What follows belongs to an exercise in optimizing a design on an open flow for small area and a short achievable clock period; a production flow would make more cautious choices. In this exercise RTL edits were held to simulation tests only and were not proved equivalent to the original. The series may have gaps, and a smaller design here may also do less where the tests do not look.

## flow/config.mk

```make
export PLATFORM = sky130hd
export DESIGN_NAME = MIPS
export DESIGN_NICKNAME = MIPS
export VERILOG_FILES = /design/flow/design.v
export SDC_FILE = /design/flow/constraint.sdc
export NUM_CORES = 4
export LEC_CHECK = 0
export CAP_MARGIN = 40
export CORE_MARGIN = 2
export CORE_UTILIZATION = 40
export PLACE_DENSITY = 0.6
export SLEW_MARGIN = 40
```

## flow/constraint.sdc

```tcl
create_clock -name core_clock -period 25.0 [get_ports {CLK}]
set_input_delay 5.0000 -clock core_clock [delete_from_list [all_inputs] [get_ports {CLK}]]
set_output_delay 5.0000 -clock core_clock [all_outputs]
set_load 0.01 [all_outputs]
```

## flow/design.v

```verilog
module MUX #(
    parameter WIDTH = 32
) (
    input   wire [WIDTH - 1 : 0]  In1,
    input   wire [WIDTH - 1 : 0]  In2,
    input   wire                  sel,
    output  wire [WIDTH - 1 : 0]  Out
);
assign Out = !sel ? In1 : In2;    
endmodule
module Adder (
    input   wire    [31:0]  A,
    input   wire    [31:0]  B,
    output  wire    [31:0]  C
);
assign  C = A + B;
endmodule
module SignExtend
(
    input   wire    [15:0]  Inst,
    output  wire    [31:0]  SignImm
);
    assign  SignImm = {{16{Inst[15]}},Inst};
endmodule
module ALU 
(
    input   wire    [31:0]   SrcA,
    input   wire    [31:0]   SrcB,
    input   wire    [2:0]    ALUControl,
    output  reg     [31:0]  ALUResult,   
    output  wire            Zero
);
localparam AND  = 3'b000;
localparam OR   = 3'b001;
localparam PLS  = 3'b010;
localparam MIN  = 3'b100;
localparam MUL  = 3'b101;
localparam SLT  = 3'b110;
    always @ (*)
        begin
            case (ALUControl)
                AND :   ALUResult <= SrcA & SrcB ;
                OR  :   ALUResult <= SrcA | SrcB ;
                PLS :   ALUResult <= SrcA + SrcB ;
                MIN :   ALUResult <= SrcA - SrcB ;
                MUL :   ALUResult <= SrcA * SrcB ;
                SLT :   ALUResult <= (SrcA < SrcB);
                default :   ALUResult <= 32'b0 ;
            endcase
        end
    assign  Zero  = ~|ALUResult;
endmodule
module Register_file(
    output	wire	[31 : 0] RD1,
    output	wire	[31 : 0] RD2,
    input  	wire	[31 : 0] WD3,
    input  	wire	[ 4 : 0] A1,
    input  	wire	[ 4 : 0] A2,
    input  	wire	[ 4 : 0] A3,
    input   wire       		 CLK, 
    input   wire       		 WE3,
    input   wire       		 reset
);
	localparam 	FILE_SIZE = 32;
	integer 			k;
	reg		[31:0]		regfile [FILE_SIZE - 1 : 0];
	assign	RD1 = regfile[A1];
	assign	RD2 = regfile[A2];
	always @(posedge CLK, negedge reset ) 
		begin
			if (~reset) 
				begin
					for(k = 0; k < 32; k = k + 1) 
						begin
							regfile[k] <= 0;
						end
				end
			else 
				begin
					if (WE3) regfile[A3] <= WD3;
				end
		end
endmodule
module ProgramCounter
(
    input   wire            CLK,
    input   wire            reset,
    input   wire   [31:0]   PC_in,
    output  reg    [31:0]   PC
);
always @(posedge CLK , negedge reset)
    begin
        if (~reset)
            begin
                PC <= 32'b0;
            end
        else
            begin
                PC <= PC_in;
            end
    end
endmodule
module ControlUnit
(
    input   wire    [31:0]  Instruction,
    input   wire            Zero,
    output  reg             Jmp,
    output  reg             MemtoReg,
    output  reg             MemWrite,
    output  reg             PCSrc,
    output  reg             ALUSrc,
    output  reg             RegDst,
    output  reg             RegWrite,
    output  reg     [2:0]   ALUControl
);
    localparam  rType           = 6'b00_0000;
    localparam  loadWord        = 6'b10_0011;
    localparam  storeWord       = 6'b10_1011;
    localparam  addImmediate    = 6'b00_1000;
    localparam  branchIfEqual   = 6'b00_0100;
    localparam  jump_inst       = 6'b00_0010;
    localparam  AND =   6'b10_0100;
    localparam  OR  =   6'b10_0101;
    localparam  ADD =   6'b10_0000;
    localparam  SUB =   6'b10_0010;
    localparam  SLT =   6'b10_1010;
    localparam  MUL =   6'b01_1100;
    reg     [1:0]   ALUOp;
    reg             Branch;      
    wire    [5:0]   OpCode;
    wire    [5:0]   Funct;
    assign  OpCode  =   Instruction [31 : 26];
    assign  Funct   =   Instruction [5 : 0];
    always @(*) 
        begin
            case (OpCode)
                rType :
                    begin
                        Jmp         =   1'b0; 
                        ALUOp       =   2'b10;
                        MemWrite    =   1'b0;
                        RegWrite    =   1'b1;
                        RegDst      =   1'b1;
                        ALUSrc      =   1'b0;
                        MemtoReg    =   1'b0;
                        Branch      =   1'b0;
                    end
                loadWord :
                    begin
                        Jmp         =   1'b0; 
                        ALUOp       =   2'b00;
                        MemWrite    =   1'b0;
                        RegWrite    =   1'b1;
                        RegDst      =   1'b0;
                        ALUSrc      =   1'b1;
                        MemtoReg    =   1'b1;
                        Branch      =   1'b0;
                    end
                storeWord :
                    begin
                        Jmp         =   1'b0; 
                        ALUOp       =   2'b00;
                        MemWrite    =   1'b1;
                        RegWrite    =   1'b0;
                        RegDst      =   1'b0;
                        ALUSrc      =   1'b1;
                        MemtoReg    =   1'b1;
                        Branch      =   1'b0;
                    end
                addImmediate :
                    begin
                        Jmp         =   1'b0; 
                        ALUOp       =   2'b00;
                        MemWrite    =   1'b0;
                        RegWrite    =   1'b1;
                        RegDst      =   1'b0;
                        ALUSrc      =   1'b1;
                        MemtoReg    =   1'b0;
                        Branch      =   1'b0;
                    end
                branchIfEqual :
                    begin
                        Jmp         =   1'b0; 
                        ALUOp       =   2'b01;
                        MemWrite    =   1'b0;
                        RegWrite    =   1'b0;
                        RegDst      =   1'b0;
                        ALUSrc      =   1'b0;
                        MemtoReg    =   1'b0;
                        Branch      =   1'b1;
                    end
                jump_inst :
                    begin
                        Jmp         =   1'b1; 
                        ALUOp       =   2'b00;
                        MemWrite    =   1'b0;
                        RegWrite    =   1'b0;
                        RegDst      =   1'b0;
                        ALUSrc      =   1'b0;
                        MemtoReg    =   1'b0;
                        Branch      =   1'b0;
                    end
                default : 
                    begin
                        Jmp         =   1'b0; 
                        ALUOp       =   2'b00;
                        MemWrite    =   1'b0;
                        RegWrite    =   1'b0;
                        RegDst      =   1'b0;
                        ALUSrc      =   1'b0;
                        MemtoReg    =   1'b0;
                        Branch      =   1'b0;
                    end  
            endcase
        end
    always @(*) 
        begin
           case (ALUOp)
               2'b00    :   ALUControl  =   3'b010;
               2'b01    :   ALUControl  =   3'b100; 
               2'b10    :   
                    begin        
                        case (Funct)
                            AND :       ALUControl  =   3'b000;
                            OR  :       ALUControl  =   3'b001;
                            ADD :       ALUControl  =   3'b010;
                            SUB :       ALUControl  =   3'b100;
                            SLT :       ALUControl  =   3'b110;
                            MUL :       ALUControl  =   3'b101;
                            default:    ALUControl  =   3'b010;
                        endcase
                    end
               default  :   ALUControl  =   3'b010;
           endcase  
        end
     always @(*) 
        begin
            PCSrc = Branch & Zero;    
        end
endmodule
module DatapathUnit (
    input   wire            CLK,
    input   wire            reset,
    input   wire    [31:0]  Instr,
    input   wire            Jmp,
    input   wire            MemtoReg,
    input   wire            PCSrc,
    input   wire            ALUSrc,
    input   wire            RegDst,
    input   wire            RegWrite,    
    input   wire    [ 2:0]  ALUControl,
    input   wire    [31:0]  ReadData,
    output  wire    [31:0]  PC,
    output  wire    [31:0]  ALUResult,
    output  wire    [31:0]  WriteData,      
    output  wire            Zero
);
    wire            [ 4:0]   A1 ;
    wire            [ 4:0]   A2 ;
    wire            [ 4:0]   A3 ;
    wire            [31:0]   WD3;    
    wire            [31:0]   RD1;
    wire            [31:0]   RD2;
    wire            [31:0]   SrcA   ;
    wire            [31:0]   SrcB   ;   
    wire            [15:0]  Imm     ;
    wire            [31:0]  SignImm ;
    wire            [31:0]  PCBranch_in  ;
    wire            [31:0]  PCPlus4  ;
    wire            [31:0]  PCBranch ;
    wire            [31:0]  PC_in    ;
    wire            [31:0]  PC4      ;
    wire            [31:0]  PC_JUMP  ;
    wire            [31:0]  PC_JIn   ;
    wire            [27:0]  JUMP_IMM ;
    assign A1 = Instr[25:21];
    assign A2 = Instr[20:16];
    Register_file M1
    (   
        .RD1(RD1),
        .RD2(RD2),
        .WD3(WD3),
        .A1(A1),
        .A2(A2),
        .A3(A3),
        .CLK(CLK), 
        .WE3(RegWrite),
        .reset(reset)
    );
    MUX #(.WIDTH(32))   rData_MUX 
    ( 
        .In1(ALUResult), 
        .In2(ReadData), 
        .sel(MemtoReg), 
        .Out(WD3)
    );            
    MUX #(.WIDTH(5))    wReg_MUX 
    (  
        .In1(Instr[20:16]), 
        .In2(Instr[15:11]), 
        .sel(RegDst), 
        .Out(A3)
    );            
    SignExtend S1
    (
        .Inst(Instr[15:0]),
        .SignImm(SignImm)
    );
    assign  SrcA = RD1  ;
    MUX #(.WIDTH(32))   SrcB_mux 
    (  
        .In1(RD2), 
        .In2(SignImm), 
        .sel(ALUSrc), 
        .Out(SrcB)
    ); 
    assign WriteData = RD2;
    ALU AL1
    (
        .SrcA(SrcA), 
        .SrcB(SrcB), 
        .ALUControl(ALUControl), 
        .Zero(Zero), 
        .ALUResult(ALUResult) 
    );     
    assign PC4 = 32'b100    ;
    Adder ADD1 
    (    
        .A  (PC),
        .B  (PC4),
        .C  (PCPlus4)
    );
    assign  PCBranch_in = SignImm<<32'd2    ;
    Adder ADD2 
    (    
        .A(PCBranch_in),
        .B(PCPlus4),
        .C(PCBranch)
    );
    MUX #(.WIDTH(32))   PC_MUX 
    (
        .In1(PCPlus4), 
        .In2(PCBranch), 
        .sel(PCSrc), 
        .Out(PC_in)
    );
    assign JUMP_IMM     =   Instr[25:0] ;
    assign PC_JUMP      =   {PCPlus4[31:28],JUMP_IMM<<2}    ;
    MUX #(.WIDTH(32))   PC_J_MUX 
    (
        .In1(PC_in), 
        .In2(PC_JUMP), 
        .sel(Jmp), 
        .Out(PC_JIn)
    );
    ProgramCounter PC1 
    (
        .CLK(CLK), 
        .reset(reset), 
        .PC_in(PC_JIn), 
        .PC(PC)
    );
endmodule
module MIPS(
    input   wire                CLK,
    input   wire                reset,
    input   wire     [31:0]     Instr,
    input   wire     [31:0]     ReadData,
    output  wire     [31:0]     PC,
    output  wire     [31:0]     ALUResult,
    output  wire     [31:0]     WriteData,
    output  wire                MemWrite
);
    wire            Jmp;
    wire            MemtoReg;
    wire            PCSrc;
    wire            ALUSrc;
    wire            RegDst;
    wire            RegWrite;     
    wire    [2:0]   ALUControl;
    wire            Zero;
    ControlUnit C1
    (
        .Instruction(Instr),
        .Zero(Zero),
        .Jmp(Jmp),
        .MemtoReg(MemtoReg),
        .MemWrite(MemWrite),
        .PCSrc(PCSrc),
        .ALUSrc(ALUSrc),
        .RegDst(RegDst),
        .RegWrite(RegWrite),
        .ALUControl(ALUControl)
    );
    DatapathUnit D1 
    (
        .CLK(CLK),
        .reset(reset),
        .Instr(Instr),
        .Jmp(Jmp),
        .MemtoReg(MemtoReg),
        .PCSrc(PCSrc),
        .ALUSrc(ALUSrc),
        .RegDst(RegDst),
        .RegWrite(RegWrite),
        .ALUControl(ALUControl),
        .ReadData(ReadData),
        .PC(PC),
        .ALUResult(ALUResult),
        .WriteData(WriteData),    
        .Zero(Zero)
    );
endmodule
```

## flow/run.sh

```bash
#!/bin/bash
# synth_recipe.tcl (not shown) runs the flow's synth.tcl, then flattens the netlist and writes it again
# the make line also repeats each setting of config.mk as NAME=value (left out here)
make -C /OpenROAD-flow-scripts/flow DESIGN_CONFIG=/design/flow/config.mk WORK_HOME=/design/flow/orfs CLKGATE_MAP_FILE= SYNTH_SCRIPT=/design/flow/synth_recipe.tcl finish
```

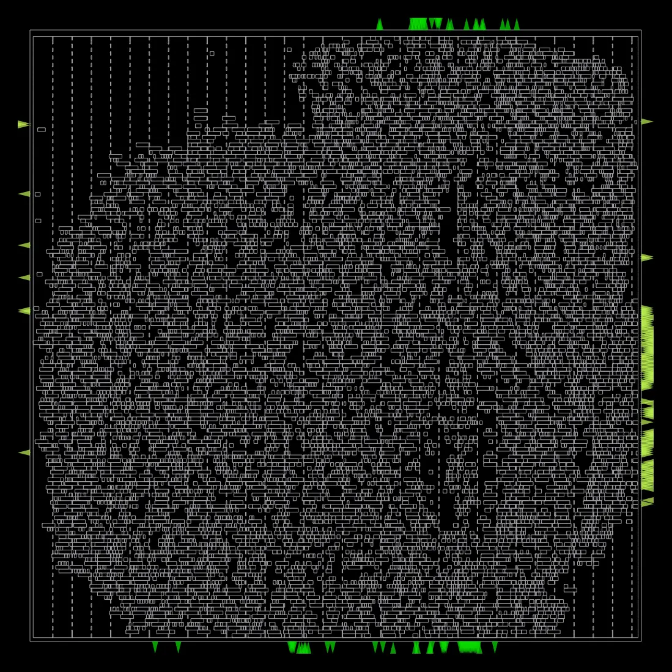
**Above:** run 1 (placed standard cells).
core footprint: 0.186 mm²
filler instances: 18,162
Std-Cell Rows: 158

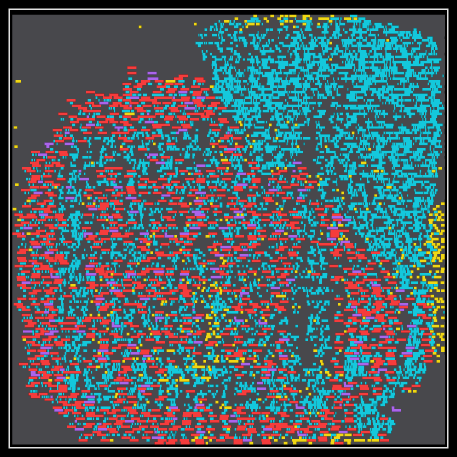
**Above:** run 1 (cells coloured by class).
(1 px per µm) Fill, decap, tap and diode cells in grey.
Cyan is combinational and other logic, cells 6,930, share of their area 57%. Red is flops, cells 1,054, share of their area 32%. Yellow is other buffers and delay cells, cells 469, share of their area 5.2%. Purple is clock drivers and dummy loads, cells 210, share of their area 5.0%.

==> reports/qor.csv, run 1 <==
stage,metric,value,unit
status,status,finished clean,
synthesis,largest cells by area after synthesis,"dfrtp_1, fa_1, nand2_1, o21ai_0, a22oi_1",
clock_network,"Clk pin slew, worst setup/hold paths",60,ps
clock_network,Post-CTS Setup Inserts,0,
timing,Final min period,22950,ps
synthesis,Synth Flop Type,dfrtp_1,
synthesis,most common cell in the netlist,nand2_1,
timing,Fmax,43.6,MHz
synthesis,cells after synthesis,8685,
critical_path,Max Fanout on Critical Path,33,
routing,via count,76019,
place,port buffer count,160,
place,DP Cell Count,10927,
clock_network,H-tree depth,3,
critical_path,CP max stage delay,800,ps
routing,Final ANT Viol Nets,0,
clock_network,post-CTS sizing,0,
finish,layout cells sized above 1,10.7,%
timing,post-layout worst setup margin,2050,ps
synthesis,top post-synthesis cells by count,"nand2_1, dfrtp_1, o21ai_0, inv_1, a22oi_1",
timing,Setup TNS,0,ps
place,DPL Wire Length,293000,µm
clock_network,Root Buffer,clkbuf_16,
routing,DRT Pass-1 Iters,10,
critical_path,Reg-to-Reg Start,D1.M1.regfile[10][7],
routing,Starting DRT DRC Count,13145,
floorplan,chip height,437,µm
routing,DR vias/cell,6.81,
synthesis,"Cell Area, Synth",0.0750,mm²
synthesis,"area leader, netlist",dfrtp_1,
synthesis,Post-synth EDFFs,0,
critical_path,Worst Path Arrival,17950,ps
timing,worst rel slew slack,30.8,%
place,DP Worst Slack,2510,ps
synthesis,Post-Syn Area per Cell,8.64,µm²
synthesis,Synth top area share,35.2,%
critical_path,Worst Path Buf+Inv,9,
finish,final non-filler cell total,11169,
critical_path,CP Class,input port to output pin,
finish,fin nets,9299,
floorplan,Die Wd,437,µm
timing,unrepaired setup endpoints after global routing,false,
routing,Wirelength per Cell,37.9,µm
hold_path,hold path cells,2,
global_route,Global Route Usage Sum,43.3,%
critical_path,critical path depth in cells,37,
clock_network,CTS Buf Count,116,
floorplan,die area,0.191,mm²
critical_path,Reg2Reg Depth,35,
global_route,number of global-route vias before repair,72599,
synthesis,Async SR Flop Fraction,100,%
place,Final Wtd Congestion,1.06,
global_route,global route overflow,0,
clock_network,CTS Buffer Depth,3,
timing,crit share post-route,91.8,%
finish,Layout area overhead,12.9,%
global_route,initial antenna violation count,43,
timing,slew at the pin with the worst max-slew slack,1040,ps
routing,Final Routed Wirelength,423000,µm
critical_path,CP required,20000,ps
routing,drt drc,0,
clock_network,"Hold-fix buffers, CTS",0,
hold_path,Hold/Removal Path Class,flop to flop,
hold_path,worst hold start,D1.M1.regfile[6][8],
hold_path,Worst Hold End,D1.M1.regfile[6][8],
critical_path,CP endpoint kind,output pin,
timing,Pins Over Slew Limit,0,
clock_network,Clock Sinks,1054,
finish,most frequent cells in the layout,"nand2_1, dfrtp_1, o21ai_0, inv_1, a22oi_1",
critical_path,worst r2r dst,D1.PC1.PC[27],
timing,Setup Viol. Count Final,0,
clock_network,clock latency at the later pin of the worst-skew pair,840,ps
synthesis,yosys warns,5,
critical_path,R2R setup slack,11660,ps
critical_path,kind of cell with the highest combined delay on the critical path,adder cells,
global_route,first-pass GRT wire length,584000,µm
critical_path,critical path's slowest cell,nor2_2,
synthesis,post-synthesis sequential area ratio,35.2,%
floorplan,I/O Pins,163,
timing,count of final hold-check violations,0,
synthesis,Yosys reg bits,1054,
timing,clk_skew,94.0,ps
critical_path,Worst Setup Start Kind,input port,
place,placed inst area,0.0804,mm²
clock_network,CTS tree,done,
critical_path,critical path's most frequent cell,fa_1,
floorplan,initial core utilization,40.4,%
finish,"commonest non-fill, non-tap cell in the layout",nand2_1,
finish,post-layout instance area,0.0847,mm²
global_route,largest net degree at the start of global routing,91,
synthesis,Unique masters post-synth,97,
flow_run,Max Cap Viol,0,
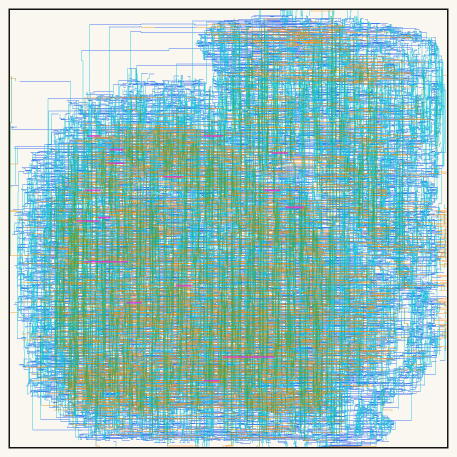
**Above:** run 1 (signal wires by layer).
(1 px per µm)
Magenta is metal 5, wire length 298 µm. Orange is metal 3, wire length 63.8 mm. Cyan is metal 2, wire length 166 mm. Blue is metal 1, wire length 157 mm. Green is metal 4, wire length 35.5 mm.

-- run 1: cells by family (layout without fill, tap and decap cells) --
family,count (synthesis),in the layout,synth area share (%)
compound gates,2247,2247,19.2
xor+xnor,147,147,1.84
fa+ha+maj,662,662,15.2
buf+inv,1363,1340,7.22
flops,1054,1054,35.2
mux,231,231,3.38
other cells,1,28,0.00500
simple gates,2980,2980,18.1
-- run 1: metrics by stage --
step / hold WS, ps / util (%)
5_1_grt: 526 / 45.6
3_5_place_dp: 492 / 43.3
3_3_place_gp: 481 / 43.0
6_report: 508 / 45.6
4_1_cts: 506 / 45.4
2_1_floorplan: 455 / -
-- run 1: state kept, by name (all words and copies together), names as in the netlist --
name / count
D1.M1.regfile: 1024
D1.PC1.PC: 30
-- run 1: worst max-delay path by stage --
stage / slack (ps) / start / endpoint
global placement: 1980 / Instr[19] / ALUResult[28]
global route: 1910 / Instr[18] / ALUResult[31]
CTS: 2490 / Instr[19] / ALUResult[31]
floorplan: 5790 / Instr[18] / ALUResult[28]
detailed placement: 2510 / Instr[19] / ALUResult[31]
finish: 2050 / Instr[16] / ALUResult[31]
-- run 1: cell type report --
class	instances	area, µm²	share of cell area (%)
Sequential cell	1054	26400	31.1
Timing Repair Buffer	469	4260	5.03
Inverter	661	2480	2.93
Multi-Input combinational cell	6269	44400	52.4
Clock inverter	56	835	0.985
Clock buffer	154	3240	3.82
Antenna cell	26	65.1	0.0768
Tap cell	2480	3100	3.66
-- run 1: worst min-delay path, stage by stage (launching register included) --
cell and delay [ps]:
dfrtp_1 360, nand2_1 50, o21ai_0 60
-- run 1: per-layer routing --
metal,wire (µm),part of all wire (%),global-route usage (%)
met5,298,0.070,0.202
met4,35500,8.4,28.9
met3,63800,15,18.5
met2,166000,39,59.6
met1,157000,37,54.9
## Run 2: large edit since run 1, in outline
flow/design.v: 413 -> 1542 lines; modules unchanged: 2
  AddrAdder: new, 134 lines
  AluAdder: new, 89 lines
  MulAdder: new, 134 lines
  ALU: edited, 28 -> 31 lines
  Multiplier: new, 812 lines
  FA: new, 4 lines
  HA: new, 4 lines
  Register_file: edited, 31 -> 43 lines
  RegHold: new, 8 lines
  ReadMux: new, 15 lines
  AndOr3N: new, 7 lines
  AndOr2N: new, 7 lines
  ProgramCounter: edited, 19 -> 34 lines
  Incrementer: new, 15 lines
  Decrementer: new, 15 lines
  RippleAdder1: new, 18 lines
  ControlUnit: edited, 138 -> 33 lines
  DatapathUnit: edited, 123 -> 75 lines
  MIPS: edited, 50 -> 47 lines
  removed: Adder
==> module HA as of run 2 <==
module HA(input wire a, input wire b, output wire s, output wire co);
    assign s  = a ^ b;
    assign co = a & b;
endmodule
==> module FA as of run 2 <==
module FA(input wire a, input wire b, input wire c, output wire s, output wire co);
    assign s  = a ^ b ^ c;
    assign co = (a & b) | (a & c) | (b & c);
endmodule
==> module RegHold as of run 2 <==
module RegHold(
    input   wire    q,
    input   wire    enn,
    input   wire    wdn,
    output  wire    d
);
    assign d = enn ? q : ~wdn;
endmodule
==> module ControlUnit as of run 2 <==
module ControlUnit
(
    input   wire    [31:0]  Instruction,
    output  wire            Jmp,
    output  wire            Branch,
    output  wire            MemtoReg,
    output  wire            MemWrite,
    output  wire            RegDst,
    output  wire            RegWrite,
    output  wire            RType,
    output  wire    [4:0]   ROp
);
    wire    [5:0]   OpCode  =   Instruction [31 : 26];
    wire    [5:0]   Funct   =   Instruction [5 : 0];
    wire    isR     =   (OpCode == 6'b00_0000);
    wire    isLw    =   (OpCode == 6'b10_0011);
    wire    isSw    =   (OpCode == 6'b10_1011);
    wire    isAddi  =   (OpCode == 6'b00_1000);
    wire    isBeq   =   (OpCode == 6'b00_0100);
    wire    isJ     =   (OpCode == 6'b00_0010);
    assign  Jmp      =   isJ;
    assign  Branch   =   isBeq;
    assign  MemtoReg =   isLw;
    assign  MemWrite =   isSw;
    assign  RegDst   =   isR;
    assign  RegWrite =   isR | isLw | isAddi;
    assign  RType    =   isR;
    assign  ROp[0]   =   (Funct == 6'b10_0100);
    assign  ROp[1]   =   (Funct == 6'b10_0101);
    assign  ROp[2]   =   (Funct == 6'b10_0010);
    assign  ROp[3]   =   (Funct == 6'b10_1010);
    assign  ROp[4]   =   (Funct == 6'b01_1100);
endmodule
==> module MulAdder as of run 2 <==
module MulAdder(input wire [31:0] a, input wire [31:0] b, output wire [31:0] s);
    wire [31:0] p = a ^ b;
    wire [31:0] g = a & b;
    wire G0 = g[1] | (p[1] & g[0]);
    wire G1 = g[3] | (p[3] & g[2]);
    wire P2 = p[3] & p[2];
    wire G3 = g[5] | (p[5] & g[4]);
    wire P4 = p[5] & p[4];
    wire G5 = g[7] | (p[7] & g[6]);
    wire P6 = p[7] & p[6];
    wire G7 = g[9] | (p[9] & g[8]);
    wire P8 = p[9] & p[8];
    wire G9 = g[11] | (p[11] & g[10]);
    wire P10 = p[11] & p[10];
    wire G11 = g[13] | (p[13] & g[12]);
    wire P12 = p[13] & p[12];
    wire G13 = g[15] | (p[15] & g[14]);
    wire P14 = p[15] & p[14];
    wire G15 = g[17] | (p[17] & g[16]);
    wire P16 = p[17] & p[16];
    wire G17 = g[19] | (p[19] & g[18]);
    wire P18 = p[19] & p[18];
    wire G19 = g[21] | (p[21] & g[20]);
    wire P20 = p[21] & p[20];
    wire G21 = g[23] | (p[23] & g[22]);
    wire P22 = p[23] & p[22];
    wire G23 = g[25] | (p[25] & g[24]);
    wire P24 = p[25] & p[24];
    wire G25 = g[27] | (p[27] & g[26]);
    wire P26 = p[27] & p[26];
    wire G27 = g[29] | (p[29] & g[28]);
    wire P28 = p[29] & p[28];
    wire G29 = g[31] | (p[31] & g[30]);
    wire P30 = p[31] & p[30];
    wire G31 = g[2] | (p[2] & G0);
    wire G32 = G1 | (P2 & G0);
    wire G33 = g[6] | (p[6] & G3);
    wire P34 = p[6] & P4;
    wire G35 = G5 | (P6 & G3);
    wire P36 = P6 & P4;
    wire G37 = g[10] | (p[10] & G7);
    wire P38 = p[10] & P8;
    wire G39 = G9 | (P10 & G7);
    wire P40 = P10 & P8;
    wire G41 = g[14] | (p[14] & G11);
    wire P42 = p[14] & P12;
    wire G43 = G13 | (P14 & G11);
    wire P44 = P14 & P12;
    wire G45 = g[18] | (p[18] & G15);
    wire P46 = p[18] & P16;
    wire G47 = G17 | (P18 & G15);
    wire P48 = P18 & P16;
    wire G49 = g[22] | (p[22] & G19);
    wire P50 = p[22] & P20;
    wire G51 = G21 | (P22 & G19);
    wire P52 = P22 & P20;
    wire G53 = g[26] | (p[26] & G23);
    wire P54 = p[26] & P24;
    wire G55 = G25 | (P26 & G23);
    wire P56 = P26 & P24;
    wire G57 = g[30] | (p[30] & G27);
    wire P58 = p[30] & P28;
    wire G59 = G29 | (P30 & G27);
    wire P60 = P30 & P28;
    wire G61 = g[4] | (p[4] & G32);
    wire G62 = G3 | (P4 & G32);
    wire G63 = G33 | (P34 & G32);
    wire G64 = G35 | (P36 & G32);
    wire G65 = g[12] | (p[12] & G39);
    wire P66 = p[12] & P40;
    wire G67 = G11 | (P12 & G39);
    wire P68 = P12 & P40;
    wire G69 = G41 | (P42 & G39);
    wire P70 = P42 & P40;
    wire G71 = G43 | (P44 & G39);
    wire P72 = P44 & P40;
    wire G73 = g[20] | (p[20] & G47);
    wire P74 = p[20] & P48;
    wire G75 = G19 | (P20 & G47);
    wire P76 = P20 & P48;
    wire G77 = G49 | (P50 & G47);
    wire P78 = P50 & P48;
    wire G79 = G51 | (P52 & G47);
    wire P80 = P52 & P48;
    wire G81 = g[28] | (p[28] & G55);
    wire P82 = p[28] & P56;
    wire G83 = G27 | (P28 & G55);
    wire P84 = P28 & P56;
    wire G85 = G57 | (P58 & G55);
    wire P86 = P58 & P56;
    wire G87 = G59 | (P60 & G55);
    wire P88 = P60 & P56;
    wire G89 = g[8] | (p[8] & G64);
    wire G90 = G7 | (P8 & G64);
    wire G91 = G37 | (P38 & G64);
    wire G92 = G39 | (P40 & G64);
    wire G93 = G65 | (P66 & G64);
    wire G94 = G67 | (P68 & G64);
    wire G95 = G69 | (P70 & G64);
    wire G96 = G71 | (P72 & G64);
    wire G97 = g[24] | (p[24] & G79);
    wire P98 = p[24] & P80;
    wire G99 = G23 | (P24 & G79);
    wire P100 = P24 & P80;
    wire G101 = G53 | (P54 & G79);
    wire P102 = P54 & P80;
    wire G103 = G55 | (P56 & G79);
    wire P104 = P56 & P80;
    wire G105 = G81 | (P82 & G79);
    wire P106 = P82 & P80;
    wire G107 = G83 | (P84 & G79);
    wire P108 = P84 & P80;
    wire G109 = G85 | (P86 & G79);
    wire P110 = P86 & P80;
    wire G111 = G87 | (P88 & G79);
    wire P112 = P88 & P80;
    wire G113 = g[16] | (p[16] & G96);
    wire G114 = G15 | (P16 & G96);
    wire G115 = G45 | (P46 & G96);
    wire G116 = G47 | (P48 & G96);
    wire G117 = G73 | (P74 & G96);
    wire G118 = G75 | (P76 & G96);
    wire G119 = G77 | (P78 & G96);
    wire G120 = G79 | (P80 & G96);
    wire G121 = G97 | (P98 & G96);
    wire G122 = G99 | (P100 & G96);
    wire G123 = G101 | (P102 & G96);
    wire G124 = G103 | (P104 & G96);
    wire G125 = G105 | (P106 & G96);
    wire G126 = G107 | (P108 & G96);
    wire G127 = G109 | (P110 & G96);
    wire G128 = G111 | (P112 & G96);
    assign s = {p[31] ^ G127, p[30] ^ G126, p[29] ^ G125, p[28] ^ G124, p[27] ^ G123, p[26] ^ G122, p[25] ^ G121, p[24] ^ G120, p[23] ^ G119, p[22] ^ G118, p[21] ^ G117, p[20] ^ G116, p[19] ^ G115, p[18] ^ G114, p[17] ^ G113, p[16] ^ G96, p[15] ^ G95, p[14] ^ G94, p[13] ^ G93, p[12] ^ G92, p[11] ^ G91, p[10] ^ G90, p[9] ^ G89, p[8] ^ G64, p[7] ^ G63, p[6] ^ G62, p[5] ^ G61, p[4] ^ G32, p[3] ^ G31, p[2] ^ G0, p[1] ^ g[0], p[0]};
endmodule
==> module RippleAdder1 as of run 2 <==
module RippleAdder1 #(parameter WIDTH = 16)
(
    input   wire    [WIDTH-1:0] A,
    input   wire    [WIDTH-1:0] B,
    output  wire    [WIDTH-1:0] S,
    output  wire                CO
);
    wire    [WIDTH:0]   c;
    assign S[0] = ~(A[0] ^ B[0]);
    assign c[1] = A[0] | B[0];
    genvar i;
    generate
        for (i = 1; i < WIDTH; i = i + 1) begin : b
            FA fa (.a(A[i]), .b(B[i]), .c(c[i]), .s(S[i]), .co(c[i+1]));
        end
    endgenerate
    assign CO = c[WIDTH];
endmodule
==> module Decrementer as of run 2 <==
module Decrementer #(parameter WIDTH = 14)
(
    input   wire    [WIDTH-1:0] A,
    output  wire    [WIDTH-1:0] Y
);
    wire    [WIDTH:0]   bw;
    assign bw[0] = 1'b1;
    genvar i;
    generate
        for (i = 0; i < WIDTH; i = i + 1) begin : b
            assign Y[i]   = A[i] ^ bw[i];
            assign bw[i+1] = ~A[i] & bw[i];
        end
    endgenerate
endmodule
==> module MIPS as of run 2 <==
module MIPS(
    input   wire                CLK,
    input   wire                reset,
    input   wire     [31:0]     Instr,
    input   wire     [31:0]     ReadData,
    output  wire     [31:0]     PC,
    output  wire     [31:0]     ALUResult,
    output  wire     [31:0]     WriteData,
    output  wire                MemWrite
);
    wire            Jmp;
    wire            Branch;
    wire            MemtoReg;
    wire            RegDst;
    wire            RegWrite;
    wire            RType;
    wire    [4:0]   ROp;
    ControlUnit C1
    (
        .Instruction(Instr),
        .Jmp(Jmp),
        .Branch(Branch),
        .MemtoReg(MemtoReg),
        .MemWrite(MemWrite),
        .RegDst(RegDst),
        .RegWrite(RegWrite),
        .RType(RType),
        .ROp(ROp)
    );
    DatapathUnit D1
    (
        .CLK(CLK),
        .reset(reset),
        .Instr(Instr),
        .Jmp(Jmp),
        .Branch(Branch),
        .MemtoReg(MemtoReg),
        .RegDst(RegDst),
        .RegWrite(RegWrite),
        .RType(RType),
        .ROp(ROp),
        .ReadData(ReadData),
        .PC(PC),
        .ALUResult(ALUResult),
        .WriteData(WriteData)
    );
endmodule
==> module AndOr2N as of run 2 <==
module AndOr2N(
    input   wire    [1:0]   d,
    input   wire    [1:0]   s,
    output  wire            yn
);
    assign yn = ~|(d & s);
endmodule
==> module Register_file as of run 2 <==
module Register_file(
    output  wire    [31 : 0] RD1,
    output  wire    [31 : 0] RD2,
    input   wire    [31 : 0] WD3,
    input   wire    [ 4 : 0] A1,
    input   wire    [ 4 : 0] A2,
    input   wire    [ 4 : 0] A3,
    input   wire             CLK,
    input   wire             WE3,
    input   wire             reset
);
    reg     [31:0]      regfile [31:0];
    reg     [31:0]      valid;
    wire    [31:0]      sel1, sel2, wen;
    wire    [31:0]      wdn = ~WD3;
    genvar i, j;
    generate
        for (i = 0; i < 32; i = i + 1) begin : r
            wire [31:0] d;
            assign wen[i]  = WE3 & (A3 == i);
            assign sel1[i] = valid[i] & (A1 == i);
            assign sel2[i] = valid[i] & (A2 == i);
            for (j = 0; j < 32; j = j + 1) begin : h
                RegHold h (.q(regfile[i][j]), .enn(~wen[i]), .wdn(wdn[j]), .d(d[j]));
            end
            always @(posedge CLK)
                regfile[i] <= d;
            always @(posedge CLK, negedge reset)
                if (~reset)
                    valid[i] <= 1'b0;
                else if (wen[i])
                    valid[i] <= 1'b1;
        end
        for (j = 0; j < 32; j = j + 1) begin : b
            wire [31:0] col;
            for (i = 0; i < 32; i = i + 1) begin : c
                assign col[i] = regfile[i][j];
            end
            ReadMux m1 (.d(col), .s(sel1), .y(RD1[j]));
            ReadMux m2 (.d(col), .s(sel2), .y(RD2[j]));
        end
    endgenerate
endmodule
==> module ProgramCounter as of run 2 <==
module ProgramCounter
(
    input   wire            CLK,
    input   wire            reset,
    input   wire            Taken,
    input   wire            Jmp,
    input   wire   [31:0]   Instr,
    output  wire   [31:0]   PC
);
    reg     [29:0]  PCW;
    wire    [29:0]  PCPlus1;
    wire    [15:0]  BrLo;
    wire            BrC;
    wire    [13:0]  HiInc, HiDec;
    wire    [13:0]  BrHi;
    wire    [29:0]  PCNext;
    wire            Sign = Instr[15];
    Incrementer #(.WIDTH(30)) INC1 (.A(PCW), .Y(PCPlus1));
    Incrementer #(.WIDTH(14)) INC2 (.A(PCW[29:16]), .Y(HiInc));
    Decrementer #(.WIDTH(14)) DEC1 (.A(PCW[29:16]), .Y(HiDec));
    RippleAdder1 #(.WIDTH(16)) ADD1 (.A(PCW[15:0]), .B(Instr[15:0]), .S(BrLo), .CO(BrC));
    assign BrHi   = (BrC == Sign) ? PCW[29:16] : (BrC ? HiInc : HiDec);
    assign PCNext = Jmp   ? {PCPlus1[29:26], Instr[25:0]} :
                    Taken ? {BrHi, BrLo} :
                            PCPlus1;
    always @(posedge CLK, negedge reset)
        begin
            if (~reset)
                PCW <= 30'b0;
            else
                PCW <= PCNext;
        end
    assign PC = {PCW, 2'b00};
endmodule
==> module Incrementer as of run 2 <==
module Incrementer #(parameter WIDTH = 30)
(
    input   wire    [WIDTH-1:0] A,
    output  wire    [WIDTH-1:0] Y
);
    wire    [WIDTH:0]   c;
    assign c[0] = 1'b1;
    genvar i;
    generate
        for (i = 0; i < WIDTH; i = i + 1) begin : b
            assign Y[i]   = A[i] ^ c[i];
            assign c[i+1] = A[i] & c[i];
        end
    endgenerate
endmodule
==> module AndOr3N as of run 2 <==
module AndOr3N(
    input   wire    [2:0]   d,
    input   wire    [2:0]   s,
    output  wire            yn
);
    assign yn = ~|(d & s);
endmodule
==> module ReadMux as of run 2 <==
module ReadMux(
    input   wire    [31:0]  d,
    input   wire    [31:0]  s,
    output  wire            y
);
    wire    [10:0]  yn;
    genvar k;
    generate
        for (k = 0; k < 10; k = k + 1) begin : g
            AndOr3N a (.d(d[3*k+2:3*k]), .s(s[3*k+2:3*k]), .yn(yn[k]));
        end
    endgenerate
    AndOr2N a10 (.d(d[31:30]), .s(s[31:30]), .yn(yn[10]));
    assign y = ~&yn;
endmodule
==> module AluAdder as of run 2 <==
module AluAdder(input wire [31:0] a, input wire [31:0] b, input wire ci, output wire [31:0] s, output wire co);
    wire [31:0] p = a ^ b;
    wire [31:0] g = {a[31:1] & b[31:1], (a[0] & b[0]) | (ci & (a[0] ^ b[0]))};
    wire G0 = g[1] | (p[1] & g[0]);
    wire G1 = g[3] | (p[3] & g[2]);
    wire P2 = p[3] & p[2];
    wire G3 = g[5] | (p[5] & g[4]);
    wire P4 = p[5] & p[4];
    wire G5 = g[7] | (p[7] & g[6]);
    wire P6 = p[7] & p[6];
    wire G7 = g[9] | (p[9] & g[8]);
    wire P8 = p[9] & p[8];
    wire G9 = g[11] | (p[11] & g[10]);
    wire P10 = p[11] & p[10];
    wire G11 = g[13] | (p[13] & g[12]);
    wire P12 = p[13] & p[12];
    wire G13 = g[15] | (p[15] & g[14]);
    wire P14 = p[15] & p[14];
    wire G15 = g[17] | (p[17] & g[16]);
    wire P16 = p[17] & p[16];
    wire G17 = g[19] | (p[19] & g[18]);
    wire P18 = p[19] & p[18];
    wire G19 = g[21] | (p[21] & g[20]);
    wire P20 = p[21] & p[20];
    wire G21 = g[23] | (p[23] & g[22]);
    wire P22 = p[23] & p[22];
    wire G23 = g[25] | (p[25] & g[24]);
    wire P24 = p[25] & p[24];
    wire G25 = g[27] | (p[27] & g[26]);
    wire P26 = p[27] & p[26];
    wire G27 = g[29] | (p[29] & g[28]);
    wire P28 = p[29] & p[28];
    wire G29 = g[31] | (p[31] & g[30]);
    wire P30 = p[31] & p[30];
    wire G31 = G1 | (P2 & G0);
    wire G32 = G5 | (P6 & G3);
    wire P33 = P6 & P4;
    wire G34 = G9 | (P10 & G7);
    wire P35 = P10 & P8;
    wire G36 = G13 | (P14 & G11);
    wire P37 = P14 & P12;
    wire G38 = G17 | (P18 & G15);
    wire P39 = P18 & P16;
    wire G40 = G21 | (P22 & G19);
    wire P41 = P22 & P20;
    wire G42 = G25 | (P26 & G23);
    wire P43 = P26 & P24;
    wire G44 = G29 | (P30 & G27);
    wire P45 = P30 & P28;
    wire G46 = G32 | (P33 & G31);
    wire G47 = G36 | (P37 & G34);
    wire P48 = P37 & P35;
    wire G49 = G40 | (P41 & G38);
    wire P50 = P41 & P39;
    wire G51 = G44 | (P45 & G42);
    wire P52 = P45 & P43;
    wire G53 = G47 | (P48 & G46);
    wire G54 = G51 | (P52 & G49);
    wire P55 = P52 & P50;
    wire G56 = G54 | (P55 & G53);
    wire G57 = G49 | (P50 & G53);
    wire G58 = G34 | (P35 & G46);
    wire G59 = G38 | (P39 & G53);
    wire G60 = G42 | (P43 & G57);
    wire G61 = G3 | (P4 & G31);
    wire G62 = G7 | (P8 & G46);
    wire G63 = G11 | (P12 & G58);
    wire G64 = G15 | (P16 & G53);
    wire G65 = G19 | (P20 & G59);
    wire G66 = G23 | (P24 & G57);
    wire G67 = G27 | (P28 & G60);
    wire G68 = g[2] | (p[2] & G0);
    wire G69 = g[4] | (p[4] & G31);
    wire G70 = g[6] | (p[6] & G61);
    wire G71 = g[8] | (p[8] & G46);
    wire G72 = g[10] | (p[10] & G62);
    wire G73 = g[12] | (p[12] & G58);
    wire G74 = g[14] | (p[14] & G63);
    wire G75 = g[16] | (p[16] & G53);
    wire G76 = g[18] | (p[18] & G64);
    wire G77 = g[20] | (p[20] & G59);
    wire G78 = g[22] | (p[22] & G65);
    wire G79 = g[24] | (p[24] & G57);
    wire G80 = g[26] | (p[26] & G66);
    wire G81 = g[28] | (p[28] & G60);
    wire G82 = g[30] | (p[30] & G67);
    assign co = G56;
    assign s = {p[31] ^ G82, p[30] ^ G67, p[29] ^ G81, p[28] ^ G60, p[27] ^ G80, p[26] ^ G66, p[25] ^ G79, p[24] ^ G57, p[23] ^ G78, p[22] ^ G65, p[21] ^ G77, p[20] ^ G59, p[19] ^ G76, p[18] ^ G64, p[17] ^ G75, p[16] ^ G53, p[15] ^ G74, p[14] ^ G63, p[13] ^ G73, p[12] ^ G58, p[11] ^ G72, p[10] ^ G62, p[9] ^ G71, p[8] ^ G46, p[7] ^ G70, p[6] ^ G61, p[5] ^ G69, p[4] ^ G31, p[3] ^ G68, p[2] ^ G0, p[1] ^ g[0], p[0] ^ ci};
endmodule
--- a/flow/config.mk
+++ b/flow/config.mk
@@ -6,7 +6,8 @@
 export NUM_CORES = 4
 export LEC_CHECK = 0
-export CAP_MARGIN = 40
+export CAP_MARGIN = 20
 export CORE_MARGIN = 2
-export CORE_UTILIZATION = 40
-export PLACE_DENSITY = 0.6
-export SLEW_MARGIN = 40
+export CORE_UTILIZATION = 55
+export PLACE_DENSITY = 0.7
+export SLEW_MARGIN = 20
+export SYNTH_HIERARCHICAL = 1
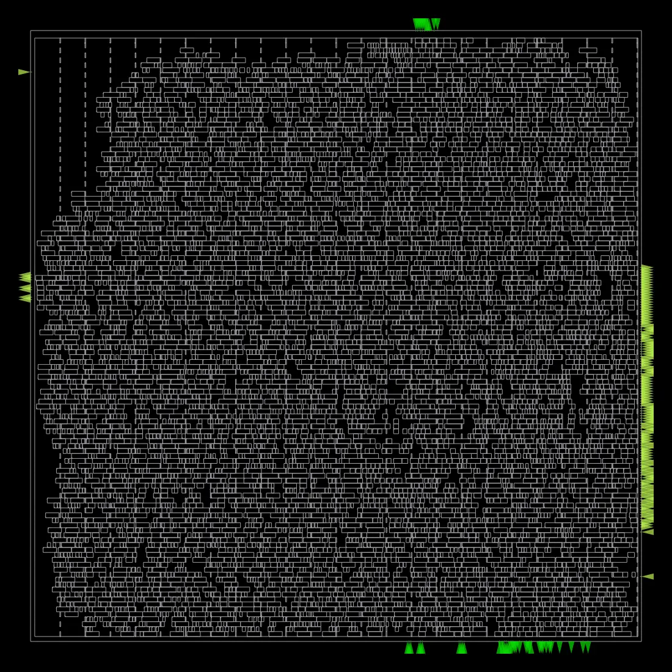
**Above:** run 2 (placed standard cells).
Std-Cell Rows: 121
Seq area share: 32.3%
Layout Utilization: 62.6%
filler instances: 9,390

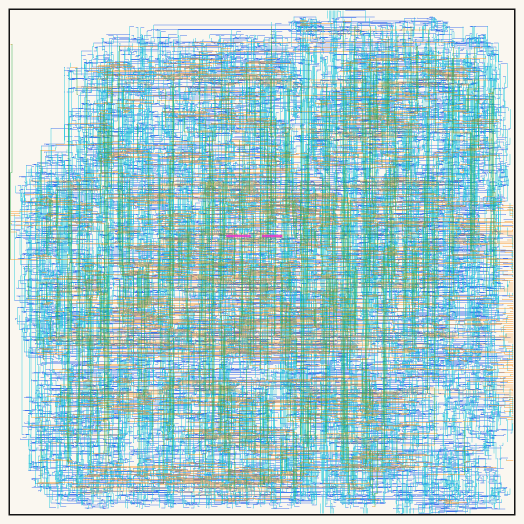
**Above:** run 2 (signal wires by layer).
(1.5 px per µm)
Orange is metal 3, wire length 35.5 mm. Magenta is metal 5, wire length 26.7 µm. Green is metal 4, wire length 20.0 mm. Blue is metal 1, wire length 89.3 mm. Cyan is metal 2, wire length 99.1 mm.

==> run 2 against run 1 <==
- still clean
- critical path depth decreased by 20
- sequential cell count rose by 32
- routed wire length is 42% lower
- die area shrank 41%
- maximum frequency grew 35%
- register-to-register slack improved by 3200 ps
- area after synthesis down 19%
- synthesized cell count down 24%
- hold slack lost 46 ps
- critical endpoint is now ALUResult[26]
- largest cell class unchanged
==> reports/qor.csv, run 2 <==
stage,metric,value,unit
synthesis,top post-synthesis cells by count,"nand2_1, o21ai_1, dfxtp_1, a222oi_1, xnor2_1",
synthesis,Post-synth EDFFs,0,
synthesis,main combinational cell family by area after synthesis,compound AO/OA/AOI/OAI gates,
routing,DR vias/cell,6.99,
place,DPL Wire Length,154000,µm
synthesis,most common cell in the netlist,nand2_1,
place,port buffer count,160,
routing,Wirelength per Cell,28.9,µm
timing,Fmax,59.0,MHz
synthesis,Post-Syn Area per Cell,9.13,µm²
critical_path,Worst Setup Start Kind,input port,
place,DP Cell Count,8240,
clock_network,Post-CTS Setup Inserts,0,
timing,crit share post-route,67.8,%
synthesis,cells after synthesis,6641,
timing,slew at the pin with the worst max-slew slack,1300,ps
critical_path,CP required,20000,ps
routing,DRT Pass-1 Iters,15,
clock_network,Root Buffer,clkbuf_16,
synthesis,post-synthesis simple-gate area fraction,14.7,%
synthesis,"area leader, netlist",dfxtp_1,
status,status,finished clean,
floorplan,I/O Pins,163,
finish,final non-filler cell total,8450,
timing,Pins Over Slew Limit,0,
synthesis,Unique masters post-synth,98,
timing,unrepaired setup endpoints after global routing,false,
global_route,global route overflow,0,
synthesis,"Cell Area, Synth",0.0606,mm²
floorplan,chip height,336,µm
clock_network,clock latency at the later pin of the worst-skew pair,750,ps
clock_network,"Hold-fix buffers, CTS",0,
timing,clk_skew,110,ps
floorplan,Die Wd,336,µm
flow_run,Max Cap Viol,0,
synthesis,post-synthesis sequential area ratio,36.4,%
global_route,initial antenna violation count,2,
critical_path,CP Class,input port to output pin,
finish,layout cells sized above 1,8.30,%
global_route,number of global-route vias before repair,55703,
timing,Final min period,16950,ps
synthesis,Synth Flop Type,dfxtp_1,
finish,max FFs per register,1024,
synthesis,Yosys reg bits,1086,
global_route,first-pass GRT wire length,357000,µm
synthesis,yosys warns,10,
critical_path,Worst Path Arrival,11950,ps
synthesis,Adder-Cell Fraction of Synth Area,11.7,%
clock_network,CTS tree,done,
routing,drt drc,0,
floorplan,die area,0.113,mm²
hold_path,Hold/Removal Path Class,flop to flop,
timing,Setup TNS,0,ps
clock_network,H-tree depth,3,
finish,fin nets,7369,
routing,via count,59083,
routing,Final Routed Wirelength,244000,µm
floorplan,initial core utilization,55.5,%
clock_network,Clock Sinks,1086,
finish,most frequent cells in the layout,"nand2_1, o21ai_1, dfxtp_1, a222oi_1, xnor2_1",
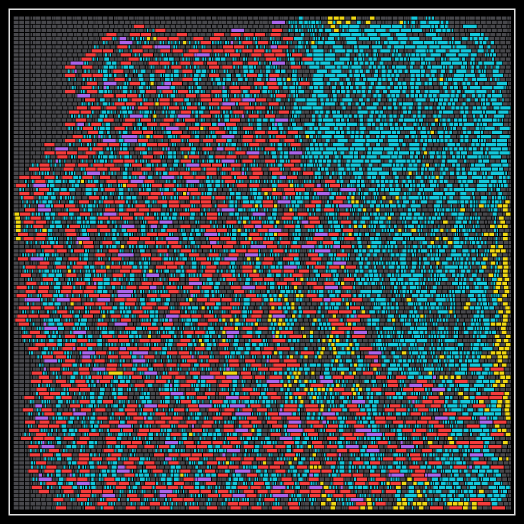
**Above:** run 2 (cells coloured by class).
(1.5 px per µm) Fill, decap, tap and diode cells in grey.
Red is flops, cells 1,086, share of their area 33%. Yellow is other buffers and delay cells, cells 339, share of their area 4.5%. Cyan is combinational and other logic, cells 5,341, share of their area 57%. Purple is clock drivers and dummy loads, cells 206, share of their area 5.7%.

-- run 2: critical path, cell delays in order --
cell	delay (ps)
clkdlybuf4s50_1	650
nor2b_1	610
and3_2	1080
a222oi_1	260
nand4_1	180
or3_2	240
buf_4	470
ha_1	250
inv_1	50
fa_1	390
nand2b_1	190
a211oi_1	360
o211ai_2	240
a21oi_2	320
o41ai_1	120
xnor2_1	730
clkdlybuf4s50_1	720
-- run 2: stage by stage --
step           hold slack [ps]  setup slack [ps]  instance area [µm²]
5_1_grt                    478              8080                68400
2_1_floorplan              433             10940                60600
4_1_cts                    462              8390                68300
3_3_place_gp               443              8380                64500
3_5_place_dp               454              8400                64500
6_report                   462              8050                68400
-- run 2: layout make-up --
cell class	count	area, µm²	share of cell area (%)
sequential	1086	22100	32.3
tap	1476	1850	2.70
multi-input combinational	5188	37100	54.3
clock inverter	49	639	0.935
timing repair buffer	339	2980	4.36
clock buffer	157	3170	4.64
inverter	153	574	0.840
antenna	2	5.00	0.00732
-- run 2: path summary, 6_finish.rpt --
kind                                             from                    end  slack (ps)  depth (start not counted)
worst max-delay path                        Instr[22]          ALUResult[26]        8050                         17
worst min-delay path            D1.M1.regfile[13][30]  D1.M1.regfile[13][30]         460                          2
worst max register to register        D1.M1.valid[22]  D1.M1.regfile[16][31]       14860                         30
worst min register to register  D1.M1.regfile[13][30]  D1.M1.regfile[13][30]         460                          2
max in group asynchronous                       reset        D1.M1.valid[26]       19800                          2
min in group asynchronous                       reset         D1.PC1.PCW[15]        4490                          2
-- run 2: kinds of logic after synthesis --
kind of cell             after synthesis
buffers and inverters                368
other                                  2
XOR/XNOR                             382
adder cells (fa/ha/maj)              425
flip-flops                          1086
multiplexers                          78
AO/OA/AOI/OAI                       2338
AND/OR/NAND/NOR                     1962
-- run 2: routing by layer --
layer	part of all wire, %	global-route usage [%]	vias up
li1	-	-	26199
met1	37	53.2	27595
met2	41	60.4	4245
met3	15	14.1	1040
met4	8.2	29.5	4
met5	0.011	0	-
**Run 2: selected gate families**

(1.5 px per µm)
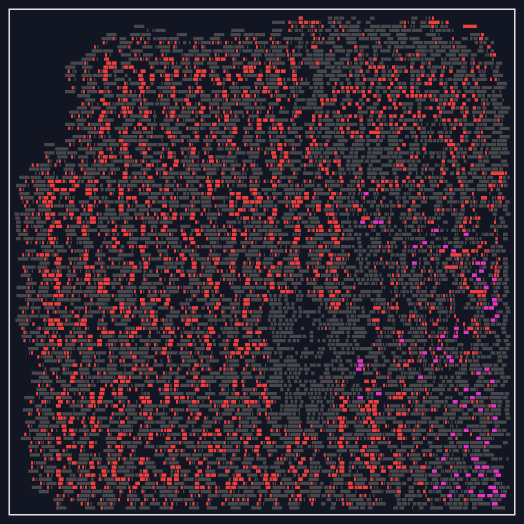

==> run 2 -> run 3 <==
--- a/flow/config.mk
+++ b/flow/config.mk
@@ -10,2 +10,3 @@
 export CORE_UTILIZATION = 55
+export CTS_BUF_LIST = sky130_fd_sc_hd__clkbuf_4 sky130_fd_sc_hd__clkbuf_8
 export PLACE_DENSITY = 0.7
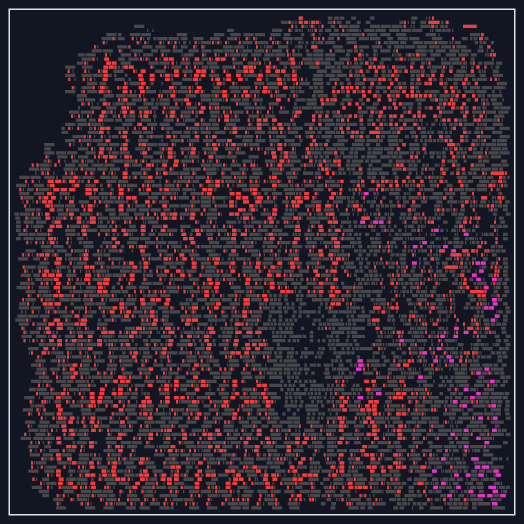
**Above:** run 3 (selected gate families).
(1.5 px per µm)
Red is inverting AOI/OAI gates, cells 2,258, most used o21ai_1, where widely spread. Magenta is multiplexers, cells 78, most used mux2i_1.

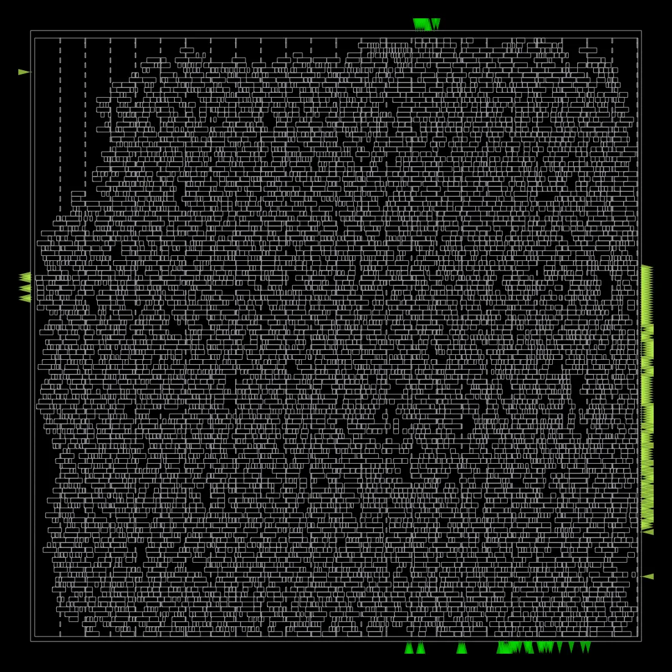
**Above:** run 3 (placed standard cells).
sequential cells: 1,086
Layout Utilization: 62.5%

==> run 3 against run 2 <==
- still clean on timing, DRC and antenna
- core utilization shrank 0.11 points
- sequential share of layout area increased by 0.054 points
- global-route usage hardly changed
- non-clock buffer count down 1
- worst setup slack got worse by 58 ps
- sequential cell count is the same
- die area stayed put
- synthesized cell count is the same
- highest routed layer unchanged
==> reports/qor.csv, run 3 <==
stage,metric,value,unit
finish,fin nets,7434,
hold_path,Hold/Removal Path Class,flop to flop,
synthesis,top post-synthesis cells by count,"nand2_1, o21ai_1, dfxtp_1, a222oi_1, xnor2_1",
timing,crit share post-route,68.0,%
synthesis,Yosys reg bits,1086,
clock_network,"Clk pin slew, worst setup/hold paths",60,ps
global_route,initial antenna violation count,14,
status,status,finished clean,
floorplan,chip height,336,µm
timing,Fmax,58.8,MHz
finish,filler instances,9461,
timing,unrepaired setup endpoints after global routing,false,
synthesis,most common cell in the netlist,nand2_1,
clock_network,Root Buffer,clkbuf_8,
clock_network,CTS Buf Count,176,
timing,Setup TNS,0,ps
synthesis,"Cell Area, Synth",0.0606,mm²
timing,Pins Over Slew Limit,0,
place,port buffer count,160,
synthesis,Async SR Flop Fraction,5.71,%
finish,"commonest non-fill, non-tap cell in the layout",nand2_1,
synthesis,"area leader, netlist",dfxtp_1,
finish,post-layout instance area,0.0682,mm²
routing,via count,59505,
place,DPL Wire Length,154000,µm
synthesis,Post-synth EDFFs,0,
critical_path,CP required,20000,ps
floorplan,I/O Pins,163,
routing,Starting DRT DRC Count,10950,
clock_network,Clock Sinks,1086,
clock_network,post-CTS sizing,0,
timing,count of final hold-check violations,0,
floorplan,Std-Cell Rows,121,
critical_path,CP Class,input port to output pin,
routing,met1 WL,89500,µm
synthesis,Synth top area share,33.8,%
flow_run,Max Cap Viol,0,
critical_path,Worst Path Arrival,12010,ps
timing,Final min period,17010,ps
synthesis,Unique masters post-synth,98,
clock_network,H-tree depth,4,
finish,max FFs per register,1024,
synthesis,post-synthesis sequential area ratio,36.4,%
routing,Final Routed Wirelength,243000,µm
synthesis,cells after synthesis,6641,
routing,Met2 Wirelength,99300,µm
routing,drt drc,0,
routing,DR vias/cell,6.95,
synthesis,Synth Flop Type,dfxtp_1,
timing,worst rel slew slack,14.3,%
finish,Largest regs,"D1.M1.regfile: 1024 flops, D1.M1.valid: 32 flops, D1.PC1.PCW: 30 flops",
synthesis,Post-Syn Area per Cell,9.13,µm²
finish,largest register by flop count,D1.M1.regfile,
timing,slew at the pin with the worst max-slew slack,1270,ps
critical_path,Max Fanout on Critical Path,37,
floorplan,core footprint,0.109,mm²
timing,hold_ws,463,ps
finish,Layout area overhead,12.6,%
place,placed inst area,0.0645,mm²
finish,layout cells sized above 1,10.0,%
finish,Multi-input gate area,0.0371,mm²
critical_path,CP endpoint kind,output pin,
routing,DR WL met3,35900,µm
timing,clk_skew,74.9,ps
synthesis,largest cells by area after synthesis,"dfxtp_1, a222oi_1, o21ai_1, fa_1, nand2_1",
clock_network,"Hold-fix buffers, CTS",0,
finish,sequential cell area,0.0221,mm²
global_route,largest net degree at the start of global routing,65,
clock_network,Post-CTS Setup Inserts,0,
place,Final Wtd Congestion,0.985,
clock_network,CTS tree,done,
clock_network,clock latency at the later pin of the worst-skew pair,890,ps
floorplan,Die Wd,336,µm
routing,Wirelength per Cell,28.4,µm
routing,DRT Pass-1 Iters,13,
floorplan,die area,0.113,mm²
floorplan,initial core utilization,55.5,%
routing,Top Layer Used,met5,
global_route,first-pass GRT wire length,357000,µm
synthesis,yosys warns,10,
timing,Setup Viol. Count Final,0,
global_route,Global Route Usage Sum,42.1,%
global_route,number of global-route vias before repair,55717,
global_route,global route overflow,0,
critical_path,Worst Setup Start Kind,input port,
routing,Final ANT Viol Nets,0,
finish,most frequent cells in the layout,"nand2_1, o21ai_1, dfxtp_1, a222oi_1, xnor2_1",
clock_network,CTS Buffer Depth,3,
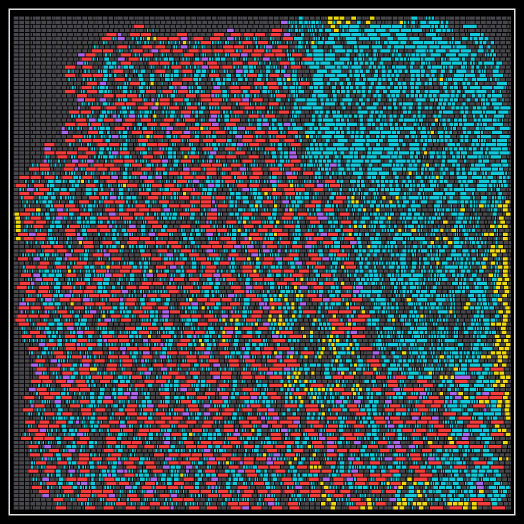
**Above:** run 3 (cells coloured by class).
(1.5 px per µm) Fill, decap, tap and diode cells in grey.
Purple is clock drivers and dummy loads, cells 315, share of their area 5.6%. Red is flops, cells 1,086, share of their area 33%. Cyan is combinational and other logic, cells 5,341, share of their area 57%. Yellow is other buffers and delay cells, cells 338, share of their area 4.4%.

==> run 3: cell counts after synthesis <==
Identical to the previous run, type by type.
==> run 3: layout make-up <==
type	count	share of cell area [%]
multi-input combinational	5188	54.4
tap	1476	2.71
timing repair buffer	338	4.31
inverter	153	0.842
antenna	4	0.0147
sequential	1086	32.3
clock inverter	39	0.438
clock buffer	276	5.03
==> run 3: kinds of logic after synthesis <==
kind of cell	count (synthesis)	share of synthesized area (%)
adder cells (fa/ha/maj)	425	11.7
AND/OR/NAND/NOR	1962	14.7
AO/OA/AOI/OAI	2338	27.4
buffers and inverters	368	2.74
multiplexers	78	1.35
other	2	0.0124
flip-flops	1086	36.4
XOR/XNOR	382	5.66
==> run 3: per-stage QoR <==
stage | worst slack, ps | cells
2_1_floorplan | 10940 | 6642
3_3_place_gp | 8380 | 8240
3_5_place_dp | 8400 | 8240
4_1_cts | 8390 | 8555
5_1_grt | 8080 | 8558
6_report | 7990 | 8560
==> run 3: worst paths after layout <==
path                            slack [ps]  cells past startpoint                    end                   from
worst min register to register         460                      2  D1.M1.regfile[22][16]  D1.M1.regfile[22][16]
min in group asynchronous             4340                      2         D1.PC1.PCW[14]                  reset
worst min-delay path                   460                      2  D1.M1.regfile[22][16]  D1.M1.regfile[22][16]
max in group asynchronous            20000                      2         D1.M1.valid[0]                  reset
worst max register to register       14860                     31   D1.M1.regfile[0][31]        D1.M1.valid[22]
worst max-delay path                  7990                     17          ALUResult[26]              Instr[22]
==> run 3: per-layer routing <==
layer	global-route usage (%)	up-vias
met5	0	-
met2	60.6	4434
li1	-	26327
met1	53.7	27721
met3	13.8	1009
met4	28.2	14
==> run 3: critical path, stage by stage <==
cell and delay, ps:
clkdlybuf4s50_1 670, nor2b_1 630, and3_2 1090, a222oi_1 260, nand4_1 190, or3_2 230
buf_4 500, ha_1 240, inv_1 50, fa_1 400, nand2b_1 200, a211oi_1 360
o211ai_2 240, a21oi_2 320, o41ai_1 120, xnor2_1 730, clkdlybuf4s50_1 720
**Run 3: signal wires by layer**

(1.5 px per µm)
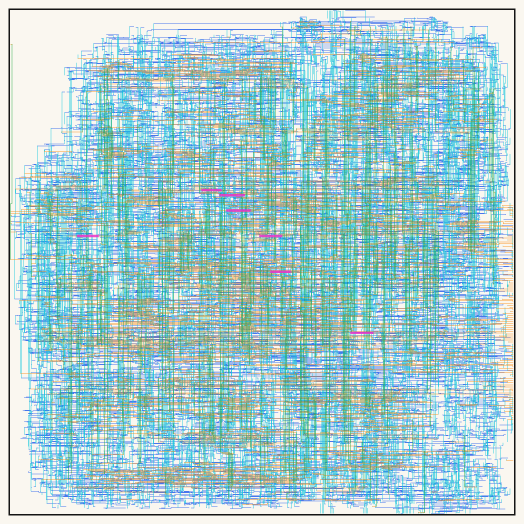

==> run 3 -> run 4 <==
==> flow/flow/run.sh (new file) <==
#!/bin/bash
# The standard layout (standard.sh, unchanged synthesis), with timing
# repair aiming for a setup slack margin so the achieved period drops below
# the (loose) clock period. Each tool's log is under orfs/logs/; this script's
# own output goes to run.log.
set -euo pipefail
MARGIN=$(cat flow/margin.txt)
bash standard.sh SETUP_SLACK_MARGIN=$MARGIN finish > run.log 2>&1
==> flow/flow/margin.txt (new file) <==
10
==> flow/standard.sh (new file) <==
#!/bin/bash
# synth_recipe.tcl (not shown) runs the flow's synth.tcl, then flattens the netlist and writes it again
# the make line also repeats each setting of config.mk as NAME=value (left out here)
make -C /OpenROAD-flow-scripts/flow DESIGN_CONFIG=/design/flow/config.mk WORK_HOME=/design/flow/orfs CLKGATE_MAP_FILE= SYNTH_SCRIPT=/design/flow/synth_recipe.tcl "${@:-finish}"
removed: flow/run.sh
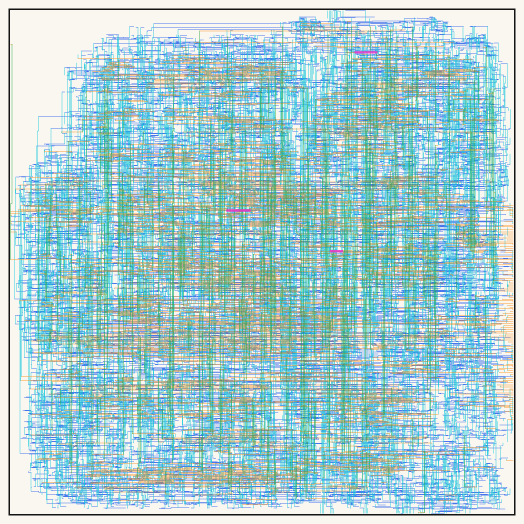
**Above:** run 4 (signal wires by layer).
(1.5 px per µm)
Green is metal 4, wire length 19,200 µm. Blue is metal 1, wire length 89.3 mm. Orange is metal 3, wire length 37.1 mm. Cyan is metal 2, wire length 101 mm. Magenta is metal 5, wire length 35.9 µm.

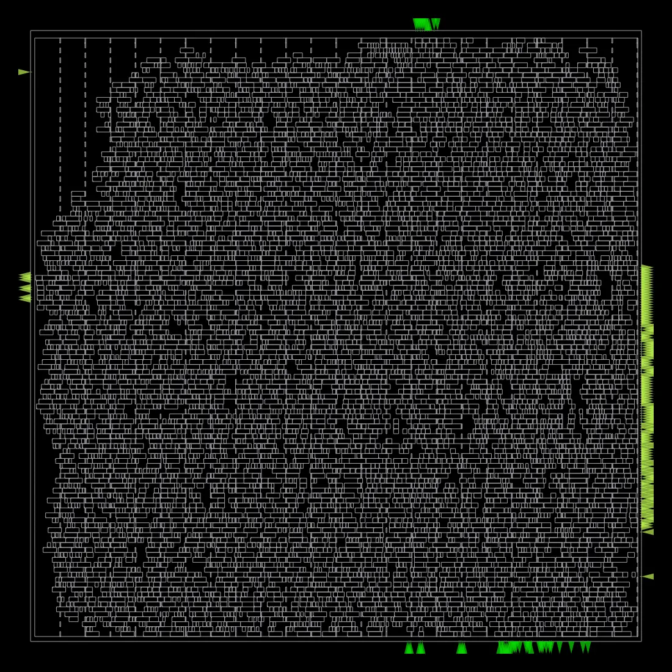
**Above:** run 4 (placed standard cells).
filler instances: 9,370
Seq area share: 32.0%
Layout Utilization: 63.2%
final non-filler cell total: 8,593

==> run 4 against run 3 <==
- count of clock-buffer cells in the layout unchanged
- routed wire length grew 1.3%
- first-iteration DRC count up 4.8%
- final cell count up 0.39%
- core utilization is 0.64 points higher
- sequential cell count unchanged
- sequential share of layout area shrank 0.33 points
- clock skew is 6.9 ps lower
- largest cell class unchanged
==> reports/qor.csv, run 4 <==
stage,metric,value,unit
status,status,finished clean,
critical_path,CP required,20000,ps
critical_path,Max Fanout on Critical Path,32,
synthesis,Synth Area in Compound Gates,27.4,%
critical_path,R2R setup slack,15060,ps
routing,Final ANT Viol Nets,0,
finish,max FFs per register,1024,
routing,Wirelength per Cell,28.7,µm
timing,Final min period,15050,ps
place,DP Worst Slack,8400,ps
routing,DR WL met3,37100,µm
clock_network,"Hold-fix buffers, CTS",0,
timing,unrepaired setup endpoints after global routing,true,
routing,Final Routed Wirelength,246000,µm
floorplan,core footprint,0.109,mm²
synthesis,Synth top area share,33.8,%
finish,post-layout instance area,0.0689,mm²
clock_network,"Clk pin slew, worst setup/hold paths",60,ps
global_route,first-pass GRT wire length,360000,µm
synthesis,post-synthesis simple-gate area fraction,14.7,%
clock_network,H-tree depth,4,
routing,Top Layer Used,met5,
clock_network,clock latency at the later pin of the worst-skew pair,890,ps
critical_path,Worst Path Arrival,10050,ps
finish,Layout area overhead,13.8,%
global_route,met1 usage in global routing,53.5,%
place,Final Wtd Congestion,0.985,
synthesis,largest cells by area after synthesis,"dfxtp_1, a222oi_1, o21ai_1, fa_1, nand2_1",
routing,DR vias/cell,6.98,
critical_path,critical path's most frequent cell,buf_4,
timing,clk_skew,68.1,ps
critical_path,Worst Setup Start Kind,input port,
synthesis,Async SR Flop Fraction,5.71,%
finish,Multi-input gate area,0.0375,mm²
synthesis,Unique masters post-synth,98,
routing,Starting DRT DRC Count,11481,
synthesis,top post-synthesis cells by count,"nand2_1, o21ai_1, dfxtp_1, a222oi_1, xnor2_1",
timing,Setup Viol. Count Final,0,
floorplan,I/O Pins,163,
synthesis,main combinational cell family by area after synthesis,compound AO/OA/AOI/OAI gates,
timing,Pins Over Slew Limit,0,
place,DPL Wire Length,154000,µm
synthesis,"Cell Area, Synth",0.0606,mm²
critical_path,CP max stage delay,580,ps
critical_path,CP endpoint kind,output pin,
timing,slew at the pin with the worst max-slew slack,1250,ps
finish,most frequent cells in the layout,"nand2_1, o21ai_1, dfxtp_1, a222oi_1, xnor2_1",
synthesis,Post-Syn Area per Cell,9.13,µm²
floorplan,die area,0.113,mm²
clock_network,CTS Buffer Depth,3,
global_route,met3 Resource Use GR,14.9,%
global_route,initial antenna violation count,9,
finish,"commonest non-fill, non-tap cell in the layout",nand2_1,
synthesis,post-synthesis sequential area ratio,36.4,%
timing,post-layout worst setup margin,9950,ps
finish,Largest regs,"D1.M1.regfile: 1024 flops, D1.M1.valid: 32 flops, D1.PC1.PCW: 30 flops",
place,port buffer count,160,
synthesis,Adder-Cell Fraction of Synth Area,11.7,%
floorplan,initial core utilization,55.5,%
global_route,largest net degree at the start of global routing,65,
place,DP Cell Count,8240,
place,placed inst area,0.0645,mm²
synthesis,cells after synthesis,6641,
floorplan,Die Wd,336,µm
finish,largest register by flop count,D1.M1.regfile,
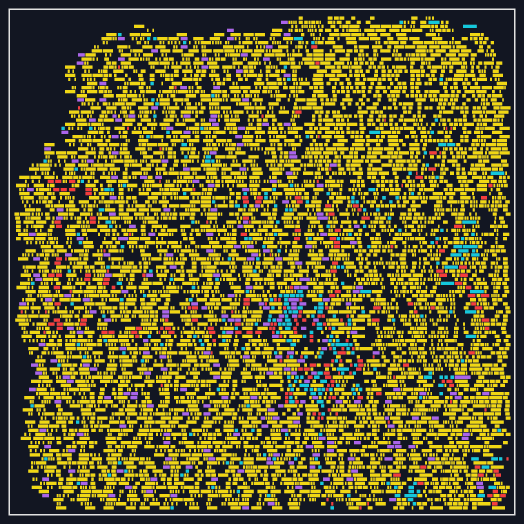
**Above:** run 4 (cell sizes after repair).
(1.5 px per µm)
Purple is _6 and larger, cells 263. Red is _2 cells, cells 233. Cyan is _3 and _4 cells, cells 295. Yellow is _0 and _1 cells, cells 6,317.

-- run 4: repair_timing --
action | CTS | global route
gates resized for setup | 85 | 79
hold endpoints to repair | 0 | 0
setup endpoints to repair | 30 | 117
pin swaps | 16 | 30
setup buffers | 9 | 15
gates cloned | 3 | 1
-- run 4: area by class of cell --
type                            count  share of cell area (%)
Sequential cell                  1086                    32.0
Multi-Input combinational cell   5192                    54.3
Inverter                          153                   0.837
Antenna cell                        9                  0.0327
Clock inverter                     39                   0.434
Timing Repair Buffer              362                    4.74
Tap cell                         1476                    2.68
Clock buffer                      276                    4.97
-- run 4: worst max-delay path: cells and delay by family --
kind | cells | cell delay, ps
compound gates | 5 | 1480
buf+inv | 5 | 1480
simple gates | 4 | 1480
xor+xnor | 1 | 160
fa+ha+maj | 1 | 390
-- run 4: worst paths after layout --
| path | startpoint | endpoint | cells past startpoint |
|---|---|---|---|
| worst min-delay path | D1.M1.regfile[19][7] | D1.M1.regfile[19][7] | 2 |
| min in group asynchronous | reset | D1.PC1.PCW[14] | 2 |
| worst max-delay path | Instr[25] | ALUResult[26] | 16 |
| max in group asynchronous | reset | D1.M1.valid[2] | 2 |
| worst min register to register | D1.M1.regfile[19][7] | D1.M1.regfile[19][7] | 2 |
| worst max register to register | D1.M1.valid[6] | D1.M1.regfile[0][31] | 30 |
-- run 4: cells by family after synthesis --
| kind of cell | after synthesis |
|---|---|
| fa+ha+maj | 425 |
| other cells | 2 |
| xor+xnor | 382 |
| flops | 1086 |
| buf+inv | 368 |
| mux | 78 |
| compound gates | 2338 |
| simple gates | 1962 |
-- run 4: Yosys stat by module (local to each module, per instance), a selection --
module / cell area (µm²) / times used / cells inside
FA: 20.0 / 211 / 1
DatapathUnit: 1340 / 1 / 223
AndOr2N: 12.5 / 64 / 1
AndOr3N: 10.0 / 640 / 1
RegHold: 8.76 / 1024 / 2
ALU: 1020 / 1 / 177
HA: 12.5 / 29 / 1
MulAdder: 1540 / 1 / 201
SignExtend: 240 / 1 / 32
AluAdder: 1410 / 1 / 168
AddrAdder: 1540 / 1 / 201
ControlUnit: 155 / 1 / 19
Multiplier: 5910 / 1 / 841
**Run 4: selected gate families**

(1.5 px per µm)
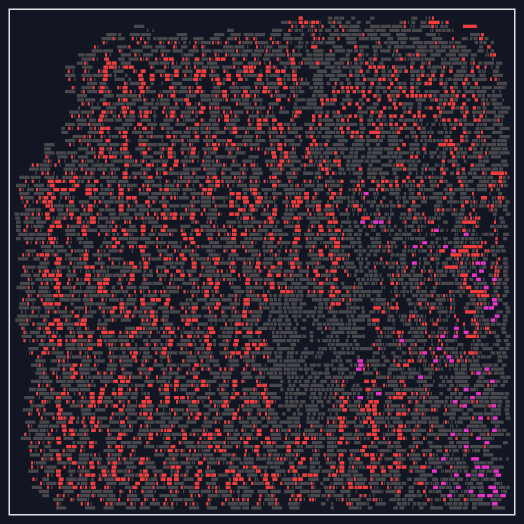

==> run 4 -> run 5 <==
--- a/flow/design.v
+++ b/flow/design.v
@@ -1228,3 +1228,3 @@
     output  wire    [31 : 0] RD2,
-    input   wire    [31 : 0] WD3,
+    input   wire    [31 : 0] WD3N,      
     input   wire    [ 4 : 0] A1,
@@ -1239,3 +1239,3 @@
     wire    [31:0]      sel1, sel2, wen;
-    wire    [31:0]      wdn = ~WD3;
+    wire    [31:0]      wdn = WD3N;
     genvar i, j;
@@ -1438,3 +1438,3 @@
     wire    [31:0]  RD2;
-    wire    [31:0]  WD3;
+    wire    [31:0]  WD3N;
     wire    [ 4:0]  A3;
@@ -1448,3 +1448,3 @@
         .RD2(RD2),
-        .WD3(WD3),
+        .WD3N(WD3N),
         .A1(Instr[25:21]),
@@ -1484,3 +1484,3 @@
     assign OtherResult = MemtoReg ? ReadData : (RType ? RResult : ALUResult);
-    assign WD3 = (RType & ROp[4]) ? Product : OtherResult;
+    assign WD3N = ~((RType & ROp[4]) ? Product : OtherResult);
     ProgramCounter PC1
==> flow/flow/run.sh (replaced) <==
#!/bin/bash
# The standard layout (standard.sh, unchanged synthesis), with timing
# repair aiming for a setup slack margin so the achieved period drops below
# the (loose) clock period, clock tree synthesis without dummy loads, and
# plain buf_2 cells (not delay cells) as the port buffers.
# Each tool's log is under orfs/logs/; this script's own output goes to run.log.
set -euo pipefail
MARGIN=$(cat flow/margin.txt)
bash standard.sh SETUP_SLACK_MARGIN=$MARGIN TNS_END_PERCENT=$(cat flow/tns.txt) \
  "CTS_ARGS=-sink_clustering_enable -repair_clock_nets -dont_use_dummy_load -buf_list {sky130_fd_sc_hd__clkbuf_4 sky130_fd_sc_hd__clkbuf_8}" \
  "BUFFER_PORTS_ARGS=-buffer_cell sky130_fd_sc_hd__buf_2" \
  finish > run.log 2>&1
==> flow/flow/margin.txt (replaced) <==
12
==> flow/flow/tns.txt (new file) <==
0
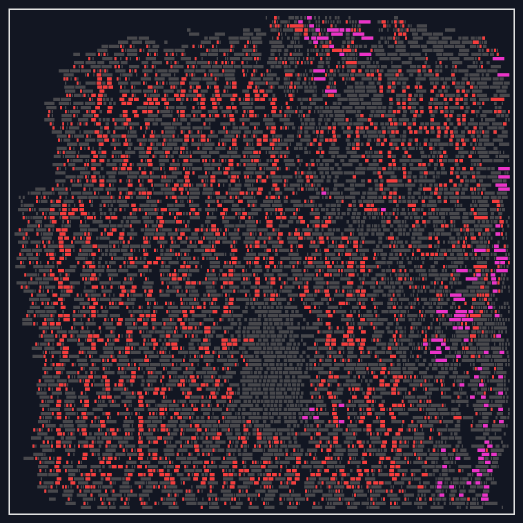
**Above:** run 5 (selected gate families).
(1.5 px per µm)
Red is inverting AOI/OAI gates, cells 2,225, most used o21ai_1, where widely spread. Magenta is multiplexers, cells 110, most used mux2i_1.

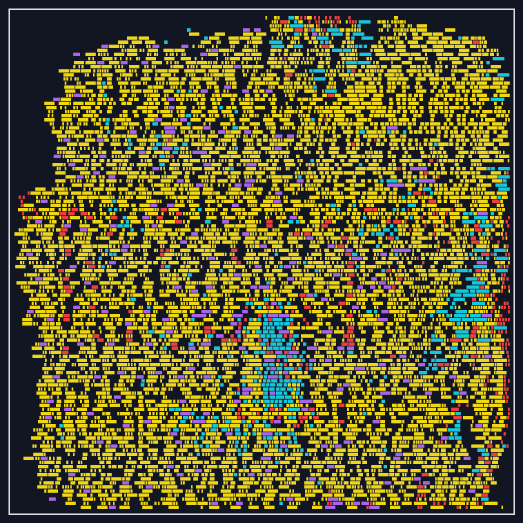
**Above:** run 5 (cell sizes after repair).
(1.5 px per µm)
Purple is _6 and larger, cells 235. Red is _2 cells, cells 340. Cyan is _3 and _4 cells, cells 422. Yellow is _0 and _1 cells, cells 6,041.

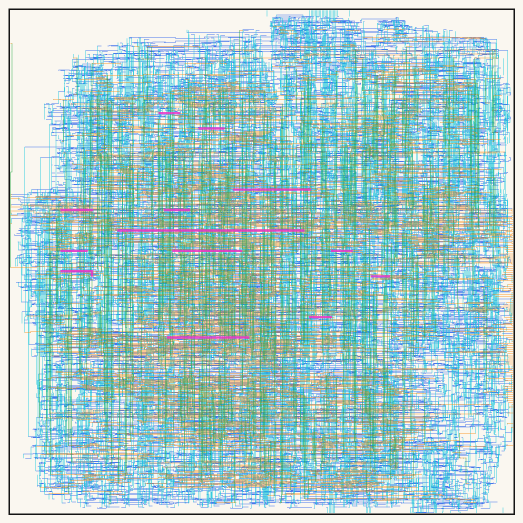
**Above:** run 5 (signal wires by layer).
(1.5 px per µm)
Magenta is metal 5, wire length 414 µm. Cyan is metal 2, wire length 104 mm. Blue is metal 1, wire length 91.1 mm. Orange is metal 3, wire length 43.5 mm. Green is metal 4, wire length 24.1 mm.

==> run 5 against run 4 <==
- still clean
- critical path depth up 3
- non-clock buffer count up 100
- maximum frequency up 4.1%
- critical path type unchanged
- synthesized cell count down 1.0%
==> reports/qor.csv, run 5 <==
stage,metric,value,unit
global_route,global route overflow,0,
place,port buffer count,160,
floorplan,chip height,336,µm
timing,Setup Viol. Count Final,0,
status,status,finished clean,
global_route,Global Route Usage Sum,45.3,%
global_route,initial antenna violation count,21,
critical_path,Worst Path Buf+Inv,7,
critical_path,R2R setup slack,14760,ps
synthesis,cells after synthesis,6574,
finish,Layout area overhead,14.1,%
routing,via count,61775,
critical_path,critical path depth in cells,19,
clock_network,CTS tree,done,
clock_network,CTS Buffer Depth,3,
synthesis,Yosys reg bits,1086,
clock_network,"Clk pin slew, worst setup/hold paths",60,ps
critical_path,Reg-to-Reg Start,D1.M1.valid[12],
synthesis,Post-Syn Area per Cell,9.20,µm²
synthesis,Unique masters post-synth,99,
flow_run,Max Cap Viol,0,
routing,Wirelength per Cell,31.1,µm
global_route,number of global-route vias before repair,56946,
clock_network,"Hold-fix buffers, CTS",0,
routing,drt drc,0,
routing,DRT Pass-1 Iters,14,
critical_path,CP endpoint kind,output pin,
critical_path,CP required,20000,ps
hold_path,worst hold start,D1.M1.regfile[16][9],
clock_network,Root Buffer,clkbuf_8,
timing,Final min period,14450,ps
finish,Multi-input gate area,0.0385,mm²
timing,Fmax,69.2,MHz
timing,crit share post-route,57.8,%
routing,Starting DRT DRC Count,12489,
place,Final Wtd Congestion,0.966,
timing,Pins Over Slew Limit,0,
clock_network,clock latency at the later pin of the worst-skew pair,920,ps
routing,Final ANT Viol Nets,0,
timing,slew at the pin with the worst max-slew slack,1140,ps
synthesis,Post-synth EDFFs,0,
clock_network,Clock Sinks,1086,
timing,clk_skew,134,ps
timing,worst rel slew slack,23.9,%
critical_path,Worst Path Arrival,9450,ps
global_route,largest net degree at the start of global routing,74,
synthesis,yosys warns,10,
synthesis,Async SR Flop Fraction,5.71,%
finish,sequential cell area,0.0221,mm²
critical_path,CP Cell Sequence,buf_12 -> nor3b_4 -> buf_6 -> buf_4 -> and3_4 -> a222oi_1 -> nand4_1 -> or3_4 -> buf_12 -> ha_4 -> o211ai_1 -> a211oi_2 -> o211ai_4 -> buf_12 -> a21oi_4 -> buf_4 -> o21a_1 -> o2111ai_1 -> buf_2,
critical_path,Critical path destination,ALUResult[27],
hold_path,hold path cells,2,
synthesis,Synth Flop Type,dfxtp_1,
finish,most frequent cells in the layout,"nand2_1, o21ai_1, dfxtp_1, a222oi_1, xnor2_1",
floorplan,Die Wd,336,µm
floorplan,Std-Cell Rows,121,
timing,count of final hold-check violations,0,
clock_network,CTS Buf Count,176,
hold_path,Worst Hold End,D1.M1.regfile[16][9],
finish,post-layout instance area,0.0690,mm²
finish,largest register by flop count,D1.M1.regfile,
finish,fin nets,7531,
finish,Largest regs,"D1.M1.regfile: 1024 flops, D1.M1.valid: 32 flops, D1.PC1.PCW: 30 flops",
floorplan,I/O Pins,163,
floorplan,die area,0.113,mm²
hold_path,Hold/Removal Path Class,flop to flop,
finish,Layout Utilization,63.3,%
finish,"commonest non-fill, non-tap cell in the layout",nand2_1,
critical_path,Max Fanout on Critical Path,34,
critical_path,worst r2r dst,D1.M1.regfile[24][30],
finish,layout cells sized above 1,14.2,%
floorplan,initial core utilization,55.5,%
critical_path,Reg2Reg Depth,24,
critical_path,CP Class,input port to output pin,
timing,Setup TNS,0,ps
finish,max FFs per register,1024,
synthesis,largest cells by area after synthesis,"dfxtp_1, a222oi_1, o21ai_1, fa_1, nand2_1",
synthesis,"Cell Area, Synth",0.0605,mm²
clock_network,H-tree depth,4,
critical_path,critical path's slowest cell,or3_4,
synthesis,top post-synthesis cells by count,"nand2_1, o21ai_1, dfxtp_1, a222oi_1, xnor2_1",
synthesis,"area leader, netlist",dfxtp_1,
routing,Final Routed Wirelength,263000,µm
finish,filler instances,9216,
critical_path,critical path's most frequent cell,buf_12,
timing,post-layout worst setup margin,10550,ps
floorplan,core footprint,0.109,mm²
critical_path,Worst Setup Start Kind,input port,
synthesis,Synth top area share,33.9,%
synthesis,post-synthesis sequential area ratio,36.5,%
global_route,first-pass GRT wire length,378000,µm
critical_path,kind of cell with the highest combined delay on the critical path,compound AO/OA/AOI/OAI gates,
critical_path,CP Launch Point,Instr[25],
place,DPL Wire Length,156000,µm
synthesis,most common cell in the netlist,nand2_1,
place,placed inst area,0.0637,mm²
critical_path,CP max stage delay,540,ps
routing,DR vias/cell,7.29,
place,DP Worst Slack,9570,ps
timing,unrepaired setup endpoints after global routing,true,
[run 5: cell count changes in the layout (fill, tap and decap cells not counted), moves of 40 or more]
cell             previous run  this run
clkbuf_8                  218       176
buf_2                       5       155
clkdlybuf4s50_1           149         0
clkbuf_4                   60         0
and3_4                     22        62
buf_4                     167       248
[run 5: Yosys stat by module, one instance, submodules excluded, excerpt]
module | cell area (µm²) | times used
HA | 12.5 | 29
ALU | 1020 | 1
ReadMux | 23.8 | 64
AddrAdder | 1540 | 1
FA | 20.0 | 211
AndOr2N | 12.5 | 64
SignExtend | 240 | 1
ProgramCounter | 1740 | 1
[run 5: what timing repair did]
item / 4_1_cts / 5_1_grt
setup buffers: 110 / 36
pin swaps: 121 / 20
gates resized for setup: 191 / 33
gates cloned: 40 / 2
endpoints found under the hold margin: 0 / 0
endpoints found under the setup margin: 567 / 652
[run 5: per-layer routing]
layer  part of all wire, %  track usage (%)  up-vias
met1                    35             54.8    28661
met5                  0.16             2.78        -
li1                      -                -    26467
met3                    17             19.3     1376
met2                    40             63.4     5245
met4                   9.2             34.1       26
[run 5: worst reg2reg max path: cells and delay by family (launching register included)]
family / cells / cell delay, ps
compound gates: 8 / 2480
simple gates: 4 / 1980
buf+inv: 3 / 1300
flops: 1 / 650
xor+xnor: 1 / 190
fa+ha+maj: 7 / 3290
mux: 1 / 130
[run 5: logic make-up after synthesis]
family / count (synthesis) / synth area share [%]
AO/OA/AOI/OAI: 2305 / 27.1
XOR/XNOR: 382 / 5.67
adder cells (fa/ha/maj): 425 / 11.7
buffers and inverters: 331 / 2.61
flip-flops: 1086 / 36.5
multiplexers: 110 / 1.88
other: 2 / 0.0124
AND/OR/NAND/NOR: 1933 / 14.5
[run 5: area by class of cell]
type | count | share of cell area (%)
well taps | 1414 | 2.56
clock buffers | 176 | 3.51
inverters | 120 | 0.656
multi-input cells | 5194 | 55.8
diodes | 17 | 0.0617
flip-flops and latches | 1086 | 32.0
repair buffers | 462 | 5.44
[run 5: metrics by stage]
stage	hold slack [ps]	instances
after floorplan	433	6575
after global placement	447	8086
after detailed placement	452	8087
after CTS	463	8413
after global routing	476	8459
final	462	8469

-- what the ideal ports hide --
How much do the figures lean on ideal ports? The routed layouts below were timed once more, with nothing changed but the port constraints. Step 1 (the two cells are an assumption about what drives the block):
set clk [get_ports {CLK}]
set_driving_cell -lib_cell sky130_fd_sc_hd__clkbuf_16 $clk
set_driving_cell -lib_cell sky130_fd_sc_hd__buf_2 [delete_from_list [all_inputs] $clk]
Step 2 also shifts input and output timing later by t, the mid clock arrival at the registers, as if the neighbouring blocks saw the same clock. Three values: ideal ports, drivers, drivers and shift; two values: the first two.
run	shift t [ns]	setup slack, ns	worst hold slack (ns)	clock arrival spread, ns	slew at the worst register clock pin (ns)
run 1	0.876	2.046 / 2.025 / 2.025	0.508 / 0.508 / 0.508	0.094 / 0.094	0.10 / 0.10
run 2	0.762	8.052 / 8.029 / 8.029	0.462 / 0.462 / 0.462	0.110 / 0.110	0.07 / 0.07
run 3	0.925	7.994 / 7.971 / 7.971	0.463 / 0.463 / 0.463	0.075 / 0.075	0.08 / 0.08
run 4	0.925	9.952 / 9.930 / 9.226	0.462 / 0.462 / 0.462	0.068 / 0.068	0.07 / 0.07
run 5	0.927	10.549 / 10.502 / 9.713	0.462 / 0.462 / 0.462	0.134 / 0.134	0.07 / 0.07
After both steps every run listed still meets setup and hold. For run 5, which loses most, drivers alone change the setup slack by -0.047 ns; drivers and shift together by -0.836 ns.
